This is an optimization exercise on Yosys and OpenROAD, whose aim is small area and a short achievable clock period, not a production implementation. Function was checked by simulation only, so behaviour that the tests miss may differ from the original. Some runs may be left out. An edit can pass the tests and still lose a function that they never use. Power and IR drop assume default switching activity.

===== flow/config.mk =====
export PLATFORM = sky130hd
export DESIGN_NAME = TopLevel
export DESIGN_NICKNAME = TopLevel
export VERILOG_FILES = /design/flow/design.v
export SDC_FILE = /design/flow/constraint.sdc
export NUM_CORES = 4
export LEC_CHECK = 0
export CAP_MARGIN = 20
export CORE_MARGIN = 2
export CORE_UTILIZATION = 40
export SLEW_MARGIN = 20

===== flow/constraint.sdc =====
create_clock -name core_clock -period 15.0 [get_ports {clk}]
set_input_delay 3.0000 -clock core_clock [delete_from_list [all_inputs] [get_ports {clk}]]
set_output_delay 3.0000 -clock core_clock [all_outputs]
set_load 0.01 [all_outputs]

===== flow/design.v =====
module TopLevel (
    input  logic        clk, rst,
    output logic [31:0] imem_addr,
    input  logic [31:0] imem_rdata,
    output logic [31:0] dmem_addr,
    output logic [31:0] dmem_wdata,
    output logic [3:0]  dmem_wstrb,
    output logic        dmem_re,
    input  logic [31:0] dmem_rdata
);
  logic [31:0] ins;
  logic [4:0]  op, rs1a, rs2a, rda;
  logic [2:0]  f3;
  assign ins  = imem_rdata;
  assign op   = ins[6:2];
  assign f3   = ins[14:12];
  assign rs1a = ins[19:15];
  assign rs2a = ins[24:20];
  assign rda  = ins[11:7];
  logic is_load, is_store, is_branch, is_jal, is_jalr, is_lui, is_auipc;
  assign is_load   = ~op[4] & ~op[3] & ~op[2];    
  assign is_store  = ~op[4] &  op[3] & ~op[2];    
  assign is_branch =  op[4] & ~op[0];             
  assign is_jal    =  op[4] &  op[1];             
  assign is_jalr   =  op[4] &  op[0] & ~op[1];    
  assign is_lui    =  op[3] &  op[2] &  op[0];    
  assign is_auipc  = ~op[3] &  op[2] &  op[0];    
  logic reg_wr;
  assign reg_wr = ~is_store & ~is_branch;
  logic [31:0] immI, immU, immC;
  assign immI = {{20{ins[31]}}, ins[31:20]};
  assign immU = {ins[31:12], 12'b0};
  always_comb begin
    if (is_branch)   immC = {{20{ins[31]}}, ins[7], ins[30:25], ins[11:8], 1'b0};
    else if (is_jal) immC = {{12{ins[31]}}, ins[19:12], ins[20], ins[30:21], 1'b0};
    else             immC = immU;
  end
  logic [31:0] wd, wdg;
  logic [31:0] rfq [0:31];
  assign wdg    = rst ? 32'd0 : wd;
  assign rfq[0] = 32'd0;
  genvar gi;
  generate
    for (gi = 1; gi < 32; gi = gi + 1) begin : g_rf
      logic [31:0] q;
      always_ff @(posedge clk)
        if (rst | (reg_wr & (rda == gi))) q <= wdg;
      assign rfq[gi] = q;
    end
  endgenerate
  logic [31:0] rs1, rs2;
  always_comb begin
    rs1 = 32'd0;
    rs2 = 32'd0;
    for (int k = 1; k < 32; k++) begin
      rs1 = rs1 | (rfq[k] & {32{rs1a == k[4:0]}});
      rs2 = rs2 | (rfq[k] & {32{rs2a == k[4:0]}});
    end
  end
  logic [31:1] pc;
  logic [31:0] pc4, pcadd, npc;
  assign imem_addr = {pc, 1'b0};
  assign pc4       = {pc[31:2] + 30'd1, pc[1], 1'b0};
  assign pcadd     = {pc, 1'b0} + immC;
  logic [31:0] addr;
  assign addr = rs1 + {immI[31:5], is_store ? ins[11:7] : ins[24:20]};
  logic [31:0] opb, sum, shin, shr, shres, alu;
  logic        sub_en, carry, lt, ltu, eq, cond;
  assign opb    = op[3] ? rs2 : immI;                  
  assign sub_en = op[4] | f3[1] | (op[3] & ins[30]);
  assign {carry, sum} = {1'b0, rs1} + {1'b0, opb ^ {32{sub_en}}} + {32'd0, sub_en};
  assign ltu    = ~carry;
  assign lt     = (rs1[31] ^ opb[31]) ? rs1[31] : sum[31];
  assign eq     = (rs1 == rs2);
  always_comb
    if (f3[2]) cond = (f3[1] ? ltu : lt) ^ f3[0];
    else       cond = eq ^ f3[0];
  always_comb begin
    for (int k = 0; k < 32; k++) shin[k] = f3[2] ? rs1[k] : rs1[31-k];
  end
  assign shr = 32'($signed({f3[2] & ins[30] & rs1[31], shin}) >>> opb[4:0]);
  always_comb begin
    for (int k = 0; k < 32; k++) shres[k] = f3[2] ? shr[k] : shr[31-k];
  end
  always_comb
    case (f3)
      3'b000:  alu = sum;
      3'b001:  alu = shres;
      3'b010:  alu = {31'd0, lt};
      3'b011:  alu = {31'd0, ltu};
      3'b100:  alu = rs1 ^ opb;
      3'b101:  alu = shres;
      3'b110:  alu = rs1 | opb;
      default: alu = rs1 & opb;
    endcase
  logic [7:0]  lbyte;
  logic [15:0] lhalf;
  logic [31:0] ld;
  always_comb begin
    case (addr[1:0])
      2'b00:   lbyte = dmem_rdata[7:0];
      2'b01:   lbyte = dmem_rdata[15:8];
      2'b10:   lbyte = dmem_rdata[23:16];
      default: lbyte = dmem_rdata[31:24];
    endcase
    lhalf = addr[1] ? dmem_rdata[31:16] : dmem_rdata[15:0];
    if (f3[1])      ld = dmem_rdata;
    else if (f3[0]) ld = {{16{~f3[2] & lhalf[15]}}, lhalf};
    else            ld = {{24{~f3[2] & lbyte[7]}}, lbyte};
  end
  assign dmem_addr  = addr;
  assign dmem_re    = is_load;
  assign dmem_wdata = f3[1] ? rs2 : f3[0] ? {2{rs2[15:0]}} : {4{rs2[7:0]}};
  always_comb begin
    if (!is_store)  dmem_wstrb = 4'b0000;
    else if (f3[1]) dmem_wstrb = 4'b1111;
    else if (f3[0]) dmem_wstrb = addr[1] ? 4'b1100 : 4'b0011;
    else            dmem_wstrb = 4'b0001 << addr[1:0];
  end
  always_comb begin
    if (op[4])                wd = pc4;                   
    else if (~op[2])          wd = ld;                    
    else if (op[0])           wd = op[3] ? immU : pcadd;  
    else                      wd = alu;                   
  end
  always_comb begin
    if (is_jalr)                         npc = {addr[31:1], 1'b0};
    else if (is_jal | (is_branch & cond)) npc = pcadd;
    else                                 npc = pc4;
  end
  always_ff @(posedge clk)
    if (rst) pc <= 31'd0;
    else     pc <= npc[31:1];
endmodule

===== flow/run.sh =====
#!/bin/bash
# synth_recipe.tcl (not shown) runs the flow's synth.tcl, then flattens the netlist and writes it again
# the make line also repeats each setting of config.mk as NAME=value (left out here)
make -C /OpenROAD-flow-scripts/flow DESIGN_CONFIG=/design/flow/config.mk WORK_HOME=/design/flow/orfs CLKGATE_MAP_FILE= SYNTH_SCRIPT=/design/flow/synth_recipe.tcl finish

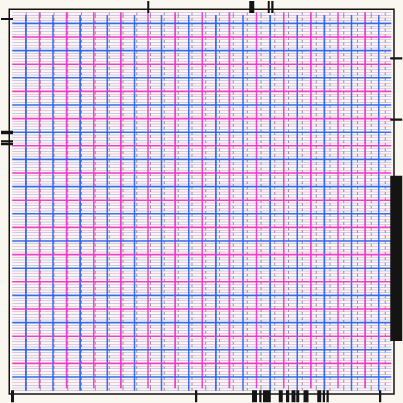
Figure 1: run 1, PDN straps and rails.
(1 px per um) Pins as bars on the die edge. Tap cells in grey.
Blue shows VSS. Magenta shows VDD.
1903 tap cells. 167 signal pins sit on the boundary. The core has 139 rows.
maximum vdd drop: 0.123 mV
Chip Width: 383 um
total core area: 143000 um2
Die Span Y: 383 um

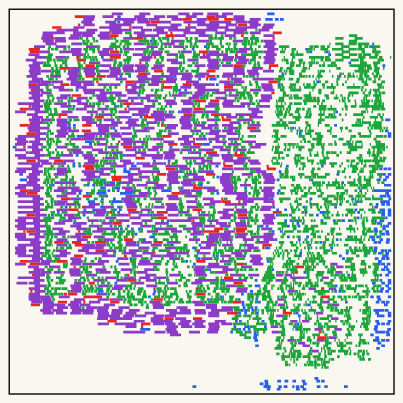
Figure 2: run 1, cells coloured by class.
(1 px per um)
Blue shows remaining buffers and delay cells, cells 433. Green shows combinational and other logic, cells 3628. Red shows clock drivers and dummy loads, cells 200. Purple shows sequential cells, cells 1023.
cell area after layout: 66300 um2
row count: 139
Seq area share: 45.8%
Layout Utilization: 46.3%

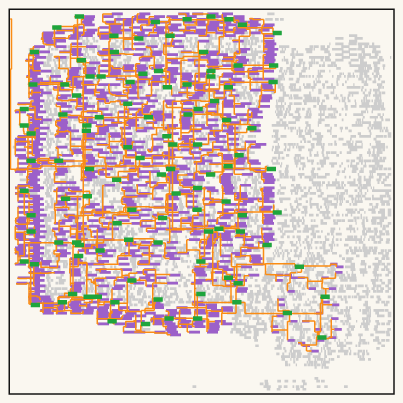
Figure 3: run 1, clock distribution.
(1 px per um)
Green shows clock drivers, count 108. Orange shows clock wires, length 12500 um. Purple shows flip-flops, count 1023.
There are 109 routed clock nets.
clk latency of the worst-skew pair: 740 ps
Clk. pwr: 2.81 mW
clock share of power: 31.4%
Clock Skew: 36.9 ps

## run 1: area by class of cell
class                      count  area share, %
multi-input combinational   3513           38.7
clock buffer                 122           4.25
timing repair buffer         433           5.66
inverter                     115          0.656
clock inverter                78           1.25
sequential                  1023           45.8
tap                         1903           3.59
antenna                       13         0.0490
## run 1: worst min path at each step
stage | slack, ps | to
CTS | 800 | pc[1]
finish | 830 | pc[1]
floorplan | 690 | pc[1]
global placement | 810 | pc[1]
detailed placement | 790 | pc[1]
global route | 860 | pc[1]
## run 1: per-layer routing
metal / vias up / track usage [%]
li1: 20663 / -
met3: 1986 / 19.2
met4: 14 / 32.7
met5: - / 0
met2: 6033 / 59.8
met1: 26229 / 50.2
## run 1: cells by family (layout without fill, tap and decap cells)
family	Yosys count	in the layout	synth area share [%]
multiplexers	132	132	3.12
AO/OA/AOI/OAI	1596	1596	20.5
flip-flops	1023	1023	52.8
buffers and inverters	536	748	4.02
XOR/XNOR	179	179	2.72
adder cells (fa/ha/maj)	160	160	3.52
other	1	14	0.00651
AND/OR/NAND/NOR	1445	1445	13.3
==> run_results.csv, run 1 <==
group,metric,value,unit
status,outcome,"no timing/DRC/antenna violations",
sta,setup_viol_count_final,0,
power,p_sw,3.09,mW
routing,drc_errors,0,
yosys,yosysSeqAreaShare,52.8,%
sta,maxSlewHeadroom,8.50,%
sta,finalHoldViolCount,0,
worst_hold_path,hold_depth,2,
power,p_leak,24.8,nW
sta,max_freq,70.3,MHz
yosys,synth_edf_count,992,
placed_design,place_area,62600,um2
floorplanning,start_util,40.2,%
cts,postCtsHoldBufs,0,
routing,met1Wirelength,105,mm
routing,met2_length,127,mm
cells_and_area,fillers,13145,
worst_setup_path,worst_setup_path_start_kind,"primary input",
cells_and_area,seq_area,30400,um2
routing,antenna_left,0,
cts,numCtsBuffers,108,
worst_setup_path,timing.rr.start,"g_rf[29].q[0]",
routing,wirelength,323,mm
placed_design,dp_hpwl,200,mm
cts,cts_sinks,1023,
cts,cts.htree.levels,3,
worst_hold_path,hp-class,"reg -> reg",
cts,ctsResizeCount,0,
floorplanning,ioPinCount,167,
cells_and_area,final_common_cell,"edfxtp_1",
routing,wl_per_cell,44.8,um
sta,holdWs,828,ps
worst_setup_path,critPathCapture,"dmem_addr[31]",
cells_and_area,layout_common_cells,"992 x edfxtp_1, 540 x a22oi_1, 260 x buf_4",
cells_and_area,nNetsFinal,5420,
cells_and_area,largest_registers,"g_rf.q x992, pc x31",
cells_and_area,largest_reg_flops,992,
sta,finalSetupTns,0,ps
worst_setup_path,critPathTopFamily,"simple AND/OR/NAND/NOR gates",
routing,vias,54925,
worst_setup_path,r2r_slack,6790,ps
placed_design,gp_congestion,1.03,
run,maxCapViolCount,0,
worst_setup_path,cp-startpoint,"imem_rdata[17]",
cells_and_area,layout-drive-gt1-share,13.0,%
grt,grt_max_degree,66,
yosys,synthCells,5072,
cts,post_cts_buffers,0,
placed_design,portBuffers,163,
routing,dr.first_iter.drc_count,12320,
power,p_comb,2.45,mW
yosys,synth_cell_types,112,
worst_setup_path,path_buf_inv,4,
worst_setup_path,crit_fanout,14,
power,comb_power_share,27.3,%
worst_hold_path,holdCritStartpoint,"pc[1]",
cts,cts.path.max_buffers,3,
placed_design,dp.cells,6985,
yosys,syn_avg_cell_area,11.3,um2
power,pg_seq,3.70,mW
cts,clockRootBuffer,"clkbuf_16",
worst_setup_path,path_cells,"clkdlybuf4s50_1 -> nor3b_2 -> buf_4 -> and2_1 -> buf_4 -> a22oi_1 -> nand4_1 -> or4_1 -> ha_1 -> nand3_1 -> a211oi_1 -> o221ai_1 -> a211oi_1 -> o2111ai_1 -> nand2_1 -> a311oi_1 -> o21ai_0 -> a21o_1 -> a21oi_1 -> xnor2_1 -> clkdlybuf4s50_1",
yosys,syn_nets,5298,
sta,tightest_slew,1370,ps
cells_and_area,instances_no_fill,7200,
routing,dr.pass1.iters,10,
cells_and_area,syn_to_final_growth,15.2,%
power,internal_power,5.88,mW
yosys,netlist_top_cells_count,"992 x edfxtp_1, 541 x a22oi_1, 297 x clkbuf_1",
routing,wl_met3,56.2,mm
cells_and_area,multi_input_area,25700,um2
power,swShare,34.4,%
sta,slew_violations,0,
sta,rsz0062_at_grt,"false",
grt,grt_pass1_vias,50673,
yosys,synth_seq_cells,1023,
worst_setup_path,worstSetupPathType,"in -> out",
worst_setup_path,cp.arrival,11230,ps
grt,grt_pass1_wl,429,mm
yosys,synth_top_area_share,51.8,%
yosys,yosysMostFrequentCell,"edfxtp_1",
yosys,synthesis.area,57600,um2
worst_setup_path,worst_ep_required_time,12000,ps
worst_setup_path,r2r_cells,24,
power,power_density,135,nW/um2
routing,route.top_layer_used,"met5",
power,p_total,8.97,mW
worst_setup_path,r2r_end,"g_rf[25].q[22]",
sta,worst_slack,766,ps
floorplanning,die-area,147000,um2
worst_setup_path,crit_cells,21,
yosys,synth_async_sr_flop_share,0,%
power,p_seq_share,41.3,%
yosys,synthFlopType,"edfxtp_1",
sta,fin_crit,14230,ps
power,power.group.top,"sequential cells",
worst_setup_path,cp_slowest_cell,"and2_1",
sta,fin_crit_sh,94.9,%
yosys,yosysTopAreaCell,"edfxtp_1",
cts,clkTransAtPathRegs,70,ps
cts,cts_tree,"built",
worst_setup_path,max_stage_delay,1060,ps
placed_design,dp_slack,1230,ps
cells_and_area,regMostFlops,"g_rf.q",
grt,antenna_found_initial,26,
Figure 4. Cell outlines without signal wires (run 1).
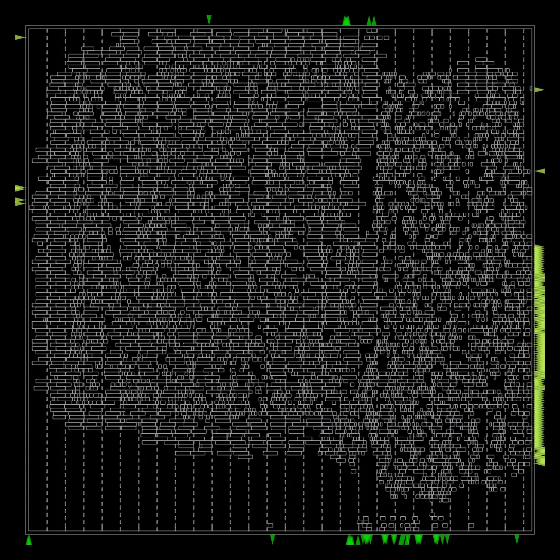

## Run 2: what changed since run 1
--- a/flow/config.mk
+++ b/flow/config.mk
@@ -9,3 +9,4 @@
 export CORE_MARGIN = 2
 export CORE_UTILIZATION = 40
+export SETUP_SLACK_MARGIN = 5
 export SLEW_MARGIN = 20
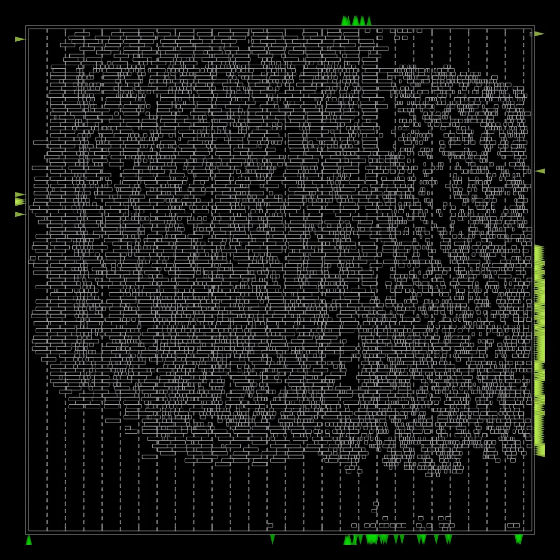
Figure 5: run 2, cell outlines without signal wires.
Tapcell Cnt: 1903
Layout Utilization: 49.0%
Seq Cell Count: 1023
fillcell total: 12704

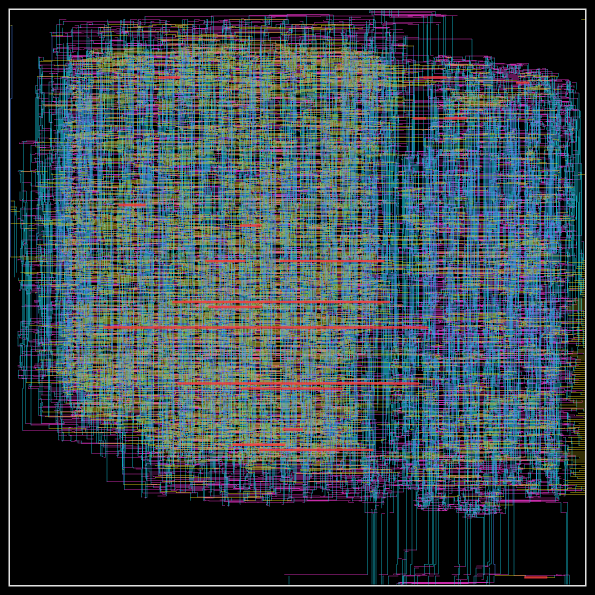
Figure 6: run 2, wiring by layer.
(1.5 px per um)
Cyan shows metal 2, wire length 129 mm. Yellow shows metal 3, wire length 59.4 mm. Blue shows metal 4, wire length 36.0 mm. Red shows metal 5, wire length 928 um. Magenta shows metal 1, wire length 105 mm.
Post-Route WL: 330 mm
Via Count: 56977
global-route usage over all layers: 43.3%

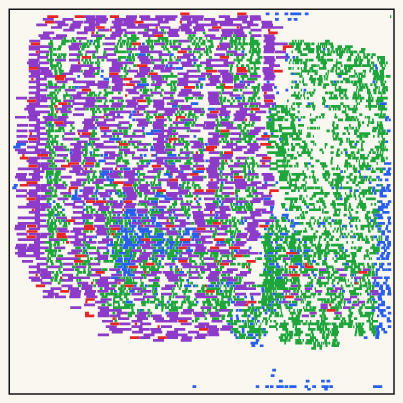
Figure 7: run 2, cells coloured by class.
(1 px per um)
Red shows clock drivers and dummy loads, cells 191. Blue shows remaining buffers and delay cells, cells 638. Green shows combinational and other logic, cells 3632. Purple shows sequential cells, cells 1023.
cell area after layout: 70200 um2
Seq area share: 43.3%

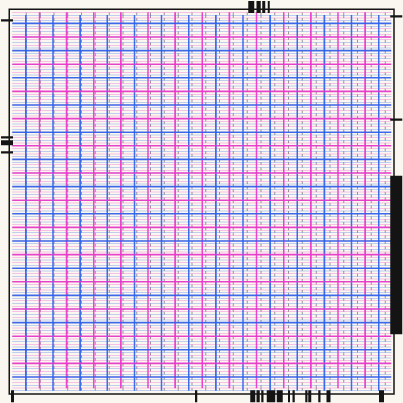
Figure 8: run 2, PDN straps and rails.
(1 px per um) Pins as bars on the die edge. Tap cells in grey.
Magenta shows VDD. Blue shows VSS.
167 signal pins sit on the boundary. The core has 139 rows. 27 straps on met4. 27 straps on met5. 1903 tap cells.
maximum vdd drop: 0.109 mV

==> run 2 against run 1 <==
Net effect:
- via count rose by 3.7%
- die area did not move
- sequential cell count did not move
- worst setup slack improved by 3300 ps
- largest cell class unchanged
- area after synthesis did not move
- core utilization rose by 2.7 points
- cell count rose by 3.0%
- first-iteration DRC count rose by 3.6%
- clock-buffer cell count fell by 7
- hold slack improved by 16 ps
- critical path type unchanged
- sequential power barely moved
==> run_results.csv, run 2 <==
group,metric,value,unit
cells_and_area,inv_count,115,
floorplanning,ioPinCount,167,
placed_design,portBuffers,163,
cts,worstSkewPairLatency,790,ps
power,pg_seq,3.71,mW
sta,maxSlewHeadroom,14.8,%
yosys,synthFlopType,"edfxtp_1",
worst_setup_path,max_stage_delay,610,ps
cells_and_area,regMostFlops,"g_rf.q",
yosys,yosysTopAreaCell,"edfxtp_1",
power,p_seq_share,40.3,%
cells_and_area,buffer_area_share,8.87,%
cells_and_area,multi_input_area_share,38.7,%
cells_and_area,final_common_cell,"edfxtp_1",
cells_and_area,largest_reg_flops,992,
cells_and_area,dominant-cell-class,"flip-flops and latches",
yosys,yosysMostFrequentCell,"edfxtp_1",
floorplanning,fp.dieW,383,um
worst_setup_path,crit_cells,25,
status,outcome,"no timing/DRC/antenna violations",
worst_setup_path,critPathTopFamily,"compound AO/OA/AOI/OAI gates",
floorplanning,core_region_area,143000,um2
worst_setup_path,path_buf_inv,7,
sta,fin_crit,10980,ps
power,p_sw,3.24,mW
sta,holdWs,844,ps
worst_setup_path,cp-startpoint,"imem_rdata[17]",
worst_setup_path,r2r_cells,26,
power,p_total,9.21,mW
worst_setup_path,worst_ep_required_time,12000,ps
worst_setup_path,crit_fanout,16,
power,swShare,35.2,%
power,powerClk,2.76,mW
cells_and_area,multi_input_comb_cells,3517,
grt,antenna_found_initial,28,
worst_setup_path,cp.arrival,7980,ps
routing,antenna_left,0,
power,p_leak,26.5,nW
cells_and_area,instances_no_fill,7414,
yosys,synthCells,5072,
cells_and_area,n_antenna_cell,27,
cts,clockRootBuffer,"clkbuf_16",
sta,rsz0062_at_grt,"true",
yosys,synth_seq_cells,1023,
power,comb_power_share,29.8,%
cells_and_area,layout-drive-gt1-share,19.5,%
worst_hold_path,hp-class,"reg -> reg",
sta,finalHoldViolCount,0,
worst_hold_path,holdCritStartpoint,"pc[26]",
grt,grt_max_degree,54,
yosys,netlist_top_cells_count,"992 x edfxtp_1, 541 x a22oi_1, 297 x clkbuf_1",
floorplanning,core.rowCount,139,
sta,max_freq,91.1,MHz
worst_hold_path,min_to,"pc[26]",
cts,cts.htree.levels,3,
cells_and_area,seq_area,30400,um2
routing,dr.first_iter.drc_count,12761,
yosys,syn_nets,5298,
sta,finalSetupTns,0,ps
yosys,synth_top_area_share,51.8,%
placed_design,dp.cells,6964,
sta,slew_violations,0,
placed_design,dp_hpwl,198,mm
routing,dr.pass1.iters,12,
cells_and_area,nNetsFinal,5626,
cells_and_area,syn_to_final_growth,22.0,%
floorplanning,die_y,383,um
cts,clkTransAtPathRegs,60,ps
power,p_comb,2.74,mW
cts,numCtsBuffers,105,
grt,grt_pass1_vias,52180,
yosys,synth_edf_count,992,
worst_hold_path,hold_depth,3,
sta,tightest_slew,1280,ps
sta,finClkSkew,101,ps
power,power.group.top,"sequential cells",
power,power_density,131,nW/um2
worst_setup_path,cp_slowest_cell,"or4_4",
cells_and_area,layout_common_cells,"992 x edfxtp_1, 536 x a22oi_1, 362 x buf_4",
grt,grt_pass1_wl,437,mm
worst_setup_path,critPathCapture,"dmem_addr[30]",
worst_setup_path,r2r_end,"g_rf[22].q[22]",
sta,fin_crit_sh,73.2,%
cells_and_area,largest_registers,"g_rf.q x992, pc x31",
yosys,synthesis.area,57600,um2
sta,setup_viol_count_final,0,
worst_setup_path,worstSetupPathType,"in -> out",
worst_setup_path,end_kind,"output pin",
cells_and_area,multi_input_area,27200,um2
cells_and_area,clockBufferCount,115,
yosys,synth_async_sr_flop_share,0,%
cts,cts_sinks,1023,
cts,cts.path.max_buffers,3,
yosys,syn_avg_cell_area,11.3,um2
-- run 2: cell counts after synthesis --
No cell type changed its count.
-- run 2: per-stage QoR --
step	setup slack, ps	cell area [um2]
final	4020	70200
after global routing	3950	70200
after CTS	4180	68900
after detailed placement	1690	62500
after global placement	1760	62500
after floorplan	4530	57800
-- run 2: repair_timing --
| action | in CTS | in global routing |
|---|---|---|
| cloned | 11 | 2 |
| setup buffers | 153 | 66 |
| gates resized for setup | 399 | 166 |
| endpoints found under the setup margin | 550 | 381 |
| pin swaps | 88 | 63 |
-- run 2: routing by layer --
metal / track usage (%) / vias up / part of all wire (%)
met5: 2.96 / - / 0.28
met4: 34.9 / 37 / 11
met3: 21.1 / 2176 / 18
met2: 59.3 / 6657 / 39
met1: 50.8 / 27043 / 32
li1: - / 21064 / -
-- run 2: logic make-up (layout without fill, tap and decap cells) --
group           after synthesis  in the layout  synth area share, %
flops                      1023           1023                 52.8
mux                         132            132                 3.12
compound gates             1596           1596                 20.5
xor+xnor                    179            179                 2.72
other cells                   1             28              0.00651
simple gates               1445           1449                 13.3
buf+inv                     536            944                 4.02
fa+ha+maj                   160            160                 3.52
Figure 9. Clock distribution (run 2).
(1 px per um)
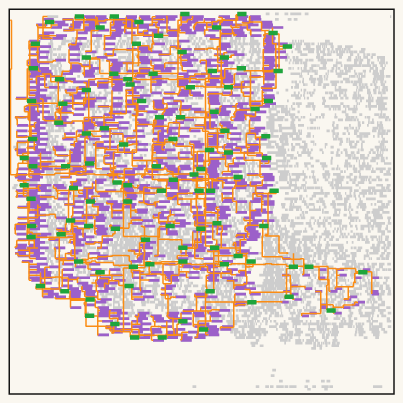

## Run 3: what changed since run 2
--- a/flow/design.v
+++ b/flow/design.v
@@ -1,2 +1,12 @@
+module rf_read_port (
+    input  logic [31:1]   sel,
+    input  logic [1023:32] d,
+    output logic [31:0]   q
+);
+  always_comb begin
+    q = 32'd0;
+    for (int k = 1; k < 32; k++) q = q | (d[32*k +: 32] & {32{sel[k]}});
+  end
+endmodule
 module TopLevel (
     input  logic        clk, rst,
@@ -36,8 +46,7 @@
     else             immC = immU;
   end
-  logic [31:0] wd, wdg;
-  logic [31:0] rfq [0:31];
-  assign wdg    = rst ? 32'd0 : wd;
-  assign rfq[0] = 32'd0;
+  logic [31:0]    wd, wdg;
+  logic [1023:32] rff;
+  assign wdg = rst ? 32'd0 : wd;
   genvar gi;
   generate
@@ -46,16 +55,16 @@
       always_ff @(posedge clk)
         if (rst | (reg_wr & (rda == gi))) q <= wdg;
-      assign rfq[gi] = q;
+      assign rff[32*gi +: 32] = q;
     end
   endgenerate
+  logic [31:1] sel1, sel2;
+  always_comb
+    for (int k = 1; k < 32; k++) begin
+      sel1[k] = (rs1a == k[4:0]);
+      sel2[k] = (rs2a == k[4:0]);
+    end
   logic [31:0] rs1, rs2;
-  always_comb begin
-    rs1 = 32'd0;
-    rs2 = 32'd0;
-    for (int k = 1; k < 32; k++) begin
-      rs1 = rs1 | (rfq[k] & {32{rs1a == k[4:0]}});
-      rs2 = rs2 | (rfq[k] & {32{rs2a == k[4:0]}});
-    end
-  end
+  rf_read_port rp1 (.sel(sel1), .d(rff), .q(rs1));
+  rf_read_port rp2 (.sel(sel2), .d(rff), .q(rs2));
   logic [31:1] pc;
   logic [31:0] pc4, pcadd, npc;
--- a/flow/config.mk
+++ b/flow/config.mk
@@ -11,2 +11,4 @@
 export SETUP_SLACK_MARGIN = 5
 export SLEW_MARGIN = 20
+export SYNTH_HIERARCHICAL = 1
+export SYNTH_MINIMUM_KEEP_SIZE = 0
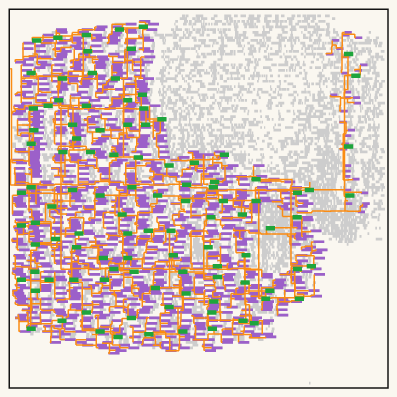
Figure 10: run 3, clock distribution.
(1 px per um)
Green shows clock drivers, count 105. Orange shows clock wires, length 12000 um. Purple shows flip-flops, count 1023.
Position of the flops: widely spread. There are 106 routed clock nets.
Clk. pwr: 2.61 mW
Clock Skew: 64.5 ps
clock share of power: 29.5%
clk latency of the worst-skew pair: 750 ps

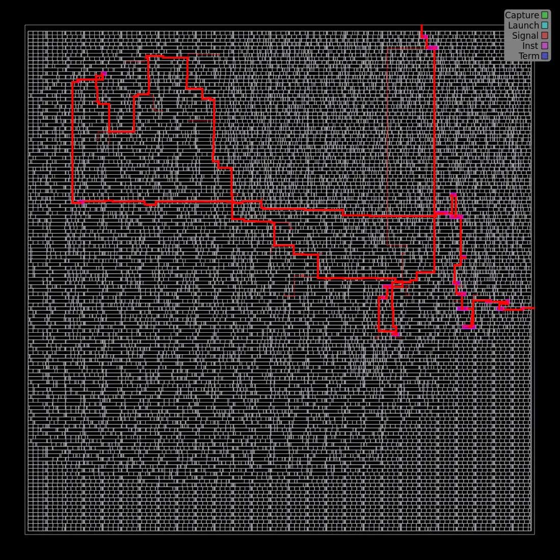
Figure 11: run 3, path with the least slack.
Layout Utilization: 48.7%
non-filler cells in the finished layout: 6932
Final WS setup: 4420 ps

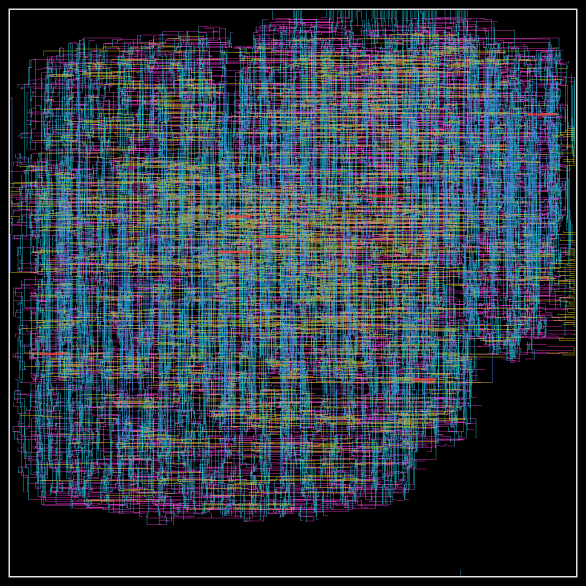
Figure 12: run 3, wiring by layer.
(1.5 px per um)
Blue shows metal 4, wire length 20.0 mm. Magenta shows metal 1, wire length 94.2 mm. Cyan shows metal 2, wire length 106 mm. Yellow shows metal 3, wire length 34.5 mm. Red shows metal 5, wire length 106 um.
Avg WL per Cell: 36.8 um
global-route usage over all layers: 34.5%
Post-Route WL: 255 mm

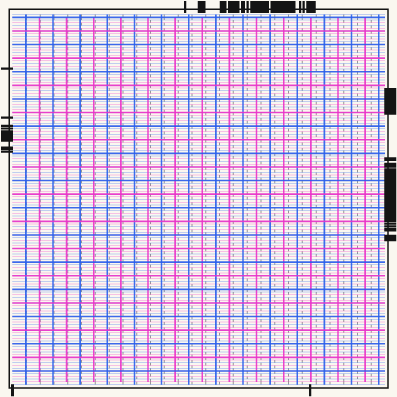
Figure 13: run 3, PDN straps and rails.
(1 px per um) Pins as bars on the die edge. Tap cells in grey.
Magenta shows VDD. Blue shows VSS.
167 signal pins sit on the boundary. 137 met1 rails follow the rows.
total core area: 138000 um2
Chip Width: 377 um

==> run 3 against run 2 <==
Net effect:
- sequential power down 1%
- register-to-register slack better by 670 ps
- critical endpoint is now dmem_addr[31]
- largest power group unchanged
- synthesized cell count down 6.5%
- clock-buffer cell count up 15
- largest cell class unchanged
- still clean
- cell count down 6.5%
- non-clock buffer count down 108
- power down 4.0%
- critical path depth down 5
==> run_results.csv, run 3 <==
group,metric,value,unit
placed_design,dp_hpwl,168,mm
sta,tightest_slew,1150,ps
placed_design,gp_congestion,1.08,
cts,cts.path.max_buffers,3,
yosys,synth_xor_area_share,2.75,%
routing,dr.first_iter.drc_count,8324,
worst_hold_path,hp-class,"reg -> reg",
cts,cts_sinks,1023,
yosys,synth_async_sr_flop_share,0,%
cts,postCtsHoldBufs,0,
sta,setup_viol_count_final,0,
grt,grt_max_degree,66,
yosys,syn_avg_cell_area,11.8,um2
floorplanning,start_util,40.4,%
yosys,synth_warnings,8,
routing,antenna_left,0,
yosys,synth_cell_types,86,
floorplanning,ioPinCount,167,
yosys,synth_seq_cells,1023,
sta,max_freq,94.5,MHz
placed_design,place_area,60500,um2
cells_and_area,regMostFlops,"g_rf.q",
worst_setup_path,cp.arrival,7580,ps
routing,drc_errors,0,
cells_and_area,multi_input_area,25700,um2
grt,antenna_found_initial,19,
yosys,synthFlopType,"edfxtp_1",
worst_setup_path,r2r_cells,19,
power,p_total,8.84,mW
routing,dr.pass1.iters,7,
cts,numCtsBuffers,105,
sta,slew_violations,0,
grt,grt_pass1_vias,44624,
grt,grt_use_met1,45.2,%
worst_hold_path,holdCritStartpoint,"pc[1]",
worst_hold_path,min_to,"pc[1]",
cts,clkTransAtPathRegs,60,ps
cells_and_area,final_common_cell,"edfxtp_1",
worst_setup_path,r2r_end,"pc[25]",
yosys,synth_area_leaders,"edfxtp_1 53%, a22oi_1 11%, ha_1 3.6%",
power,power_density,132,nW/um2
cts,cts_tree,"built",
yosys,netlist_top_cells_count,"992 x edfxtp_1, 787 x a22oi_1, 268 x clkbuf_1",
sta,finalHoldViolCount,0,
cells_and_area,largest_reg_flops,992,
grt,use_met3,9.74,%
worst_setup_path,max_stage_delay,710,ps
yosys,synth_top_area_share,53.5,%
sta,rsz0062_at_grt,"true",
yosys,yosysMostFrequentCell,"edfxtp_1",
worst_setup_path,worstSetupPathType,"in -> out",
worst_setup_path,critPathTopFamily,"compound AO/OA/AOI/OAI gates",
worst_setup_path,end_kind,"output pin",
yosys,synth_edf_count,992,
grt,grt-busiest-layer,"met2",
power,p_leak,24.3,nW
worst_setup_path,crit_fanout,32,
routing,route.top_layer_used,"met5",
status,outcome,"no timing/DRC/antenna violations",
grt,overflow,0,
yosys,yosys.area_share.simple,9.47,%
yosys,synth_top_family_by_area,"compound AO/OA/AOI/OAI gates",
worst_setup_path,critPathCapture,"dmem_addr[31]",
sta,maxSlewHeadroom,23.3,%
power,max-vdd-ir-drop,0.173,mV
yosys,synth-compound-area-share,22.8,%
yosys,yosysTopAreaCell,"edfxtp_1",
placed_design,portBuffers,163,
yosys,synthAdderAreaFrac,3.68,%
worst_setup_path,cp-startpoint,"imem_rdata[17]",
worst_hold_path,hold_depth,3,
worst_setup_path,path_buf_inv,5,
yosys,syn_nets,4969,
grt,grt_pass1_wl,347,mm
worst_setup_path,cp_slowest_cell,"or4_4",
cells_and_area,fillers,12151,
cells_and_area,syn_to_final_growth,20.5,%
worst_setup_path,worst_ep_required_time,12000,ps
cells_and_area,largest_registers,"g_rf.q x992, pc x31",
sta,fin_crit,10580,ps
floorplanning,core.rowCount,136,
cts,ctsResizeCount,352,
routing,met2_length,106,mm
sta,finalSetupTns,0,ps
yosys,synthesis.area,55700,um2
cells_and_area,layout_common_cells,"992 x edfxtp_1, 777 x a22oi_1, 301 x buf_4",
cts,clockRootBuffer,"clkbuf_16",
yosys,synthMuxAreaShare,3.53,%
routing,wl_met3,34.5,mm
worst_setup_path,timing.rr.start,"g_rf[2].q[2]",
worst_setup_path,crit_cells,20,
worst_setup_path,r2r_slack,8320,ps
sta,holdWs,706,ps
sta,fin_crit_sh,70.5,%
cts,post_cts_buffers,119,
worst_setup_path,path_cells,"buf_6 -> buf_12 -> nand2b_4 -> nor2_2 -> buf_12 -> a222oi_1 -> nand3_1 -> or4_4 -> ha_4 -> and3_4 -> a221oi_4 -> a211oi_2 -> a2bb2oi_2 -> a31o_4 -> a31oi_4 -> a221oi_4 -> o22ai_2 -> buf_4 -> a311oi_2 -> buf_2",
cells_and_area,fin_area,67200,um2
floorplanning,die-area,142000,um2
grt,grt_util_met2,50.2,%
run,maxCapViolCount,0,
routing,vias,48609,
yosys,synthCells,4741,
routing,met1Wirelength,94.2,mm
cells_and_area,nNetsFinal,5271,
cts,cts.htree.levels,3,
yosys,yosysSeqAreaShare,54.6,%
worst_setup_path,worst_setup_path_start_kind,"primary input",
routing,viasPerCell,7.01,
cells_and_area,layout-drive-gt1-share,19.5,%
cells_and_area,seq_area,30400,um2
run 3: changes by cell type after synthesis, sizes merged, moves of 27 or more:
cell     change
xnor2       -30
nand4       +35
buf         -52
a32oi       -79
nand2       +27
clkbuf      -29
a2111oi     -80
and2        -29
a22oi      +245
and3       -223
a222oi      +37
nand3       -73
o21ai       +49
run 3: through the flow:
step           util (%)  setup slack, ps  cells
6_report           48.7             4420   6932
5_1_grt            48.7             4420   6926
4_1_cts            48.1             4600   6885
3_5_place_dp       43.9             2170   6562
3_3_place_gp       43.9             2210   6562
2_1_floorplan         -             5000   4741
run 3: worst min-delay path, stage by stage, from the launching register on:
cell     delay, ps
dfxtp_1        370
nor2_1         120
nand2_1         60
o311a_1        110
run 3: layout make-up:
cell class / instances / area share, %
Antenna cell: 7 / 0.0261
Clock buffer: 130 / 4.05
Clock inverter: 65 / 1.01
Inverter: 97 / 0.550
Multi-Input combinational cell: 3286 / 38.3
Sequential cell: 1023 / 45.3
Tap cell: 1794 / 3.34
Timing Repair Buffer: 530 / 7.45
run 3: power by group:
group | total [mW] | switching [mW] | internal, mW
combinational | 2.56 | 1.68 | 0.888
sequential | 3.67 | 0.168 | 3.50
clock | 2.61 | 1.14 | 1.47
Figure 14. Cell outlines without signal wires (run 3).
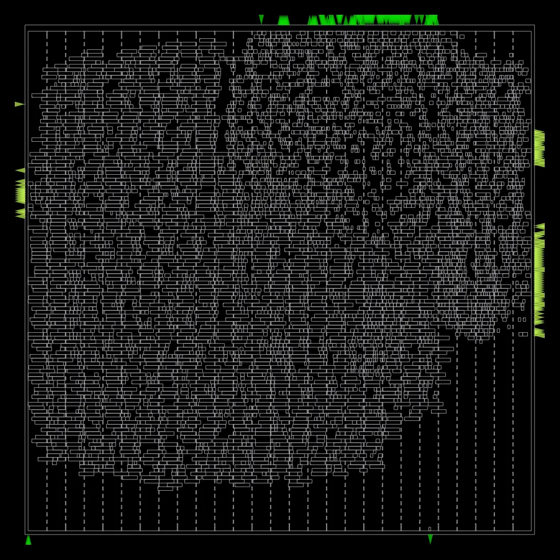

## Run 4: files that changed since run 3, shown whole
removed: flow/run.sh
==> flow/design.v <==
module rf_dec (input logic [4:0] a, output logic [31:1] sel);
  always_comb for (int k = 1; k < 32; k++) sel[k] = (a == k[4:0]);
endmodule
module rf_l1 (input logic [31:1] sel, input logic [1023:32] d, output logic [511:0] n);
  assign n[31:0] = ~(d[63:32] & {32{sel[1]}});
  always_comb
    for (int j = 1; j < 16; j++)
      n[32*j +: 32] = ~((d[64*j +: 32] & {32{sel[2*j]}}) | (d[64*j+32 +: 32] & {32{sel[2*j+1]}}));
endmodule
module rf_l2 (input logic [511:0] n, output logic [127:0] o);
  always_comb
    for (int j = 0; j < 4; j++)
      o[32*j +: 32] = ~(n[128*j +: 32] & n[128*j+32 +: 32] & n[128*j+64 +: 32] & n[128*j+96 +: 32]);
endmodule
module rf_l3 (input logic [127:0] o, output logic [63:0] n);
  assign n[31:0]  = ~(o[31:0]  | o[63:32]);
  assign n[63:32] = ~(o[95:64] | o[127:96]);
endmodule
module rf_l4 (input logic [63:0] n, output logic [31:0] q);
  assign q = ~(n[31:0] & n[63:32]);
endmodule
module rf_read_port (
    input  logic [4:0]     a,
    input  logic [1023:32] d,
    output logic [31:0]    q
);
  logic [31:1]  sel;
  logic [511:0] n1;
  logic [127:0] o2;
  logic [63:0]  n3;
  rf_dec u_dec (.a(a), .sel(sel));
  rf_l1  u_l1  (.sel(sel), .d(d), .n(n1));
  rf_l2  u_l2  (.n(n1), .o(o2));
  rf_l3  u_l3  (.o(o2), .n(n3));
  rf_l4  u_l4  (.n(n3), .q(q));
endmodule
module ks_p (input logic [31:0] a, b, output logic [31:0] p);
  assign p = a ^ b;
endmodule
module ks_g (input logic [31:0] a, b, output logic [31:0] g);
  assign g = a & b;
endmodule
module ks_l1 (input logic [31:0] gi, pi, output logic [31:1] go, output logic [31:2] po);
  assign go[1] = ~(gi[1] | (pi[1] & gi[0]));
  assign go[2] = ~(gi[2] | (pi[2] & gi[1]));
  assign po[2] = ~(pi[2] & pi[1]);
  assign go[3] = ~(gi[3] | (pi[3] & gi[2]));
  assign po[3] = ~(pi[3] & pi[2]);
  assign go[4] = ~(gi[4] | (pi[4] & gi[3]));
  assign po[4] = ~(pi[4] & pi[3]);
  assign go[5] = ~(gi[5] | (pi[5] & gi[4]));
  assign po[5] = ~(pi[5] & pi[4]);
  assign go[6] = ~(gi[6] | (pi[6] & gi[5]));
  assign po[6] = ~(pi[6] & pi[5]);
  assign go[7] = ~(gi[7] | (pi[7] & gi[6]));
  assign po[7] = ~(pi[7] & pi[6]);
  assign go[8] = ~(gi[8] | (pi[8] & gi[7]));
  assign po[8] = ~(pi[8] & pi[7]);
  assign go[9] = ~(gi[9] | (pi[9] & gi[8]));
  assign po[9] = ~(pi[9] & pi[8]);
  assign go[10] = ~(gi[10] | (pi[10] & gi[9]));
  assign po[10] = ~(pi[10] & pi[9]);
  assign go[11] = ~(gi[11] | (pi[11] & gi[10]));
  assign po[11] = ~(pi[11] & pi[10]);
  assign go[12] = ~(gi[12] | (pi[12] & gi[11]));
  assign po[12] = ~(pi[12] & pi[11]);
  assign go[13] = ~(gi[13] | (pi[13] & gi[12]));
  assign po[13] = ~(pi[13] & pi[12]);
  assign go[14] = ~(gi[14] | (pi[14] & gi[13]));
  assign po[14] = ~(pi[14] & pi[13]);
  assign go[15] = ~(gi[15] | (pi[15] & gi[14]));
  assign po[15] = ~(pi[15] & pi[14]);
  assign go[16] = ~(gi[16] | (pi[16] & gi[15]));
  assign po[16] = ~(pi[16] & pi[15]);
  assign go[17] = ~(gi[17] | (pi[17] & gi[16]));
  assign po[17] = ~(pi[17] & pi[16]);
  assign go[18] = ~(gi[18] | (pi[18] & gi[17]));
  assign po[18] = ~(pi[18] & pi[17]);
  assign go[19] = ~(gi[19] | (pi[19] & gi[18]));
  assign po[19] = ~(pi[19] & pi[18]);
  assign go[20] = ~(gi[20] | (pi[20] & gi[19]));
  assign po[20] = ~(pi[20] & pi[19]);
  assign go[21] = ~(gi[21] | (pi[21] & gi[20]));
  assign po[21] = ~(pi[21] & pi[20]);
  assign go[22] = ~(gi[22] | (pi[22] & gi[21]));
  assign po[22] = ~(pi[22] & pi[21]);
  assign go[23] = ~(gi[23] | (pi[23] & gi[22]));
  assign po[23] = ~(pi[23] & pi[22]);
  assign go[24] = ~(gi[24] | (pi[24] & gi[23]));
  assign po[24] = ~(pi[24] & pi[23]);
  assign go[25] = ~(gi[25] | (pi[25] & gi[24]));
  assign po[25] = ~(pi[25] & pi[24]);
  assign go[26] = ~(gi[26] | (pi[26] & gi[25]));
  assign po[26] = ~(pi[26] & pi[25]);
  assign go[27] = ~(gi[27] | (pi[27] & gi[26]));
  assign po[27] = ~(pi[27] & pi[26]);
  assign go[28] = ~(gi[28] | (pi[28] & gi[27]));
  assign po[28] = ~(pi[28] & pi[27]);
  assign go[29] = ~(gi[29] | (pi[29] & gi[28]));
  assign po[29] = ~(pi[29] & pi[28]);
  assign go[30] = ~(gi[30] | (pi[30] & gi[29]));
  assign po[30] = ~(pi[30] & pi[29]);
  assign go[31] = ~(gi[31] | (pi[31] & gi[30]));
  assign po[31] = ~(pi[31] & pi[30]);
endmodule
module ks_l2 (input logic [31:0] gi, pi, output logic [31:2] go, output logic [31:4] po);
  assign go[2] = (~gi[2] | (~pi[2] & gi[0]));
  assign go[3] = (~gi[3] | (~pi[3] & ~gi[1]));
  assign go[4] = (~gi[4] | (~pi[4] & ~gi[2]));
  assign po[4] = (~pi[4] & ~pi[2]);
  assign go[5] = (~gi[5] | (~pi[5] & ~gi[3]));
  assign po[5] = (~pi[5] & ~pi[3]);
  assign go[6] = (~gi[6] | (~pi[6] & ~gi[4]));
  assign po[6] = (~pi[6] & ~pi[4]);
  assign go[7] = (~gi[7] | (~pi[7] & ~gi[5]));
  assign po[7] = (~pi[7] & ~pi[5]);
  assign go[8] = (~gi[8] | (~pi[8] & ~gi[6]));
  assign po[8] = (~pi[8] & ~pi[6]);
  assign go[9] = (~gi[9] | (~pi[9] & ~gi[7]));
  assign po[9] = (~pi[9] & ~pi[7]);
  assign go[10] = (~gi[10] | (~pi[10] & ~gi[8]));
  assign po[10] = (~pi[10] & ~pi[8]);
  assign go[11] = (~gi[11] | (~pi[11] & ~gi[9]));
  assign po[11] = (~pi[11] & ~pi[9]);
  assign go[12] = (~gi[12] | (~pi[12] & ~gi[10]));
  assign po[12] = (~pi[12] & ~pi[10]);
  assign go[13] = (~gi[13] | (~pi[13] & ~gi[11]));
  assign po[13] = (~pi[13] & ~pi[11]);
  assign go[14] = (~gi[14] | (~pi[14] & ~gi[12]));
  assign po[14] = (~pi[14] & ~pi[12]);
  assign go[15] = (~gi[15] | (~pi[15] & ~gi[13]));
  assign po[15] = (~pi[15] & ~pi[13]);
  assign go[16] = (~gi[16] | (~pi[16] & ~gi[14]));
  assign po[16] = (~pi[16] & ~pi[14]);
  assign go[17] = (~gi[17] | (~pi[17] & ~gi[15]));
  assign po[17] = (~pi[17] & ~pi[15]);
  assign go[18] = (~gi[18] | (~pi[18] & ~gi[16]));
  assign po[18] = (~pi[18] & ~pi[16]);
  assign go[19] = (~gi[19] | (~pi[19] & ~gi[17]));
  assign po[19] = (~pi[19] & ~pi[17]);
  assign go[20] = (~gi[20] | (~pi[20] & ~gi[18]));
  assign po[20] = (~pi[20] & ~pi[18]);
  assign go[21] = (~gi[21] | (~pi[21] & ~gi[19]));
  assign po[21] = (~pi[21] & ~pi[19]);
  assign go[22] = (~gi[22] | (~pi[22] & ~gi[20]));
  assign po[22] = (~pi[22] & ~pi[20]);
  assign go[23] = (~gi[23] | (~pi[23] & ~gi[21]));
  assign po[23] = (~pi[23] & ~pi[21]);
  assign go[24] = (~gi[24] | (~pi[24] & ~gi[22]));
  assign po[24] = (~pi[24] & ~pi[22]);
  assign go[25] = (~gi[25] | (~pi[25] & ~gi[23]));
  assign po[25] = (~pi[25] & ~pi[23]);
  assign go[26] = (~gi[26] | (~pi[26] & ~gi[24]));
  assign po[26] = (~pi[26] & ~pi[24]);
  assign go[27] = (~gi[27] | (~pi[27] & ~gi[25]));
  assign po[27] = (~pi[27] & ~pi[25]);
  assign go[28] = (~gi[28] | (~pi[28] & ~gi[26]));
  assign po[28] = (~pi[28] & ~pi[26]);
  assign go[29] = (~gi[29] | (~pi[29] & ~gi[27]));
  assign po[29] = (~pi[29] & ~pi[27]);
  assign go[30] = (~gi[30] | (~pi[30] & ~gi[28]));
  assign po[30] = (~pi[30] & ~pi[28]);
  assign go[31] = (~gi[31] | (~pi[31] & ~gi[29]));
  assign po[31] = (~pi[31] & ~pi[29]);
endmodule
module ks_l3 (input logic [31:0] gi, pi, output logic [31:4] go, output logic [31:8] po);
  assign go[4] = ~(gi[4] | (pi[4] & gi[0]));
  assign go[5] = ~(gi[5] | (pi[5] & ~gi[1]));
  assign go[6] = ~(gi[6] | (pi[6] & gi[2]));
  assign go[7] = ~(gi[7] | (pi[7] & gi[3]));
  assign go[8] = ~(gi[8] | (pi[8] & gi[4]));
  assign po[8] = ~(pi[8] & pi[4]);
  assign go[9] = ~(gi[9] | (pi[9] & gi[5]));
  assign po[9] = ~(pi[9] & pi[5]);
  assign go[10] = ~(gi[10] | (pi[10] & gi[6]));
  assign po[10] = ~(pi[10] & pi[6]);
  assign go[11] = ~(gi[11] | (pi[11] & gi[7]));
  assign po[11] = ~(pi[11] & pi[7]);
  assign go[12] = ~(gi[12] | (pi[12] & gi[8]));
  assign po[12] = ~(pi[12] & pi[8]);
  assign go[13] = ~(gi[13] | (pi[13] & gi[9]));
  assign po[13] = ~(pi[13] & pi[9]);
  assign go[14] = ~(gi[14] | (pi[14] & gi[10]));
  assign po[14] = ~(pi[14] & pi[10]);
  assign go[15] = ~(gi[15] | (pi[15] & gi[11]));
  assign po[15] = ~(pi[15] & pi[11]);
  assign go[16] = ~(gi[16] | (pi[16] & gi[12]));
  assign po[16] = ~(pi[16] & pi[12]);
  assign go[17] = ~(gi[17] | (pi[17] & gi[13]));
  assign po[17] = ~(pi[17] & pi[13]);
  assign go[18] = ~(gi[18] | (pi[18] & gi[14]));
  assign po[18] = ~(pi[18] & pi[14]);
  assign go[19] = ~(gi[19] | (pi[19] & gi[15]));
  assign po[19] = ~(pi[19] & pi[15]);
  assign go[20] = ~(gi[20] | (pi[20] & gi[16]));
  assign po[20] = ~(pi[20] & pi[16]);
  assign go[21] = ~(gi[21] | (pi[21] & gi[17]));
  assign po[21] = ~(pi[21] & pi[17]);
  assign go[22] = ~(gi[22] | (pi[22] & gi[18]));
  assign po[22] = ~(pi[22] & pi[18]);
  assign go[23] = ~(gi[23] | (pi[23] & gi[19]));
  assign po[23] = ~(pi[23] & pi[19]);
  assign go[24] = ~(gi[24] | (pi[24] & gi[20]));
  assign po[24] = ~(pi[24] & pi[20]);
  assign go[25] = ~(gi[25] | (pi[25] & gi[21]));
  assign po[25] = ~(pi[25] & pi[21]);
  assign go[26] = ~(gi[26] | (pi[26] & gi[22]));
  assign po[26] = ~(pi[26] & pi[22]);
  assign go[27] = ~(gi[27] | (pi[27] & gi[23]));
  assign po[27] = ~(pi[27] & pi[23]);
  assign go[28] = ~(gi[28] | (pi[28] & gi[24]));
  assign po[28] = ~(pi[28] & pi[24]);
  assign go[29] = ~(gi[29] | (pi[29] & gi[25]));
  assign po[29] = ~(pi[29] & pi[25]);
  assign go[30] = ~(gi[30] | (pi[30] & gi[26]));
  assign po[30] = ~(pi[30] & pi[26]);
  assign go[31] = ~(gi[31] | (pi[31] & gi[27]));
  assign po[31] = ~(pi[31] & pi[27]);
endmodule
module ks_l4 (input logic [31:0] gi, pi, output logic [31:8] go, output logic [31:16] po);
  assign go[8] = (~gi[8] | (~pi[8] & gi[0]));
  assign go[9] = (~gi[9] | (~pi[9] & ~gi[1]));
  assign go[10] = (~gi[10] | (~pi[10] & gi[2]));
  assign go[11] = (~gi[11] | (~pi[11] & gi[3]));
  assign go[12] = (~gi[12] | (~pi[12] & ~gi[4]));
  assign go[13] = (~gi[13] | (~pi[13] & ~gi[5]));
  assign go[14] = (~gi[14] | (~pi[14] & ~gi[6]));
  assign go[15] = (~gi[15] | (~pi[15] & ~gi[7]));
  assign go[16] = (~gi[16] | (~pi[16] & ~gi[8]));
  assign po[16] = (~pi[16] & ~pi[8]);
  assign go[17] = (~gi[17] | (~pi[17] & ~gi[9]));
  assign po[17] = (~pi[17] & ~pi[9]);
  assign go[18] = (~gi[18] | (~pi[18] & ~gi[10]));
  assign po[18] = (~pi[18] & ~pi[10]);
  assign go[19] = (~gi[19] | (~pi[19] & ~gi[11]));
  assign po[19] = (~pi[19] & ~pi[11]);
  assign go[20] = (~gi[20] | (~pi[20] & ~gi[12]));
  assign po[20] = (~pi[20] & ~pi[12]);
  assign go[21] = (~gi[21] | (~pi[21] & ~gi[13]));
  assign po[21] = (~pi[21] & ~pi[13]);
  assign go[22] = (~gi[22] | (~pi[22] & ~gi[14]));
  assign po[22] = (~pi[22] & ~pi[14]);
  assign go[23] = (~gi[23] | (~pi[23] & ~gi[15]));
  assign po[23] = (~pi[23] & ~pi[15]);
  assign go[24] = (~gi[24] | (~pi[24] & ~gi[16]));
  assign po[24] = (~pi[24] & ~pi[16]);
  assign go[25] = (~gi[25] | (~pi[25] & ~gi[17]));
  assign po[25] = (~pi[25] & ~pi[17]);
  assign go[26] = (~gi[26] | (~pi[26] & ~gi[18]));
  assign po[26] = (~pi[26] & ~pi[18]);
  assign go[27] = (~gi[27] | (~pi[27] & ~gi[19]));
  assign po[27] = (~pi[27] & ~pi[19]);
  assign go[28] = (~gi[28] | (~pi[28] & ~gi[20]));
  assign po[28] = (~pi[28] & ~pi[20]);
  assign go[29] = (~gi[29] | (~pi[29] & ~gi[21]));
  assign po[29] = (~pi[29] & ~pi[21]);
  assign go[30] = (~gi[30] | (~pi[30] & ~gi[22]));
  assign po[30] = (~pi[30] & ~pi[22]);
  assign go[31] = (~gi[31] | (~pi[31] & ~gi[23]));
  assign po[31] = (~pi[31] & ~pi[23]);
endmodule
module ks_l5 (input logic [31:0] gi, pi, output logic [31:16] go);
  assign go[16] = ~(gi[16] | (pi[16] & gi[0]));
  assign go[17] = ~(gi[17] | (pi[17] & ~gi[1]));
  assign go[18] = ~(gi[18] | (pi[18] & gi[2]));
  assign go[19] = ~(gi[19] | (pi[19] & gi[3]));
  assign go[20] = ~(gi[20] | (pi[20] & ~gi[4]));
  assign go[21] = ~(gi[21] | (pi[21] & ~gi[5]));
  assign go[22] = ~(gi[22] | (pi[22] & ~gi[6]));
  assign go[23] = ~(gi[23] | (pi[23] & ~gi[7]));
  assign go[24] = ~(gi[24] | (pi[24] & gi[8]));
  assign go[25] = ~(gi[25] | (pi[25] & gi[9]));
  assign go[26] = ~(gi[26] | (pi[26] & gi[10]));
  assign go[27] = ~(gi[27] | (pi[27] & gi[11]));
  assign go[28] = ~(gi[28] | (pi[28] & gi[12]));
  assign go[29] = ~(gi[29] | (pi[29] & gi[13]));
  assign go[30] = ~(gi[30] | (pi[30] & gi[14]));
  assign go[31] = ~(gi[31] | (pi[31] & gi[15]));
endmodule
module ks_sum (input logic [31:0] p, g, output logic [31:1] s);
  assign s[1] = p[1] ^ g[0];
  assign s[2] = p[2] ^ ~g[1];
  assign s[3] = p[3] ^ g[2];
  assign s[4] = p[4] ^ g[3];
  assign s[5] = p[5] ^ ~g[4];
  assign s[6] = p[6] ^ ~g[5];
  assign s[7] = p[7] ^ ~g[6];
  assign s[8] = p[8] ^ ~g[7];
  assign s[9] = p[9] ^ g[8];
  assign s[10] = p[10] ^ g[9];
  assign s[11] = p[11] ^ g[10];
  assign s[12] = p[12] ^ g[11];
  assign s[13] = p[13] ^ g[12];
  assign s[14] = p[14] ^ g[13];
  assign s[15] = p[15] ^ g[14];
  assign s[16] = p[16] ^ g[15];
  assign s[17] = p[17] ^ ~g[16];
  assign s[18] = p[18] ^ ~g[17];
  assign s[19] = p[19] ^ ~g[18];
  assign s[20] = p[20] ^ ~g[19];
  assign s[21] = p[21] ^ ~g[20];
  assign s[22] = p[22] ^ ~g[21];
  assign s[23] = p[23] ^ ~g[22];
  assign s[24] = p[24] ^ ~g[23];
  assign s[25] = p[25] ^ ~g[24];
  assign s[26] = p[26] ^ ~g[25];
  assign s[27] = p[27] ^ ~g[26];
  assign s[28] = p[28] ^ ~g[27];
  assign s[29] = p[29] ^ ~g[28];
  assign s[30] = p[30] ^ ~g[29];
  assign s[31] = p[31] ^ ~g[30];
endmodule
module ks_add32 (input logic [31:0] a, b, output logic [31:0] s);
  logic [31:0] p, g;
  logic [31:0] g1, p1;
  logic [31:0] g2, p2;
  logic [31:0] g3, p3;
  logic [31:0] g4, p4;
  logic [31:0] g5, p5;
  ks_p u_p (.a(a), .b(b), .p(p));
  ks_g u_g (.a(a), .b(b), .g(g));
  assign p1[1:0] = '0;
  assign g1[0:0] = g[0:0];
  ks_l1 u_l1 (.gi(g), .pi(p), .go(g1[31:1]), .po(p1[31:2]));
  assign p2[3:0] = '0;
  assign g2[1:0] = g1[1:0];
  ks_l2 u_l2 (.gi(g1), .pi(p1), .go(g2[31:2]), .po(p2[31:4]));
  assign p3[7:0] = '0;
  assign g3[3:0] = g2[3:0];
  ks_l3 u_l3 (.gi(g2), .pi(p2), .go(g3[31:4]), .po(p3[31:8]));
  assign p4[15:0] = '0;
  assign g4[7:0] = g3[7:0];
  ks_l4 u_l4 (.gi(g3), .pi(p3), .go(g4[31:8]), .po(p4[31:16]));
  assign p5 = '0;
  assign g5[15:0] = g4[15:0];
  ks_l5 u_l5 (.gi(g4), .pi(p4), .go(g5[31:16]));
  assign s[0] = p[0];
  ks_sum u_s (.p(p), .g(g5), .s(s[31:1]));
endmodule
module TopLevel (
    input  logic        clk, rst,
    output logic [31:0] imem_addr,
    input  logic [31:0] imem_rdata,
    output logic [31:0] dmem_addr,
    output logic [31:0] dmem_wdata,
    output logic [3:0]  dmem_wstrb,
    output logic        dmem_re,
    input  logic [31:0] dmem_rdata
);
  logic [31:0] ins;
  logic [4:0]  op, rs1a, rs2a, rda;
  logic [2:0]  f3;
  assign ins  = imem_rdata;
  assign op   = ins[6:2];
  assign f3   = ins[14:12];
  assign rs1a = ins[19:15];
  assign rs2a = ins[24:20];
  assign rda  = ins[11:7];
  logic is_load, is_store, is_branch, is_jal, is_jalr, is_lui, is_auipc;
  assign is_load   = ~op[4] & ~op[3] & ~op[2];    
  assign is_store  = ~op[4] &  op[3] & ~op[2];    
  assign is_branch =  op[4] & ~op[0];             
  assign is_jal    =  op[4] &  op[1];             
  assign is_jalr   =  op[4] &  op[0] & ~op[1];    
  assign is_lui    =  op[3] &  op[2] &  op[0];    
  assign is_auipc  = ~op[3] &  op[2] &  op[0];    
  logic reg_wr;
  assign reg_wr = ~is_store & ~is_branch;
  logic [31:0] immI, immU, immC;
  assign immI = {{20{ins[31]}}, ins[31:20]};
  assign immU = {ins[31:12], 12'b0};
  always_comb begin
    if (is_branch)   immC = {{20{ins[31]}}, ins[7], ins[30:25], ins[11:8], 1'b0};
    else if (is_jal) immC = {{12{ins[31]}}, ins[19:12], ins[20], ins[30:21], 1'b0};
    else             immC = immU;
  end
  logic [31:0]    wd, wdg;
  logic [1023:32] rff;
  assign wdg = rst ? 32'd0 : wd;
  genvar gi;
  generate
    for (gi = 1; gi < 32; gi = gi + 1) begin : g_rf
      logic [31:0] q;
      always_ff @(posedge clk)
        if (rst | (reg_wr & (rda == gi))) q <= wdg;
      assign rff[32*gi +: 32] = q;
    end
  endgenerate
  logic [31:0] rs1, rs2;
  rf_read_port rp1 (.a(rs1a), .d(rff), .q(rs1));
  rf_read_port rp2 (.a(rs2a), .d(rff), .q(rs2));
  logic [31:1] pc;
  logic [31:0] pc4, pcadd, npc;
  assign imem_addr = {pc, 1'b0};
  assign pc4       = {pc[31:2] + 30'd1, pc[1], 1'b0};
  assign pcadd     = {pc, 1'b0} + immC;
  logic [31:0] addr;
  ks_add32 u_aadd (.a(rs1), .b({immI[31:5], is_store ? ins[11:7] : ins[24:20]}), .s(addr));
  logic [31:0] opb, sum, shin, shr, shres, alu;
  logic        sub_en, carry, lt, ltu, eq, cond;
  assign opb    = op[3] ? rs2 : immI;                  
  assign sub_en = op[4] | f3[1] | (op[3] & ins[30]);
  assign {carry, sum} = {1'b0, rs1} + {1'b0, opb ^ {32{sub_en}}} + {32'd0, sub_en};
  assign ltu    = ~carry;
  assign lt     = (rs1[31] ^ opb[31]) ? rs1[31] : sum[31];
  assign eq     = (rs1 == rs2);
  always_comb
    if (f3[2]) cond = (f3[1] ? ltu : lt) ^ f3[0];
    else       cond = eq ^ f3[0];
  always_comb begin
    for (int k = 0; k < 32; k++) shin[k] = f3[2] ? rs1[k] : rs1[31-k];
  end
  assign shr = 32'($signed({f3[2] & ins[30] & rs1[31], shin}) >>> opb[4:0]);
  always_comb begin
    for (int k = 0; k < 32; k++) shres[k] = f3[2] ? shr[k] : shr[31-k];
  end
  always_comb
    case (f3)
      3'b000:  alu = sum;
      3'b001:  alu = shres;
      3'b010:  alu = {31'd0, lt};
      3'b011:  alu = {31'd0, ltu};
      3'b100:  alu = rs1 ^ opb;
      3'b101:  alu = shres;
      3'b110:  alu = rs1 | opb;
      default: alu = rs1 & opb;
    endcase
  logic [7:0]  lbyte;
  logic [15:0] lhalf;
  logic [31:0] ld;
  always_comb begin
    case (addr[1:0])
      2'b00:   lbyte = dmem_rdata[7:0];
      2'b01:   lbyte = dmem_rdata[15:8];
      2'b10:   lbyte = dmem_rdata[23:16];
      default: lbyte = dmem_rdata[31:24];
    endcase
    lhalf = addr[1] ? dmem_rdata[31:16] : dmem_rdata[15:0];
    if (f3[1])      ld = dmem_rdata;
    else if (f3[0]) ld = {{16{~f3[2] & lhalf[15]}}, lhalf};
    else            ld = {{24{~f3[2] & lbyte[7]}}, lbyte};
  end
  assign dmem_addr  = addr;
  assign dmem_re    = is_load;
  assign dmem_wdata = f3[1] ? rs2 : f3[0] ? {2{rs2[15:0]}} : {4{rs2[7:0]}};
  always_comb begin
    if (!is_store)  dmem_wstrb = 4'b0000;
    else if (f3[1]) dmem_wstrb = 4'b1111;
    else if (f3[0]) dmem_wstrb = addr[1] ? 4'b1100 : 4'b0011;
    else            dmem_wstrb = 4'b0001 << addr[1:0];
  end
  always_comb begin
    if (op[4])                wd = pc4;                   
    else if (~op[2])          wd = ld;                    
    else if (op[0])           wd = op[3] ? immU : pcadd;  
    else                      wd = alu;                   
  end
  always_comb begin
    if (is_jalr)                         npc = {addr[31:1], 1'b0};
    else if (is_jal | (is_branch & cond)) npc = pcadd;
    else                                 npc = pc4;
  end
  always_ff @(posedge clk)
    if (rst) pc <= 31'd0;
    else     pc <= npc[31:1];
endmodule
==> flow/flow/run.sh <==
#!/bin/bash
set -euo pipefail
cd "$(dirname "$0")/.."
bash standard.sh SETUP_SLACK_MARGIN=7 finish > standard_flow.log 2>&1
==> flow/standard.sh <==
#!/bin/bash
# synth_recipe.tcl (not shown) runs the flow's synth.tcl, then flattens the netlist and writes it again
# the make line also repeats each setting of config.mk as NAME=value (left out here)
make -C /OpenROAD-flow-scripts/flow DESIGN_CONFIG=/design/flow/config.mk WORK_HOME=/design/flow/orfs CLKGATE_MAP_FILE= SYNTH_SCRIPT=/design/flow/synth_recipe.tcl "${@:-finish}"
==> flow/config.mk <==
export PLATFORM = sky130hd
export DESIGN_NAME = TopLevel
export DESIGN_NICKNAME = TopLevel
export VERILOG_FILES = /design/flow/design.v
export SDC_FILE = /design/flow/constraint.sdc
export NUM_CORES = 4
export LEC_CHECK = 0
export CAP_MARGIN = 20
export CORE_MARGIN = 2
export CORE_UTILIZATION = 40
export SLEW_MARGIN = 20
export SYNTH_HIERARCHICAL = 1
export SYNTH_MINIMUM_KEEP_SIZE = 0
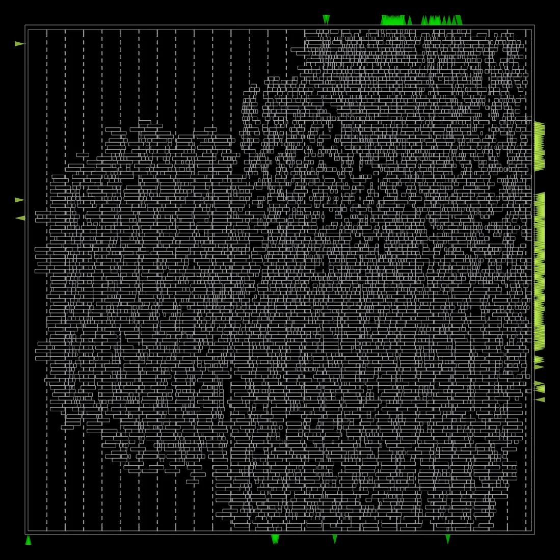
Figure 15: run 4, cell outlines without signal wires.
fillcell total: 11270
Seq area share: 37.8%
total core area: 142000 um2

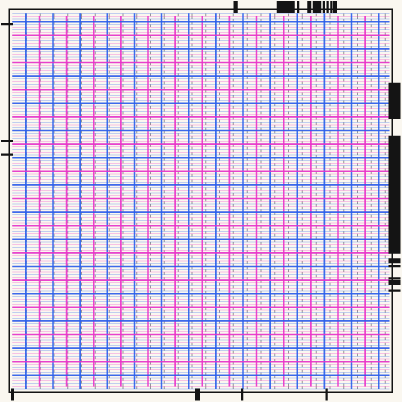
Figure 16: run 4, PDN straps and rails.
(1 px per um) Pins as bars on the die edge. Tap cells in grey.
Blue shows VSS. Magenta shows VDD.
1890 tap cells. 139 met1 rails follow the rows.
Chip Width: 382 um
Die Span Y: 382 um
maximum vdd drop: 0.107 mV

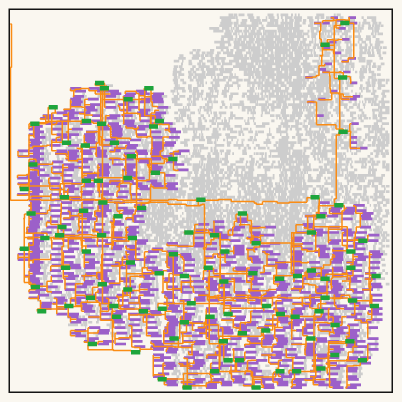
Figure 17: run 4, clock distribution.
(1 px per um)
Green shows clock drivers, count 105. Orange shows clock wires, length 12200 um. Purple shows flip-flops, count 1023.
There are 106 routed clock nets.
clock share of power: 25.8%
Clk. pwr: 2.60 mW

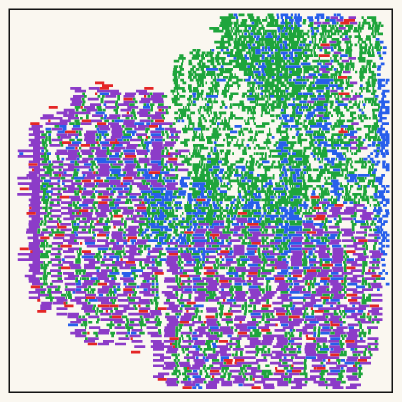
Figure 18: run 4, cells coloured by class.
(1 px per um)
Green shows combinational and other logic, cells 3760. Red shows clock drivers and dummy loads, cells 188. Purple shows sequential cells, cells 1023. Blue shows remaining buffers and delay cells, cells 1053.
row count: 138
cell area after layout: 80400 um2

==> run 4 against run 3 <==
Net effect:
- combinational power increased by 49%
- global-route usage increased by 3.9 points
- highest routed layer unchanged
- sequential share of layout area decreased by 7.5 points
- final area increased by 20%
- register-to-register slack improved by 680 ps
==> run_results.csv, run 4 <==
group,metric,value,unit
worst_setup_path,cp_slowest_cell,"nand4_1",
cts,clkTransAtPathRegs,70,ps
grt,use_met3,16.5,%
sta,finClkSkew,62.5,ps
power,internal_power,6.42,mW
cells_and_area,largest_reg_flops,992,
cts,cts.path.max_buffers,3,
placed_design,gp_congestion,1.06,
sta,slew_violations,0,
cts,cts_sinks,1023,
worst_hold_path,hp-class,"reg -> reg",
worst_setup_path,worst_ep_required_time,12000,ps
yosys,synthesis.area,57000,um2
grt,antenna_found_initial,20,
worst_hold_path,hold_depth,2,
sta,holdWs,767,ps
yosys,syn_avg_cell_area,11.2,um2
power,power_density,125,nW/um2
power,p_seq_share,36.4,%
worst_hold_path,holdCritStartpoint,"pc[30]",
worst_setup_path,r2r_slack,9000,ps
run,maxCapViolCount,0,
cts,ctsResizeCount,1461,
grt,grt-busiest-layer,"met2",
cells_and_area,layout_common_cells,"992 x edfxtp_1, 889 x a22oi_1, 440 x buf_4",
cells_and_area,syn_to_final_growth,41.1,%
floorplanning,start_util,40.3,%
status,outcome,"no timing/DRC/antenna violations",
grt,grt_pass1_wl,394,mm
grt,grt_max_degree,57,
sta,finalSetupTns,0,ps
worst_setup_path,path_cells,"buf_12 -> buf_8 -> nand3b_1 -> buf_6 -> buf_12 -> nor2_4 -> buf_12 -> buf_4 -> a22oi_2 -> nand4_1 -> nor2_4 -> nand2_8 -> xor2_4 -> nand2_2 -> nor2_4 -> nand2_2 -> o21ai_4 -> buf_4 -> a21oi_4 -> xnor2_2 -> buf_2",
floorplanning,die-area,146000,um2
cells_and_area,regMostFlops,"g_rf.q",
sta,rsz0062_at_grt,"true",
worst_setup_path,r2r_cells,28,
cells_and_area,final_core_util,56.8,%
routing,met1Wirelength,103,mm
routing,route.top_layer_used,"met5",
routing,wirelength,303,mm
floorplanning,ioPinCount,167,
worst_setup_path,crit_fanout,7,
placed_design,place_area,61900,um2
power,p_sw,3.65,mW
routing,antenna_left,0,
yosys,synth_warnings,10,
sta,fin_crit,9780,ps
worst_setup_path,end_kind,"output pin",
cells_and_area,final_common_cell,"edfxtp_1",
sta,finalHoldViolCount,0,
sta,max_freq,102,MHz
worst_setup_path,timing.rr.start,"g_rf[8].q[1]",
routing,drc_errors,0,
worst_setup_path,cp.arrival,6780,ps
cells_and_area,nNetsFinal,6139,
cts,clockRootBuffer,"clkbuf_16",
sta,worst_slack,5220,ps
cts,cts_tree,"built",
routing,vias,55978,
placed_design,portBuffers,163,
placed_design,dp_slack,3050,ps
grt,grt_util_met2,54.0,%
yosys,synthCells,5106,
power,p_comb,3.81,mW
[run 4: worst max-delay path by stage]
stage	start	end	slack (ps)	cells past startpoint
after floorplan	imem_rdata[16]	dmem_addr[31]	6680	14
after global placement	imem_rdata[15]	dmem_addr[19]	3080	16
after detailed placement	imem_rdata[15]	dmem_addr[19]	3050	16
after CTS	imem_rdata[16]	dmem_addr[25]	5530	19
after global routing	imem_rdata[16]	dmem_addr[23]	5250	18
final	imem_rdata[17]	dmem_addr[30]	5220	21
[run 4: worst max-delay path: cells and delay by family]
family	cells	cell delay, ps
compound gates	3	370
xor+xnor	2	530
buf+inv	8	1190
simple gates	8	1630
[run 4: cell type report]
| cell class | count | area (um2) | share of cell area [%] |
|---|---|---|---|
| antenna | 9 | 22.5 | 0.0280 |
| clock buffer | 136 | 2740 | 3.41 |
| clock inverter | 52 | 601 | 0.747 |
| inverter | 107 | 419 | 0.521 |
| multi-input combinational | 3653 | 30900 | 38.4 |
| sequential | 1023 | 30400 | 37.8 |
| tap | 1890 | 2360 | 2.94 |
| timing repair buffer | 1053 | 13000 | 16.2 |
Figure 19. Wiring by layer (run 4).
(1.5 px per um)
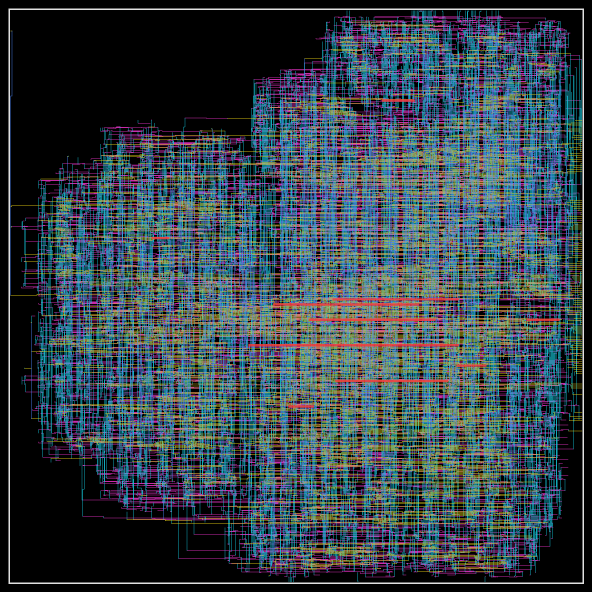

## Run 5: what changed since run 4
==> flow/run.sh (new file) <==
#!/bin/bash
# synth_recipe.tcl (not shown) runs the flow's synth.tcl, then flattens the netlist and writes it again
# the make line also repeats each setting of config.mk as NAME=value (left out here)
make -C /OpenROAD-flow-scripts/flow DESIGN_CONFIG=/design/flow/config.mk WORK_HOME=/design/flow/orfs CLKGATE_MAP_FILE= SYNTH_SCRIPT=/design/flow/synth_recipe.tcl finish
--- a/flow/config.mk
+++ b/flow/config.mk
@@ -9,4 +9,5 @@
 export CORE_MARGIN = 2
 export CORE_UTILIZATION = 40
+export SETUP_SLACK_MARGIN = 5
 export SLEW_MARGIN = 20
 export SYNTH_HIERARCHICAL = 1
removed: flow/flow/run.sh
removed: flow/standard.sh
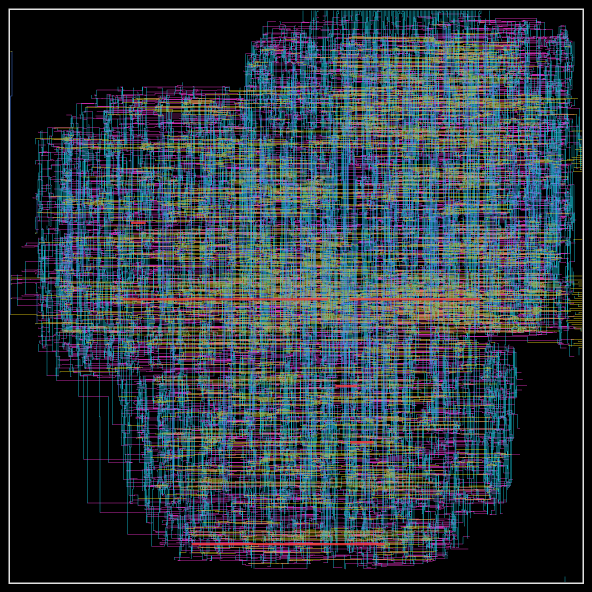
Figure 20: run 5, wiring by layer.
(1.5 px per um)
Blue shows metal 4, wire length 19600 um. Magenta shows metal 1, wire length 94.1 mm. Red shows metal 5, wire length 382 um. Cyan shows metal 2, wire length 106 mm. Yellow shows metal 3, wire length 40.5 mm.
global-route usage over all layers: 34.1%
Post-Route WL: 260 mm
Via Count: 50906

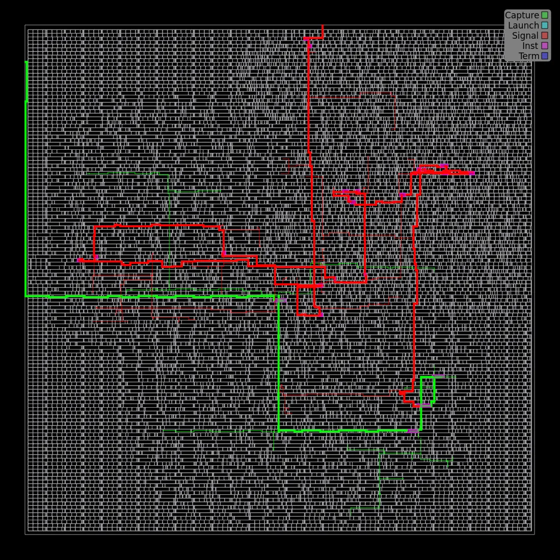
Figure 21: run 5, path with the least slack.
fin crit period: 10180 ps
non-filler cells in the finished layout: 7351
Setup TNS Final: 0 ps
Layout Utilization: 47.8%

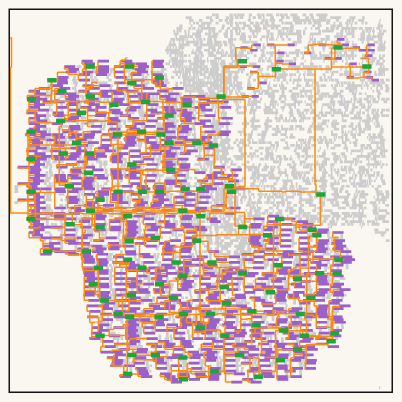
Figure 22: run 5, clock distribution.
(1 px per um)
Orange shows clock wires, length 12500 um. Green shows clock drivers, count 107. Purple shows flip-flops, count 1023.
There are 108 routed clock nets.
clock share of power: 30.7%
Clk. pwr: 2.76 mW

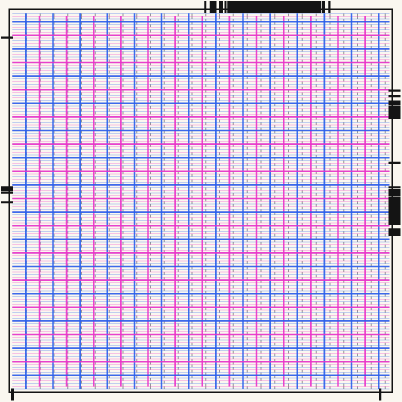
Figure 23: run 5, PDN straps and rails.
(1 px per um) Pins as bars on the die edge. Tap cells in grey.
Magenta shows VDD. Blue shows VSS.
The core has 138 rows. 167 signal pins sit on the boundary. 27 straps on met5. 1890 tap cells.
maximum vdd drop: 0.109 mV

==> run 5 against run 4 <==
Net effect:
- largest power group is now sequential cells
- register-to-register slack got worse by 730 ps
- highest routed layer unchanged
- core utilization fell by 9.0 points
- critical path type is now in -> reg
- still clean
- critical path depth rose by 1
==> run_results.csv, run 5 <==
group,metric,value,unit
yosys,synthCells,5106,
sta,fin_crit_sh,67.9,%
worst_setup_path,crit_cells,22,
worst_setup_path,cp.arrival,10590,ps
cts,clkTransAtPathRegs,60,ps
grt,overflow,0,
worst_hold_path,hp-class,"reg -> reg",
routing,dr.pass1.iters,10,
routing,viasPerCell,6.93,
placed_design,dp_hpwl,166,mm
worst_setup_path,end_kind,"flop",
worst_setup_path,timing.rr.start,"g_rf[30].q[2]",
placed_design,portBuffers,163,
grt,grt-busiest-layer,"met2",
power,power_density,133,nW/um2
cells_and_area,final_common_cell,"edfxtp_1",
yosys,synthesis.area,57000,um2
power,comb_power_share,28.6,%
routing,drc_errors,0,
cells_and_area,largest_registers,"g_rf.q x992, pc x31",
worst_setup_path,cp-startpoint,"imem_rdata[24]",
cts,cts.path.max_buffers,3,
floorplanning,die_y,382,um
grt,grt_pass1_wl,353,mm
routing,route.top_layer_used,"met5",
placed_design,gp_congestion,1.06,
power,p_total,8.99,mW
status,outcome,"no timing/DRC/antenna violations",
worst_setup_path,worstSetupPathType,"in -> reg",
cts,numCtsBuffers,107,
worst_hold_path,holdCritStartpoint,"pc[1]",
worst_setup_path,worst_setup_path_start_kind,"primary input",
worst_setup_path,r2r_cells,19,
grt,grt_use_met1,44.3,%
grt,use_met3,12.8,%
cts,postCtsHoldBufs,0,
sta,max_freq,98.2,MHz
worst_setup_path,path_cells,"clkdlybuf4s50_1 -> buf_4 -> nand2b_2 -> nor2_4 -> buf_4 -> a22oi_1 -> nand4_1 -> nor2_1 -> nand2_1 -> a21oi_1 -> xor2_1 -> ha_1 -> nand2_1 -> or3_4 -> nor4_2 -> or4b_4 -> nand2_1 -> nor2_1 -> xor2_1 -> o21ai_0 -> a31oi_2 -> a21oi_4",
routing,wl_per_cell,35.4,um
cts,worstSkewPairLatency,800,ps
routing,dr.first_iter.drc_count,8452,
cts,clockRootBuffer,"clkbuf_16",
cells_and_area,nNetsFinal,5561,
sta,tightest_slew,1190,ps
power,p_sw,3.10,mW
run,maxCapViolCount,0,
floorplanning,die-area,146000,um2
cts,cts_tree,"built",
power,internal_power,5.89,mW
routing,antenna_left,0,
cells_and_area,layout_common_cells,"992 x edfxtp_1, 961 x a22oi_1, 428 x nand2_1",
routing,met2_length,106,mm
power,p_seq_share,40.7,%
cells_and_area,largest_reg_flops,992,
floorplanning,core_region_area,142000,um2
sta,finClkSkew,78.5,ps
yosys,syn_nets,5302,
worst_setup_path,crit_fanout,25,
cts,cts.htree.levels,3,
grt,grt_util_met2,47.6,%
cts,cts_sinks,1023,
power,pg_seq,3.66,mW
routing,met1Wirelength,94.1,mm
power,p_leak,23.8,nW
cells_and_area,layout-drive-gt1-share,15.8,%
power,power.group.top,"sequential cells",
grt,antenna_found_initial,7,
worst_hold_path,min_to,"pc[1]",
yosys,syn_avg_cell_area,11.2,um2
placed_design,place_area,61300,um2
worst_setup_path,r2r_slack,8270,ps
yosys,synth_warnings,10,
sta,finalHoldViolCount,0,
worst_setup_path,r2r_end,"g_rf[26].q[19]",
worst_setup_path,path_buf_inv,3,
sta,maxSlewHeadroom,20.6,%
sta,rsz0062_at_grt,"true",
worst_setup_path,cp_slowest_cell,"a21oi_4",
power,swShare,34.4,%
worst_setup_path,worst_ep_required_time,15410,ps
cells_and_area,fillers,12748,
grt,grt_pass1_vias,46646,
cells_and_area,syn_to_final_growth,18.7,%
floorplanning,start_util,40.3,%
worst_hold_path,hold_depth,2,
floorplanning,core.rowCount,138,
floorplanning,ioPinCount,167,
sta,setup_viol_count_final,0,
worst_setup_path,max_stage_delay,810,ps
worst_setup_path,critPathTopFamily,"simple AND/OR/NAND/NOR gates",
worst_setup_path,critPathCapture,"g_rf[30].q[0]",
cells_and_area,regMostFlops,"g_rf.q",
cells_and_area,fin_area,67700,um2
floorplanning,fp.dieW,382,um
-- run 5: what timing repair did --
action	CTS	global route
pin swaps	76	19
buffers inserted	99	23
gates cloned	8	6
endpoints found under the setup margin	890	321
gates resized for setup	273	88
-- run 5: layout make-up --
| class | count | area [um2] | area share (%) |
|---|---|---|---|
| clock inverter | 67 | 847 | 1.25 |
| tap | 1890 | 2360 | 3.49 |
| clock buffer | 130 | 2760 | 4.08 |
| sequential | 1023 | 30400 | 44.9 |
| inverter | 107 | 404 | 0.597 |
| multi-input combinational | 3648 | 26400 | 39.0 |
| timing repair buffer | 478 | 4470 | 6.61 |
| antenna | 8 | 20.0 | 0.0296 |
-- run 5: per-stage QoR --
stage / hold WS (ps) / worst slack (ps) / cells
2_1_floorplan: 589 / 5210 / 5106
3_3_place_gp: 617 / 2740 / 7008
3_5_place_dp: 633 / 2740 / 7008
4_1_cts: 641 / 4790 / 7312
5_1_grt: 691 / 4880 / 7343
6_report: 649 / 4820 / 7351
-- run 5: worst min-delay path: cells and delay by family (launching register included) --
kind               cells  cell delay (ps)
AOI/OAI and AO/OA      2              230
DFF                    1              370
Figure 24. Cell outlines without signal wires (run 5).
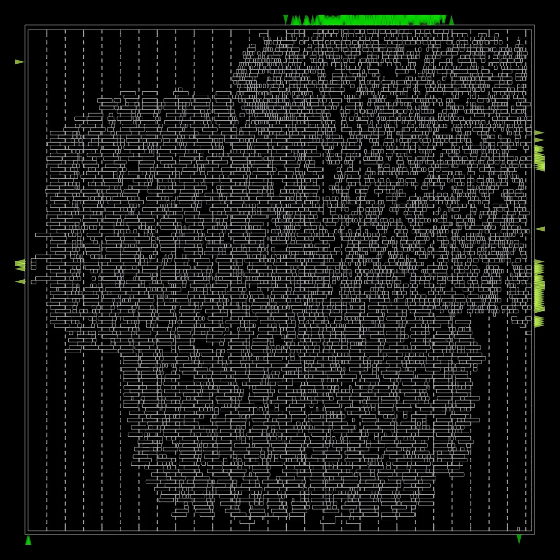

## Run 6: what changed since run 5
==> flow/flow/run.sh (new file) <==
#!/bin/bash
# The standard layout with two changes: the port buffers are buf_4 cells (buffer_ports'
# own pick is a slow delay cell), and timing repair aims SETUP_SLACK_MARGIN below the period.
# The full make output goes to standard_flow.log; ORFS's own logs are under orfs/logs.
set -euo pipefail
cd "$(dirname "$0")/.."
bash standard.sh "BUFFER_PORTS_ARGS=-buffer_cell sky130_fd_sc_hd__buf_4" SETUP_SLACK_MARGIN=5 finish > standard_flow.log 2>&1
==> flow/standard.sh (new file) <==
#!/bin/bash
# synth_recipe.tcl (not shown) runs the flow's synth.tcl, then flattens the netlist and writes it again
# the make line also repeats each setting of config.mk as NAME=value (left out here)
make -C /OpenROAD-flow-scripts/flow DESIGN_CONFIG=/design/flow/config.mk WORK_HOME=/design/flow/orfs CLKGATE_MAP_FILE= SYNTH_SCRIPT=/design/flow/synth_recipe.tcl "${@:-finish}"
--- a/flow/config.mk
+++ b/flow/config.mk
@@ -6,9 +6,9 @@
 export NUM_CORES = 4
 export LEC_CHECK = 0
-export CAP_MARGIN = 20
+export CAP_MARGIN = 10
 export CORE_MARGIN = 2
 export CORE_UTILIZATION = 40
-export SETUP_SLACK_MARGIN = 5
-export SLEW_MARGIN = 20
+export CTS_BUF_LIST = sky130_fd_sc_hd__clkbuf_8
+export SLEW_MARGIN = 10
 export SYNTH_HIERARCHICAL = 1
 export SYNTH_MINIMUM_KEEP_SIZE = 0
removed: flow/run.sh
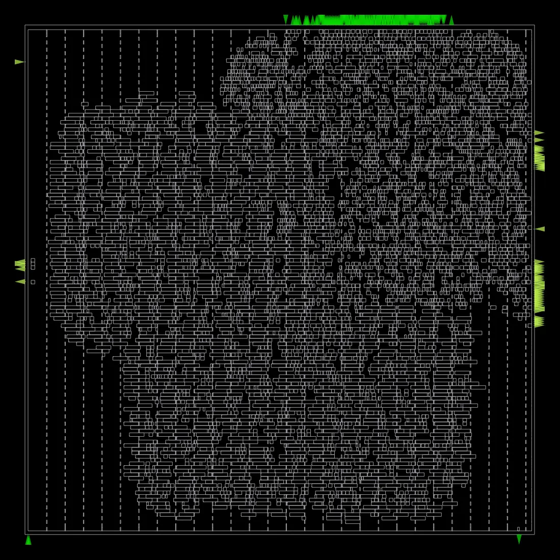
Figure 25: run 6, cell outlines without signal wires.
non-filler cells in the finished layout: 7335
Layout Utilization: 45.8%
Tapcell Cnt: 1890
Seq area share: 46.9%
fillcell total: 13206

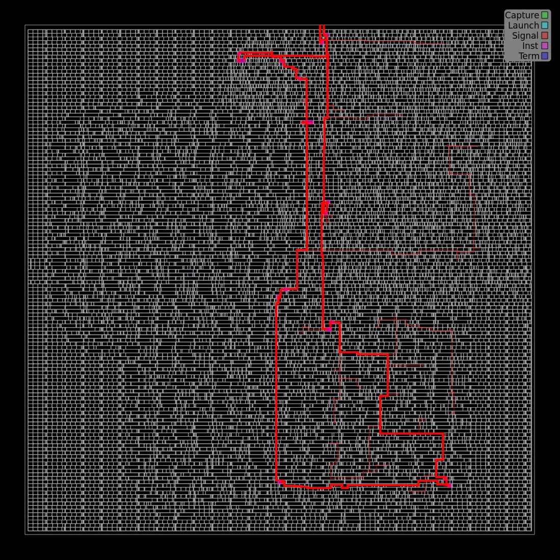
Figure 26: run 6, path with the least slack.
fin crit period: 10150 ps
Final WS setup: 4850 ps

==> run 6 against run 5 <==
Net effect:
- still clean
- core utilization decreased by 2.0 points
- sequential share of layout area increased by 2.0 points
- sequential cell count unchanged
- clock power down 17%
- area after synthesis is the same
- hold slack better by 57 ps
- first-iteration DRC count rose by 7.1%
- register-to-register slack worse by 150 ps
- cell count fell by 0.22%
- non-clock buffer count shrank 114
- wire length shrank 1.1%
- fmax is 0.34% higher
- critical endpoint is now dmem_addr[28]
- highest routed layer unchanged
==> run_results.csv, run 6 <==
group,metric,value,unit
yosys,synthesis.area,57000,um2
cells_and_area,layout_common_cells,"992 x edfxtp_1, 967 x a22oi_1, 437 x nand2_1",
cells_and_area,largest_registers,"g_rf.q x992, pc x31",
power,max-vdd-ir-drop,0.0819,mV
worst_setup_path,critPathTopFamily,"simple AND/OR/NAND/NOR gates",
grt,track_usage,33.8,%
sta,slew_violations,0,
yosys,syn_nets,5302,
routing,wirelength,258,mm
cts,cts.path.max_buffers,3,
cts,postCtsHoldBufs,0,
floorplanning,start_util,40.3,%
power,swShare,36.3,%
power,power_density,130,nW/um2
cells_and_area,final_common_cell,"edfxtp_1",
sta,holdWs,706,ps
cts,cts_tree,"built",
routing,drc_errors,0,
cells_and_area,seq_area,30400,um2
placed_design,dp_slack,3570,ps
placed_design,gp_congestion,1.04,
worst_setup_path,cpMostUsedCell,"buf_4",
floorplanning,die_y,382,um
yosys,synthCells,5106,
yosys,synth_warnings,10,
grt,grt_pass1_wl,351,mm
worst_setup_path,cp_slowest_cell,"nand4_1",
power,power.group.top,"sequential cells",
sta,rsz0062_at_grt,"true",
grt,overflow,0,
power,p_total,8.42,mW
sta,finalHoldViolCount,0,
placed_design,portBuffers,163,
grt,grt_max_degree,54,
power,p_leak,23.1,nW
power,p_seq_share,43.5,%
worst_hold_path,hp-class,"reg -> reg",
cts,numCtsBuffers,169,
sta,fin_crit_sh,67.6,%
power,p_comb,2.48,mW
run,maxCapViolCount,0,
power,p_sw,3.05,mW
worst_setup_path,worst_setup_path_start_kind,"primary input",
cts,clkTransAtPathRegs,50,ps
worst_setup_path,cp.arrival,7150,ps
routing,vias,50569,
routing,dr.first_iter.drc_count,9051,
routing,antenna_left,0,
sta,maxSlewHeadroom,13.8,%
cells_and_area,regMostFlops,"g_rf.q",
grt,antenna_found_initial,21,
power,comb_power_share,29.4,%
floorplanning,fp.dieW,382,um
cts,cts_sinks,1023,
worst_setup_path,crit_fanout,32,
status,outcome,"no timing/DRC/antenna violations",
sta,setup_viol_count_final,0,
routing,wl_per_cell,35.1,um
worst_setup_path,path_cells,"buf_4 -> nand3b_1 -> buf_4 -> nor2_4 -> buf_4 -> a22oi_1 -> nand4_1 -> nor2_4 -> nand2_1 -> buf_4 -> xor2_2 -> nand2_1 -> nor2_1 -> nand2_1 -> o21ai_2 -> a21oi_1 -> xnor2_2 -> buf_4",
placed_design,dp_hpwl,161,mm
grt,grt_pass1_vias,46324,
cells_and_area,layout-drive-gt1-share,16.0,%
yosys,syn_avg_cell_area,11.2,um2
cts,cts.htree.levels,4,
routing,dr.pass1.iters,8,
power,pg_seq,3.66,mW
floorplanning,core.rowCount,138,
cells_and_area,multi_input_area,25700,um2
floorplanning,die-area,146000,um2
worst_setup_path,worst_ep_required_time,12000,ps
cells_and_area,syn_to_final_growth,13.7,%
worst_setup_path,max_stage_delay,420,ps
routing,viasPerCell,6.89,
cts,clockRootBuffer,"clkbuf_8",
cells_and_area,largest_reg_flops,992,
floorplanning,core_region_area,142000,um2
placed_design,dp.cells,6987,
worst_setup_path,path_buf_inv,5,
sta,tightest_slew,1290,ps
worst_setup_path,end_kind,"output pin",
sta,max_freq,98.6,MHz
floorplanning,ioPinCount,167,
power,internal_power,5.36,mW
cells_and_area,nNetsFinal,5504,
worst_setup_path,worstSetupPathType,"in -> out",
placed_design,place_area,60800,um2
sta,finalSetupTns,0,ps
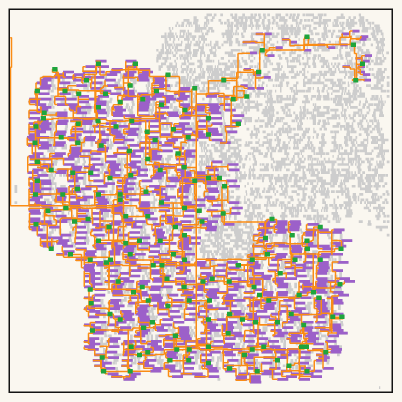
Figure 27: run 6, clock distribution.
(1 px per um)
Purple shows flip-flops, count 1023. Green shows clock drivers, count 169. Orange shows clock wires, length 13200 um.
Position of the flops: widely spread. There are 170 routed clock nets.
Clk. pwr: 2.28 mW
clock share of power: 27.0%
Clock Skew: 64.4 ps
clk latency of the worst-skew pair: 940 ps

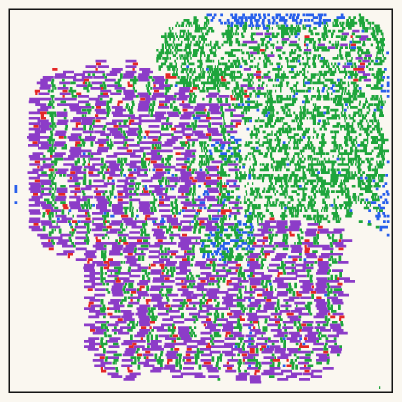
Figure 28: run 6, cells coloured by class.
(1 px per um)
Purple shows sequential cells, cells 1023. Green shows combinational and other logic, cells 3750. Red shows clock drivers and dummy loads, cells 299. Blue shows remaining buffers and delay cells, cells 364.
cell area after layout: 64800 um2

-- run 6: layout make-up --
class	count	area share [%]
clock inverters	125	0.971
flip-flops and latches	1023	46.9
inverters	107	0.623
diodes	9	0.0347
clock buffers	174	3.69
well taps	1890	3.65
multi-input cells	3643	39.7
repair buffers	364	4.43
-- run 6: layer usage --
metal | global-route usage [%] | vias to the layer above | wire length [um]
met5 | 0.860 | - | 405
met4 | 20.8 | 14 | 18800
met3 | 11.1 | 843 | 37600
met2 | 47.9 | 4021 | 107000
met1 | 44.7 | 25032 | 94100
li1 | - | 20659 | -
-- run 6: final timing paths --
check / start / endpoint / slack (ps) / cells past startpoint
min: pc[1] / pc[1] / 710 / 2
max: imem_rdata[15] / dmem_addr[28] / 4850 / 18
max reg2reg: g_rf[26].q[2] / g_rf[22].q[23] / 8120 / 18
min reg2reg: pc[1] / pc[1] / 710 / 2
-- run 6: repair_timing --
action,4_1_cts,5_1_grt
resized for setup,69,70
setup endpoints to repair,119,377
cloned,3,1
setup buffers,13,23
pin swaps,8,17
Figure 29. Wiring by layer (run 6).
(1.5 px per um)
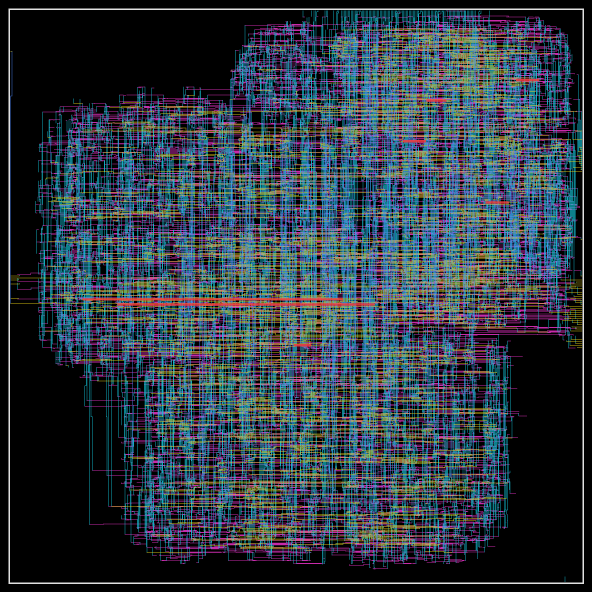

## Run 7: what changed since run 6
--- a/flow/config.mk
+++ b/flow/config.mk
@@ -8,6 +8,7 @@
 export CAP_MARGIN = 10
 export CORE_MARGIN = 2
-export CORE_UTILIZATION = 40
+export CORE_UTILIZATION = 55
 export CTS_BUF_LIST = sky130_fd_sc_hd__clkbuf_8
+export PLACE_DENSITY = 0.75
 export SLEW_MARGIN = 10
 export SYNTH_HIERARCHICAL = 1
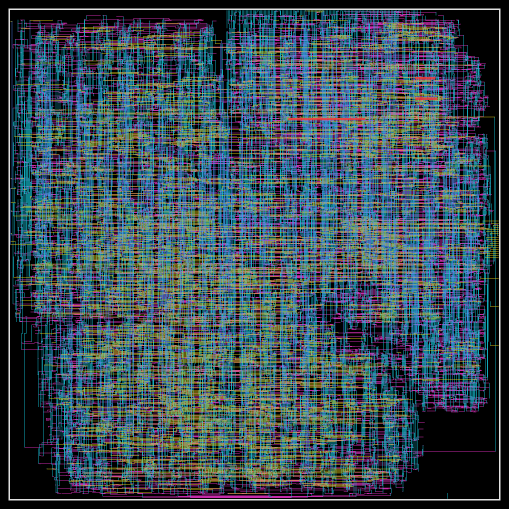
Figure 30: run 7, wiring by layer.
(1.5 px per um)
Blue shows metal 4, wire length 23.0 mm. Magenta shows metal 1, wire length 84.4 mm. Yellow shows metal 3, wire length 40.2 mm. Red shows metal 5, wire length 74.5 um. Cyan shows metal 2, wire length 103 mm.
Avg WL per Cell: 37.1 um
Via Count: 50774
global-route usage over all layers: 45.5%
Post-Route WL: 251 mm

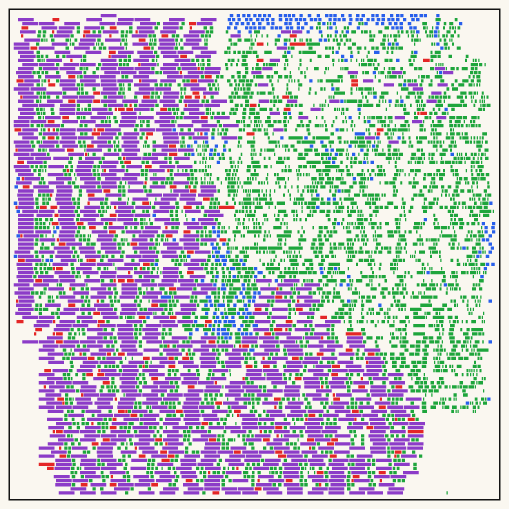
Figure 31: run 7, cells coloured by class.
(1.5 px per um)
Green shows combinational and other logic, cells 3747. Blue shows remaining buffers and delay cells, cells 328. Purple shows sequential cells, cells 1023. Red shows clock drivers and dummy loads, cells 279.
Layout Utilization: 61.8%
cell area after layout: 63700 um2
row count: 118
Seq area share: 47.7%

==> run 7 against run 6 <==
Net effect:
- non-clock buffer count shrank 36
- sequential cell count is the same
- synthesized cell count is the same
- clock power shrank 2%
- critical endpoint is now dmem_addr[10]
- wire length shrank 2.6%
- largest power group unchanged
- area after synthesis is the same
- register-to-register slack lost 240 ps
- sequential share of layout area grew 0.82 points
==> run_results.csv, run 7 <==
group,metric,value,unit
worst_setup_path,critPathTopFamily,"simple AND/OR/NAND/NOR gates",
cts,cts.path.max_buffers,3,
cts,postCtsHoldBufs,0,
worst_setup_path,cp-startpoint,"imem_rdata[15]",
grt,overflow,0,
sta,tightest_slew,1270,ps
worst_setup_path,max_stage_delay,550,ps
sta,fin_crit,10210,ps
worst_setup_path,timing.rr.start,"g_rf[20].q[23]",
yosys,syn_avg_cell_area,11.2,um2
grt,grt_pass1_vias,46127,
worst_setup_path,cpMostUsedCell,"buf_4",
yosys,synthesis.area,57000,um2
floorplanning,ioPinCount,167,
cts,clockRootBuffer,"clkbuf_8",
cells_and_area,regMostFlops,"g_rf.q",
sta,fin_crit_sh,68.1,%
sta,finalSetupTns,0,ps
cts,cts.htree.levels,4,
sta,holdWs,635,ps
routing,dr.pass1.iters,9,
cells_and_area,layout_common_cells,"992 x edfxtp_1, 967 x a22oi_1, 419 x nand2_1",
cts,cts_sinks,1023,
placed_design,dp_hpwl,162,mm
sta,rsz0062_at_grt,"true",
cells_and_area,largest_reg_flops,992,
cts,cts_tree,"built",
power,power_density,131,nW/um2
routing,antenna_left,0,
routing,viasPerCell,7.50,
cts,worstSkewPairLatency,890,ps
worst_setup_path,crit_fanout,32,
cts,numCtsBuffers,158,
placed_design,portBuffers,163,
run,maxCapViolCount,0,
sta,max_freq,97.9,MHz
floorplanning,fp.dieW,326,um
power,max-vdd-ir-drop,0.0933,mV
yosys,synthCells,5106,
worst_setup_path,worstSetupPathType,"in -> out",
worst_hold_path,holdCritStartpoint,"pc[1]",
placed_design,gp_congestion,1.13,
power,p_total,8.37,mW
worst_setup_path,path_cells,"buf_4 -> nand3b_1 -> buf_4 -> nor2_2 -> buf_4 -> a22oi_1 -> nand4_1 -> nor2_1 -> nand2_2 -> xor2_1 -> nand2_1 -> nor2_1 -> nand2_1 -> o21ai_1 -> xor2_1 -> buf_4",
worst_setup_path,worst_ep_required_time,12000,ps
worst_setup_path,path_buf_inv,4,
sta,slew_violations,0,
worst_setup_path,cp.arrival,7210,ps
worst_setup_path,cp_slowest_cell,"xor2_1",
routing,dr.first_iter.drc_count,9251,
worst_setup_path,end_kind,"output pin",
worst_hold_path,hp-class,"reg -> reg",
floorplanning,die-area,106000,um2
status,outcome,"no timing/DRC/antenna violations",
grt,grt_max_degree,58,
grt,antenna_found_initial,13,
sta,finalHoldViolCount,0,
yosys,syn_nets,5302,
yosys,synth_warnings,10,
cts,clkTransAtPathRegs,50,ps
worst_setup_path,worst_setup_path_start_kind,"primary input",
cells_and_area,final_common_cell,"edfxtp_1",
power,p_leak,22.9,nW
cells_and_area,largest_registers,"g_rf.q x992, pc x31",
cts,post_cts_buffers,3,
cts,ctsResizeCount,101,
sta,setup_viol_count_final,0,
cells_and_area,layout-drive-gt1-share,16.0,%
cells_and_area,nNetsFinal,5454,
floorplanning,start_util,55.3,%
cells_and_area,syn_to_final_growth,11.7,%
routing,drc_errors,0,
grt,grt_pass1_wl,343,mm
placed_design,place_area,59800,um2
floorplanning,die_y,326,um
sta,maxSlewHeadroom,13.7,%
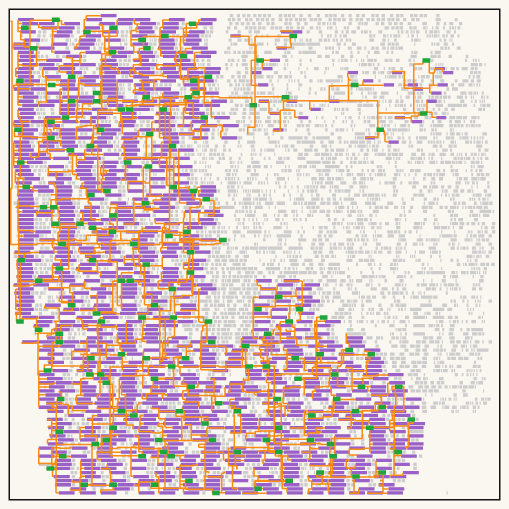
Figure 32: run 7, clock distribution.
(1.5 px per um)
Purple shows flip-flops, count 1023. Green shows clock drivers, count 158. Orange shows clock wires, length 11700 um.
There are 159 routed clock nets.
Clock Skew: 72.5 ps
clock share of power: 26.6%

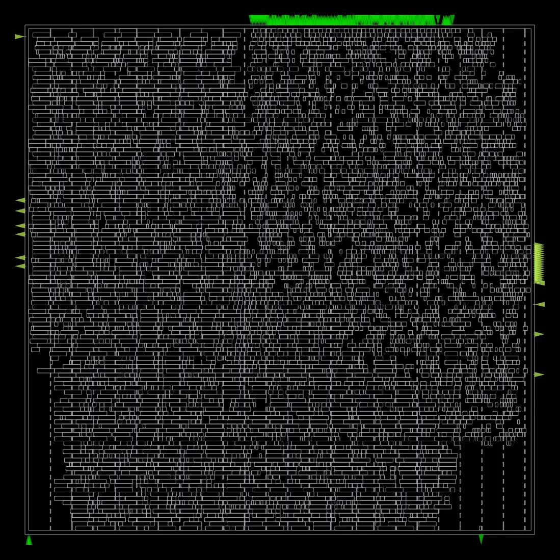
Figure 33: run 7, cell outlines without signal wires.
non-filler cells in the finished layout: 6771
total core area: 103000 um2

[run 7: per-layer routing]
metal / routed length [um] / GRT usage [%]
met1: 84400 / 58.0
met2: 103000 / 64.4
met3: 40200 / 16.5
met4: 23000 / 31.8
met5: 74 / 0.266
[run 7: power by group]
group	total [mW]	internal, mW	leakage, nW	switching, mW
combinational	2.47	0.721	10.7	1.75
sequential	3.67	3.50	10.4	0.167
clock	2.23	1.10	1.68	1.13
[run 7: through the flow]
stage               utilization, %  setup WS (ps)  std cells
global placement              57.9           3980       6464
finish                        61.8           4790       6771
CTS                           61.3           4980       6747
global route                  61.7           4890       6759
floorplan                        -           5210       5106
detailed placement            57.9           3970       6464
[run 7: final cells by class]
cell class              instances  area, um2
diodes                         14       35.0
well taps                    1380       1730
clock inverters               117        724
clock buffers                 162       2230
repair buffers                328       2560
flip-flops and latches       1023      30400
multi-input cells            3640      25600
inverters                     107        402
fillers                      8194      39500
[run 7: worst paths after layout]
| kind | end | slack (ps) | cells past startpoint |
|---|---|---|---|
| worst max register to register | g_rf[12].q[0] | 7880 | 17 |
| worst max-delay path | dmem_addr[10] | 4790 | 16 |
| worst min-delay path | pc[1] | 630 | 2 |
| worst min register to register | pc[1] | 630 | 2 |
Figure 34. PDN straps and rails (run 7).
(1.5 px per um) Pins as bars on the die edge. Tap cells in grey.
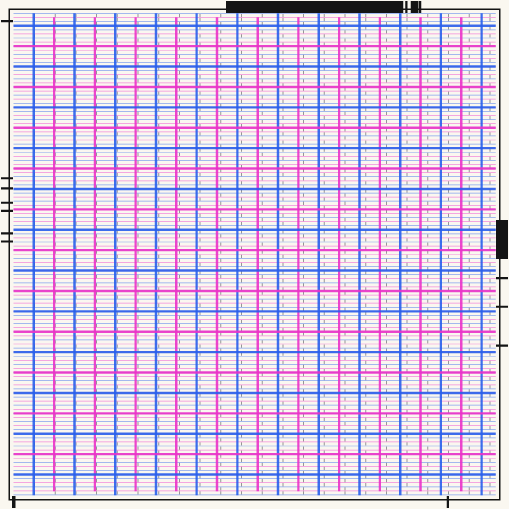

## Run 8: what changed since run 7
--- a/flow/design.v
+++ b/flow/design.v
@@ -23,5 +23,6 @@
     input  logic [4:0]     a,
     input  logic [1023:32] d,
-    output logic [31:0]    q
+    output logic [31:0]    q,
+    output logic [31:0]    qa
 );
   logic [31:1]  sel;
@@ -34,4 +35,5 @@
   rf_l3  u_l3  (.o(o2), .n(n3));
   rf_l4  u_l4  (.n(n3), .q(q));
+  rf_l4  u_l4a (.n(n3), .q(qa));
 endmodule
 module ks_p (input logic [31:0] a, b, output logic [31:0] p);
@@ -41,4 +43,8 @@
   assign g = a & b;
 endmodule
+module ks_gc (input logic [31:0] a, b, input logic cin, output logic [31:0] g);
+  assign g[31:1] = a[31:1] & b[31:1];
+  assign g[0] = (a[0] & b[0]) | ((a[0] | b[0]) & cin);
+endmodule
 module ks_l1 (input logic [31:0] gi, pi, output logic [31:1] go, output logic [31:2] po);
   assign go[1] = ~(gi[1] | (pi[1] & gi[0]));
@@ -338,4 +344,32 @@
   ks_sum u_s (.p(p), .g(g5), .s(s[31:1]));
 endmodule
+module ks_addc32 (input logic [31:0] a, b, input logic cin, output logic [31:0] s, output logic cout);
+  logic [31:0] p, g;
+  logic [31:0] g1, p1;
+  logic [31:0] g2, p2;
+  logic [31:0] g3, p3;
+  logic [31:0] g4, p4;
+  logic [31:0] g5, p5;
+  ks_p u_p (.a(a), .b(b), .p(p));
+  ks_gc u_g (.a(a), .b(b), .cin(cin), .g(g));
+  assign p1[1:0] = '0;
+  assign g1[0:0] = g[0:0];
+  ks_l1 u_l1 (.gi(g), .pi(p), .go(g1[31:1]), .po(p1[31:2]));
+  assign p2[3:0] = '0;
+  assign g2[1:0] = g1[1:0];
+  ks_l2 u_l2 (.gi(g1), .pi(p1), .go(g2[31:2]), .po(p2[31:4]));
+  assign p3[7:0] = '0;
+  assign g3[3:0] = g2[3:0];
+  ks_l3 u_l3 (.gi(g2), .pi(p2), .go(g3[31:4]), .po(p3[31:8]));
+  assign p4[15:0] = '0;
+  assign g4[7:0] = g3[7:0];
+  ks_l4 u_l4 (.gi(g3), .pi(p3), .go(g4[31:8]), .po(p4[31:16]));
+  assign p5 = '0;
+  assign g5[15:0] = g4[15:0];
+  ks_l5 u_l5 (.gi(g4), .pi(p4), .go(g5[31:16]));
+  assign s[0] = p[0] ^ cin;
+  assign cout = ~g5[31];
+  ks_sum u_s (.p(p), .g(g5), .s(s[31:1]));
+endmodule
 module TopLevel (
     input  logic        clk, rst,
@@ -387,7 +421,7 @@
     end
   endgenerate
-  logic [31:0] rs1, rs2;
-  rf_read_port rp1 (.a(rs1a), .d(rff), .q(rs1));
-  rf_read_port rp2 (.a(rs2a), .d(rff), .q(rs2));
+  logic [31:0] rs1, rs2, rs1a_q, rs2a_q;
+  rf_read_port rp1 (.a(rs1a), .d(rff), .q(rs1), .qa(rs1a_q));
+  rf_read_port rp2 (.a(rs2a), .d(rff), .q(rs2), .qa(rs2a_q));
   logic [31:1] pc;
   logic [31:0] pc4, pcadd, npc;
@@ -396,10 +430,10 @@
   assign pcadd     = {pc, 1'b0} + immC;
   logic [31:0] addr;
-  ks_add32 u_aadd (.a(rs1), .b({immI[31:5], is_store ? ins[11:7] : ins[24:20]}), .s(addr));
+  ks_add32 u_aadd (.a(rs1a_q), .b({immI[31:5], is_store ? ins[11:7] : ins[24:20]}), .s(addr));
   logic [31:0] opb, sum, shin, shr, shres, alu;
   logic        sub_en, carry, lt, ltu, eq, cond;
   assign opb    = op[3] ? rs2 : immI;                  
   assign sub_en = op[4] | f3[1] | (op[3] & ins[30]);
-  assign {carry, sum} = {1'b0, rs1} + {1'b0, opb ^ {32{sub_en}}} + {32'd0, sub_en};
+  ks_addc32 u_alu_add (.a(rs1), .b(opb ^ {32{sub_en}}), .cin(sub_en), .s(sum), .cout(carry));
   assign ltu    = ~carry;
   assign lt     = (rs1[31] ^ opb[31]) ? rs1[31] : sum[31];
@@ -426,9 +460,11 @@
       default: alu = rs1 & opb;
     endcase
+  logic [1:0] la;
+  assign la = rs1[1:0] + ins[21:20];
   logic [7:0]  lbyte;
   logic [15:0] lhalf;
   logic [31:0] ld;
   always_comb begin
-    case (addr[1:0])
+    case (la)
       2'b00:   lbyte = dmem_rdata[7:0];
       2'b01:   lbyte = dmem_rdata[15:8];
@@ -436,5 +472,5 @@
       default: lbyte = dmem_rdata[31:24];
     endcase
-    lhalf = addr[1] ? dmem_rdata[31:16] : dmem_rdata[15:0];
+    lhalf = la[1] ? dmem_rdata[31:16] : dmem_rdata[15:0];
     if (f3[1])      ld = dmem_rdata;
     else if (f3[0]) ld = {{16{~f3[2] & lhalf[15]}}, lhalf};
@@ -443,5 +479,5 @@
   assign dmem_addr  = addr;
   assign dmem_re    = is_load;
-  assign dmem_wdata = f3[1] ? rs2 : f3[0] ? {2{rs2[15:0]}} : {4{rs2[7:0]}};
+  assign dmem_wdata = f3[1] ? rs2a_q : f3[0] ? {2{rs2a_q[15:0]}} : {4{rs2a_q[7:0]}};
   always_comb begin
     if (!is_store)  dmem_wstrb = 4'b0000;
--- a/flow/config.mk
+++ b/flow/config.mk
@@ -8,7 +8,6 @@
 export CAP_MARGIN = 10
 export CORE_MARGIN = 2
-export CORE_UTILIZATION = 55
+export CORE_UTILIZATION = 40
 export CTS_BUF_LIST = sky130_fd_sc_hd__clkbuf_8
-export PLACE_DENSITY = 0.75
 export SLEW_MARGIN = 10
 export SYNTH_HIERARCHICAL = 1
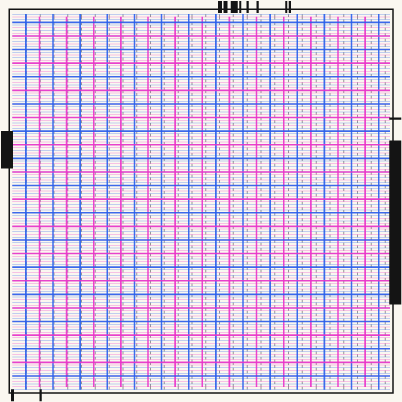
Figure 35: run 8, PDN straps and rails.
(1 px per um) Pins as bars on the die edge. Tap cells in grey.
Blue shows VSS. Magenta shows VDD.
27 straps on met4. The core has 138 rows. 1890 tap cells. 167 signal pins sit on the boundary. 27 straps on met5.
Chip Width: 382 um
total core area: 142000 um2
maximum vdd drop: 0.0611 mV

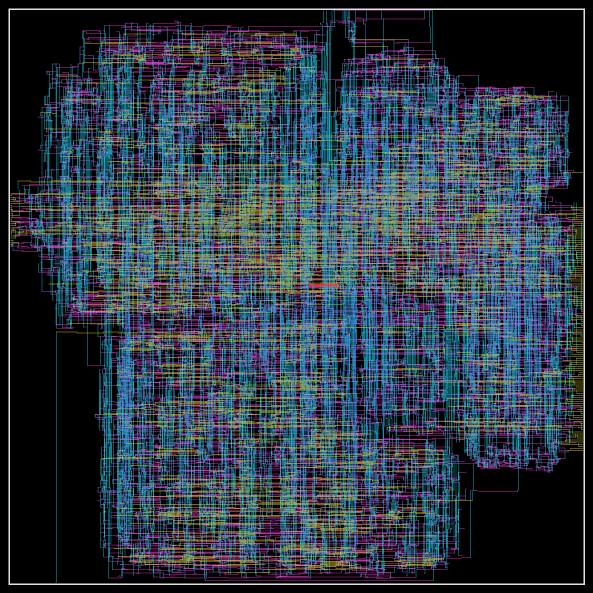
Figure 36: run 8, wiring by layer.
(1.5 px per um)
Yellow shows metal 3, wire length 33.7 mm. Cyan shows metal 2, wire length 110 mm. Red shows metal 5, wire length 17.5 um. Blue shows metal 4, wire length 17400 um. Magenta shows metal 1, wire length 96.1 mm.
Via Count: 49980
global-route usage over all layers: 34.0%
Avg WL per Cell: 34.7 um
Post-Route WL: 257 mm

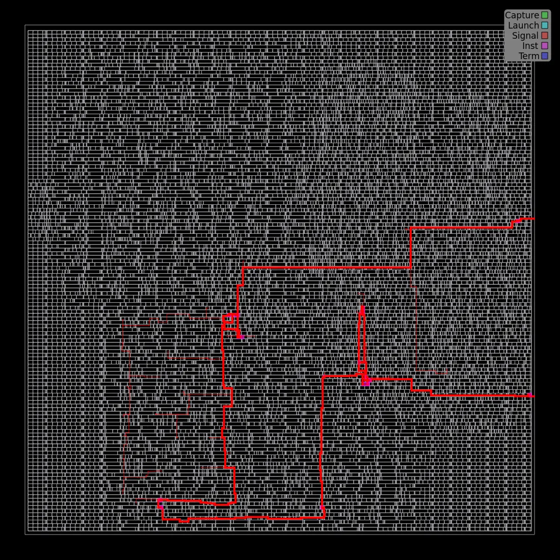
Figure 37: run 8, path with the least slack.
Layout Utilization: 45.7%
fin crit period: 10170 ps
Final WS setup: 4830 ps
non-filler cells in the finished layout: 7413

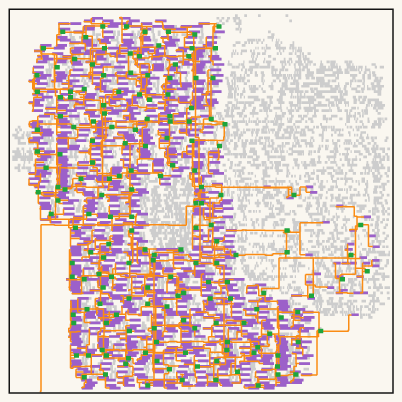
Figure 38: run 8, clock distribution.
(1 px per um)
Purple shows flip-flops, count 1023. Green shows clock drivers, count 170. Orange shows clock wires, length 13300 um.
There are 171 routed clock nets.
Clock Skew: 81.8 ps
clock share of power: 26.9%
Clk. pwr: 2.29 mW
clk latency of the worst-skew pair: 950 ps

==> run 8 against run 7 <==
Net effect:
- area after synthesis up 0.34%
- sequential share of layout area down 0.79 points
- sequential power about the same
- clock-buffer cell count up 10
- non-clock buffer count up 4
- power up 1.5%
- synthesized cell count up 1.8%
- register-to-register slack better by 30 ps
- core utilization down 16 points
- hold slack worse by 120 ps
- die area up 37%
- worst setup slack better by 43 ps
- critical path type unchanged
- largest cell class unchanged
==> run_results.csv, run 8 <==
group,metric,value,unit
status,outcome,"no timing/DRC/antenna violations",
sta,holdWs,516,ps
worst_setup_path,r2r_slack,7910,ps
power,p_seq_share,43.0,%
cells_and_area,seq_area,30400,um2
sta,rsz0062_at_grt,"true",
cts,cts_sinks,1023,
cells_and_area,fillers,13249,
cells_and_area,regMostFlops,"g_rf.q",
power,swShare,37.1,%
cells_and_area,largest_reg_flops,992,
cells_and_area,layout_common_cells,"992 x edfxtp_1, 974 x a22oi_1, 500 x nand2_1",
cells_and_area,n_antenna_cell,11,
sta,finalSetupTns,0,ps
placed_design,portBuffers,163,
worst_setup_path,critPathTopFamily,"simple AND/OR/NAND/NOR gates",
worst_hold_path,holdCritStartpoint,"pc[1]",
worst_setup_path,crit_fanout,32,
worst_setup_path,end_kind,"output pin",
worst_hold_path,hold_depth,2,
placed_design,dp.cells,7072,
cells_and_area,buffer_area_share,4.06,%
cts,clockRootBuffer,"clkbuf_8",
grt,grt_max_degree,59,
power,power_density,131,nW/um2
floorplanning,start_util,40.4,%
cts,cts.path.max_buffers,3,
power,p_total,8.50,mW
sta,fin_crit_sh,67.8,%
cts,clkTransAtPathRegs,60,ps
cts,cts_tree,"built",
cells_and_area,inv_count,102,
yosys,synthCells,5198,
worst_setup_path,worst_ep_required_time,12000,ps
placed_design,dp_slack,3940,ps
floorplanning,die-area,146000,um2
cells_and_area,layout-drive-gt1-share,15.8,%
yosys,synth_warnings,10,
cells_and_area,multi_input_comb_cells,3751,
sta,max_freq,98.3,MHz
grt,overflow,0,
routing,drc_errors,0,
cells_and_area,seq_cells,1023,
sta,finalHoldViolCount,0,
run,maxCapViolCount,0,
worst_setup_path,cp.arrival,7170,ps
cells_and_area,clockBufferCount,172,
floorplanning,core.rowCount,138,
grt,grt_pass1_vias,45622,
sta,slew_violations,0,
worst_setup_path,path_cells,"buf_4 -> nand2b_4 -> nor2_4 -> buf_4 -> a22oi_1 -> nand4_1 -> nor2_2 -> nand2_1 -> xor2_2 -> nand2_1 -> nor2_1 -> nand2_1 -> o21ai_2 -> xor2_1 -> buf_4",
yosys,syn_nets,5362,
worst_hold_path,min_to,"pc[1]",
routing,dr.pass1.iters,9,
yosys,syn_avg_cell_area,11.0,um2
cells_and_area,buffers,332,
worst_hold_path,hp-class,"reg -> reg",
cells_and_area,multi_input_area_share,40.0,%
placed_design,place_area,60800,um2
worst_setup_path,r2r_end,"g_rf[30].q[29]",
power,p_leak,23.1,nW
worst_setup_path,worstSetupPathType,"in -> out",
worst_setup_path,r2r_cells,20,
worst_setup_path,worst_setup_path_start_kind,"primary input",
grt,grt_pass1_wl,351,mm
cts,numCtsBuffers,170,
worst_setup_path,path_buf_inv,3,
power,comb_power_share,30.0,%
yosys,synthesis.area,57200,um2
sta,setup_viol_count_final,0,
cells_and_area,largest_registers,"g_rf.q x992, pc x31",
cells_and_area,seq_area_share,46.9,%
routing,viasPerCell,6.74,
worst_setup_path,max_stage_delay,580,ps
cells_and_area,final_common_cell,"edfxtp_1",
power,internal_power,5.35,mW
placed_design,dp_hpwl,168,mm
worst_setup_path,timing.rr.start,"g_rf[24].q[11]",
placed_design,gp_congestion,1.01,
cells_and_area,nNetsFinal,5544,
routing,antenna_left,0,
cells_and_area,fin_area,64800,um2
grt,antenna_found_initial,11,
floorplanning,tap_cells,1890,
cells_and_area,dominant-cell-class,"flip-flops and latches",
sta,maxSlewHeadroom,6.95,%
cells_and_area,multi_input_area,25900,um2
cts,cts.htree.levels,4,
sta,tightest_slew,1400,ps
cells_and_area,syn_to_final_growth,13.2,%
floorplanning,ioPinCount,167,
cells_and_area,clockNetworkAreaShare,4.72,%
power,p_sw,3.15,mW
worst_setup_path,cp_slowest_cell,"xor2_1",
routing,dr.first_iter.drc_count,7930,
-- run 8: routing by layer --
layer,part of all wire (%),vias up,global-route usage (%)
met1,37,24789,43.8
li1,-,20757,-
met5,0.0066,-,0
met3,13,667,10.4
met4,6.7,2,20.2
met2,43,3765,50.2
-- run 8: worst max path at each step --
stage / start / end / slack [ps] / depth (start not counted)
global route: imem_rdata[19] / dmem_addr[14] / 4920 / 15
floorplan: imem_rdata[24] / g_rf[10].q[2] / 5130 / 20
detailed placement: imem_rdata[19] / dmem_addr[31] / 3940 / 16
global placement: imem_rdata[19] / dmem_addr[31] / 3980 / 16
CTS: imem_rdata[17] / dmem_addr[28] / 5000 / 17
finish: imem_rdata[18] / dmem_addr[15] / 4830 / 15
-- run 8: power groups by stage --
stage	clock [mW]	sequential (mW)	combinational [mW]
after floorplan	0	3.67	1.33
after global placement	0	3.69	2.38
final	2.29	3.66	2.55
after CTS	2.31	3.65	2.42
after global routing	2.44	3.69	2.63
after detailed placement	0	3.71	2.39
-- run 8: timing repair --
item | in CTS | in global routing
gates resized for setup | 78 | 62
hold buffers | 0 | 0
endpoints found under the setup margin | 29 | 177
buffers inserted | 22 | 4
pin swaps | 8 | 7
Figure 39. Cells coloured by class (run 8).
(1 px per um)
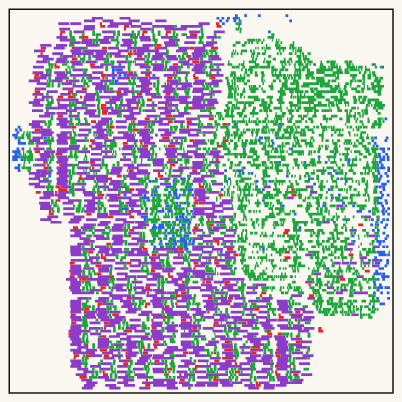

## Run 9: what changed since run 8
==> flow/flow/run.sh (replaced) <==
#!/bin/bash
# The standard layout with these changes:
#  - the port buffers are buf_4 cells (buffer_ports' own pick is a slow delay cell);
#  - timing repair aims SETUP_SLACK_MARGIN below the clock period;
#  - clock tree synthesis inserts no dummy loads.
# The full make output goes to standard_flow.log; ORFS's own logs are under orfs/logs.
set -euo pipefail
cd "$(dirname "$0")/.."
bash standard.sh \
  "BUFFER_PORTS_ARGS=-buffer_cell sky130_fd_sc_hd__buf_4" \
  SETUP_SLACK_MARGIN=6 \
  "CTS_ARGS=-sink_clustering_enable -repair_clock_nets -buf_list sky130_fd_sc_hd__clkbuf_8 -dont_use_dummy_load" \
  finish > standard_flow.log 2>&1
--- a/flow/config.mk
+++ b/flow/config.mk
@@ -8,6 +8,7 @@
 export CAP_MARGIN = 10
 export CORE_MARGIN = 2
-export CORE_UTILIZATION = 40
+export CORE_UTILIZATION = 55
 export CTS_BUF_LIST = sky130_fd_sc_hd__clkbuf_8
+export PLACE_DENSITY = 0.75
 export SLEW_MARGIN = 10
 export SYNTH_HIERARCHICAL = 1
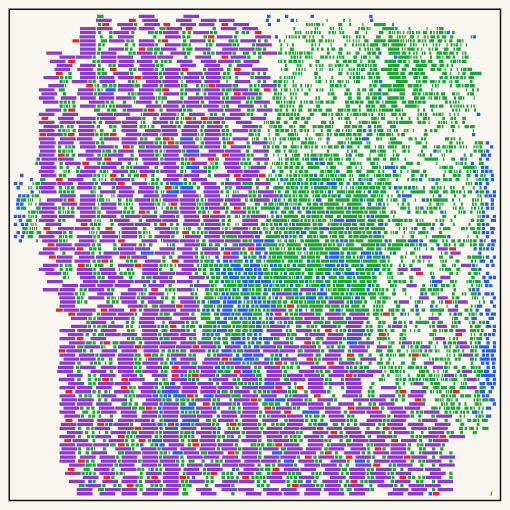
Figure 40: run 9, cells coloured by class.
(1.5 px per um)
Blue shows remaining buffers and delay cells, cells 516. Red shows clock drivers, cells 159. Purple shows sequential cells, cells 1023. Green shows combinational and other logic, cells 3861.
Seq area share: 44.4%
total core area: 103000 um2

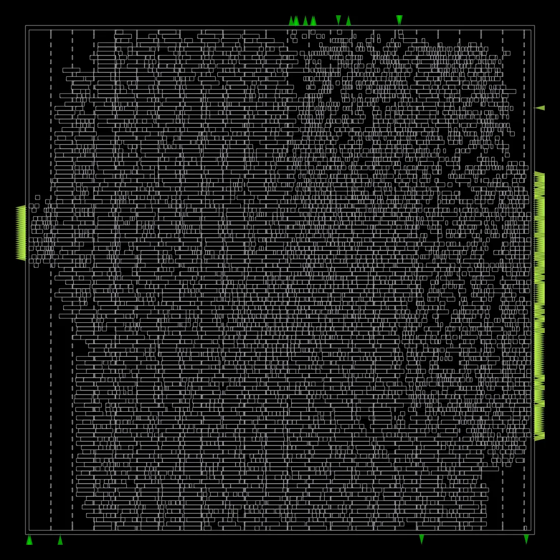
Figure 41: run 9, cell outlines without signal wires.
Layout Utilization: 66.3%
Tapcell Cnt: 1380
non-filler cells in the finished layout: 6951

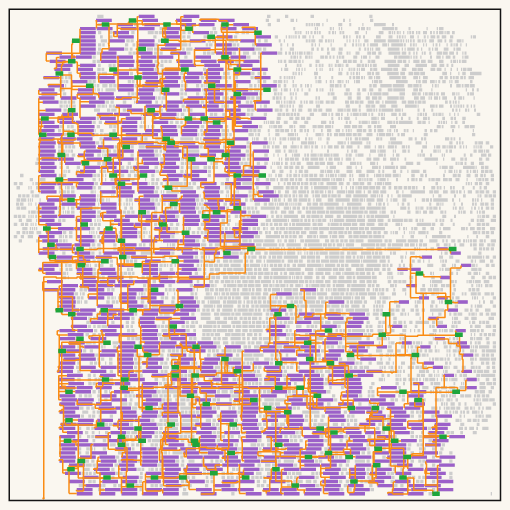
Figure 42: run 9, clock distribution.
(1.5 px per um)
Orange shows clock wires, length 11700 um. Purple shows flip-flops, count 1023. Green shows clock drivers, count 159.
There are 160 routed clock nets.
Clk. pwr: 1.92 mW
clock share of power: 22.2%
clk latency of the worst-skew pair: 940 ps
Clock Skew: 174 ps

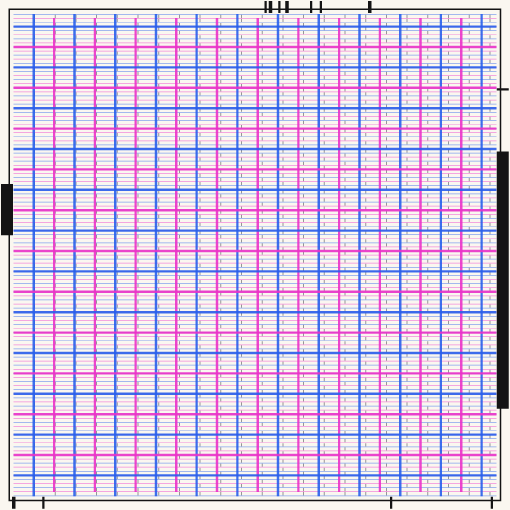
Figure 43: run 9, PDN straps and rails.
(1.5 px per um) Pins as bars on the die edge. Tap cells in grey.
Blue shows VSS. Magenta shows VDD.
The core has 118 rows. 119 met1 rails follow the rows. 1380 tap cells. 23 straps on met5.
Chip Width: 327 um
Die Span Y: 327 um

==> run 9 against run 8 <==
Net effect:
- now fails the layout checks on max-capacitance violations, max-slew violations
- non-clock buffer count grew 184
- sequential cell count stayed put
- core utilization is 21 points higher
- first-iteration DRC count increased by 32%
- hold slack gained 55 ps
- synthesized cell count unchanged
- highest routed layer unchanged
- sequential power about the same
- register-to-register slack improved by 480 ps
==> run_results.csv, run 9 <==
group,metric,value,unit
status,outcome,"failed layout checks",
status,so_faults,"max-capacitance violations, max-slew violations",
power,internal_power,5.45,mW
placed_design,dp_hpwl,153,mm
worst_setup_path,crit_fanout,16,
power,p_total,8.66,mW
cells_and_area,largest_registers,"g_rf.q x992, pc x31",
cells_and_area,fillers,7408,
grt,grt_pass1_wl,343,mm
worst_setup_path,worstSetupPathType,"in -> out",
cts,post_cts_buffers,128,
worst_setup_path,end_kind,"output pin",
cts,numCtsBuffers,159,
cts,cts.path.max_buffers,3,
routing,wl_met3,47.5,mm
worst_setup_path,crit_cells,17,
routing,wirelength,257,mm
grt,grt-busiest-layer,"met2",
grt,grt_use_met1,55.5,%
cells_and_area,layout_common_cells,"992 x edfxtp_1, 921 x a22oi_1, 426 x nand2_1",
yosys,synthesis.area,57200,um2
sta,fin_crit_sh,65.1,%
power,p_comb,3.07,mW
worst_setup_path,cp_slowest_cell,"nor2_4",
worst_hold_path,hp-class,"reg -> reg",
routing,dr.first_iter.drc_count,10487,
grt,antenna_found_initial,11,
placed_design,portBuffers,163,
floorplanning,core.rowCount,118,
grt,grt_max_degree,64,
cts,cts_tree,"built",
cells_and_area,layout-drive-gt1-share,24.3,%
cts,ctsResizeCount,598,
grt,grt_util_met2,63.4,%
worst_setup_path,critPathCapture,"dmem_addr[24]",
sta,maxSlewHeadroom,-8.42,%
cells_and_area,regMostFlops,"g_rf.q",
sta,holdWs,571,ps
routing,wl_per_cell,37.0,um
yosys,syn_nets,5362,
power,p_sw,3.21,mW
cells_and_area,syn_to_final_growth,19.8,%
yosys,synth_warnings,10,
sta,fin_crit,9760,ps
worst_hold_path,holdCritStartpoint,"pc[1]",
power,p_seq_share,42.4,%
sta,slew_violations,3,
cells_and_area,final_common_cell,"edfxtp_1",
power,power_density,126,nW/um2
routing,met2_length,104,mm
power,pg_seq,3.67,mW
sta,rsz0062_at_grt,"true",
sta,finalSetupTns,0,ps
cells_and_area,nNetsFinal,5725,
cts,clockRootBuffer,"clkbuf_8",
floorplanning,die-area,107000,um2
run,maxCapViolCount,1,
floorplanning,start_util,55.4,%
power,swShare,37.0,%
routing,dr.pass1.iters,12,
routing,antenna_left,0,
power,power.group.top,"sequential cells",
placed_design,gp_congestion,1.10,
cts,cts.htree.levels,4,
worst_setup_path,worst_ep_required_time,12000,ps
floorplanning,ioPinCount,167,
routing,drc_errors,0,
power,p_leak,24.4,nW
worst_setup_path,timing.rr.start,"g_rf[26].q[9]",
## run 9: changes by cell type in the layout (fill, tap and decap cells not counted), sizes merged
cell    previous run  this run
a31oi             11        13
bufinv             1         0
inv              160       100
clkinv            73         2
nor2             426       432
clkbuf           172       169
diode             11        12
buf              332       503
bufbuf             0         3
## run 9: worst min-delay path by stage
stage                        to  slack (ps)  depth (start not counted)
final                     pc[1]         570                          2
after global routing      pc[1]         580                          2
after CTS                 pc[1]         550                          2
after detailed placement  pc[1]         550                          2
after global placement    pc[1]         540                          2
after floorplan           pc[1]         510                          2
## run 9: layout make-up
| cell class | count | area, um2 | area share (%) |
|---|---|---|---|
| timing repair buffer | 516 | 5230 | 7.63 |
| tap | 1380 | 1730 | 2.52 |
| inverter | 102 | 390 | 0.569 |
| multi-input combinational | 3759 | 28600 | 41.7 |
| clock buffer | 159 | 2190 | 3.19 |
| sequential | 1023 | 30400 | 44.4 |
| antenna | 12 | 30.0 | 0.0438 |
## run 9: metrics by stage
step                setup WS [ps]  area (um2)  instances
floorplan                    6060       57300       5198
global placement             4130       59900       6552
detailed placement           4090       59900       6552
CTS                          5820       66400       6853
global route                 5390       68500       6942
finish                       5240       68600       6951

afterwards: timing with drivers on the ports:
The results above use ideal ports. As a check the final layouts listed here were re-extracted and re-timed, cells and wires unchanged. Step 1, drivers: a clkbuf_16 drives clk and a buf_2 each remaining input, both assumed. Step 2 moves the port delays by t, midway between the first and last clock arrival at a register: inputs arrive t later, outputs are due t later. That takes back most of the time a late clock gives input paths. Slacks: ideal / step 1 / step 2; pairs: ideal / step 1.
run	t, ns	setup WS [ns]	worst setup path at the end
run 1	0.792	0.766 / 0.720 / 0.720	input to output
run 2	0.821	4.022 / 3.901 / 3.901	input to output
run 3	0.785	4.421 / 4.381 / 4.270	input to register
run 4	0.845	5.219 / 5.152 / 5.056	input to register
run 5	0.832	4.820 / 4.838 / 4.028	input to register
run 6	0.975	4.854 / 4.824 / 4.159	input to register
run 7	0.929	4.788 / 4.761 / 3.995	input to register
run 8	0.980	4.831 / 4.796 / 4.064	input to register
run 9	0.926	5.238 / 5.085 / 4.713	input to register
For run 7, which loses most, drivers alone change the setup slack by -0.027 ns; drivers and shift together by -0.793 ns.
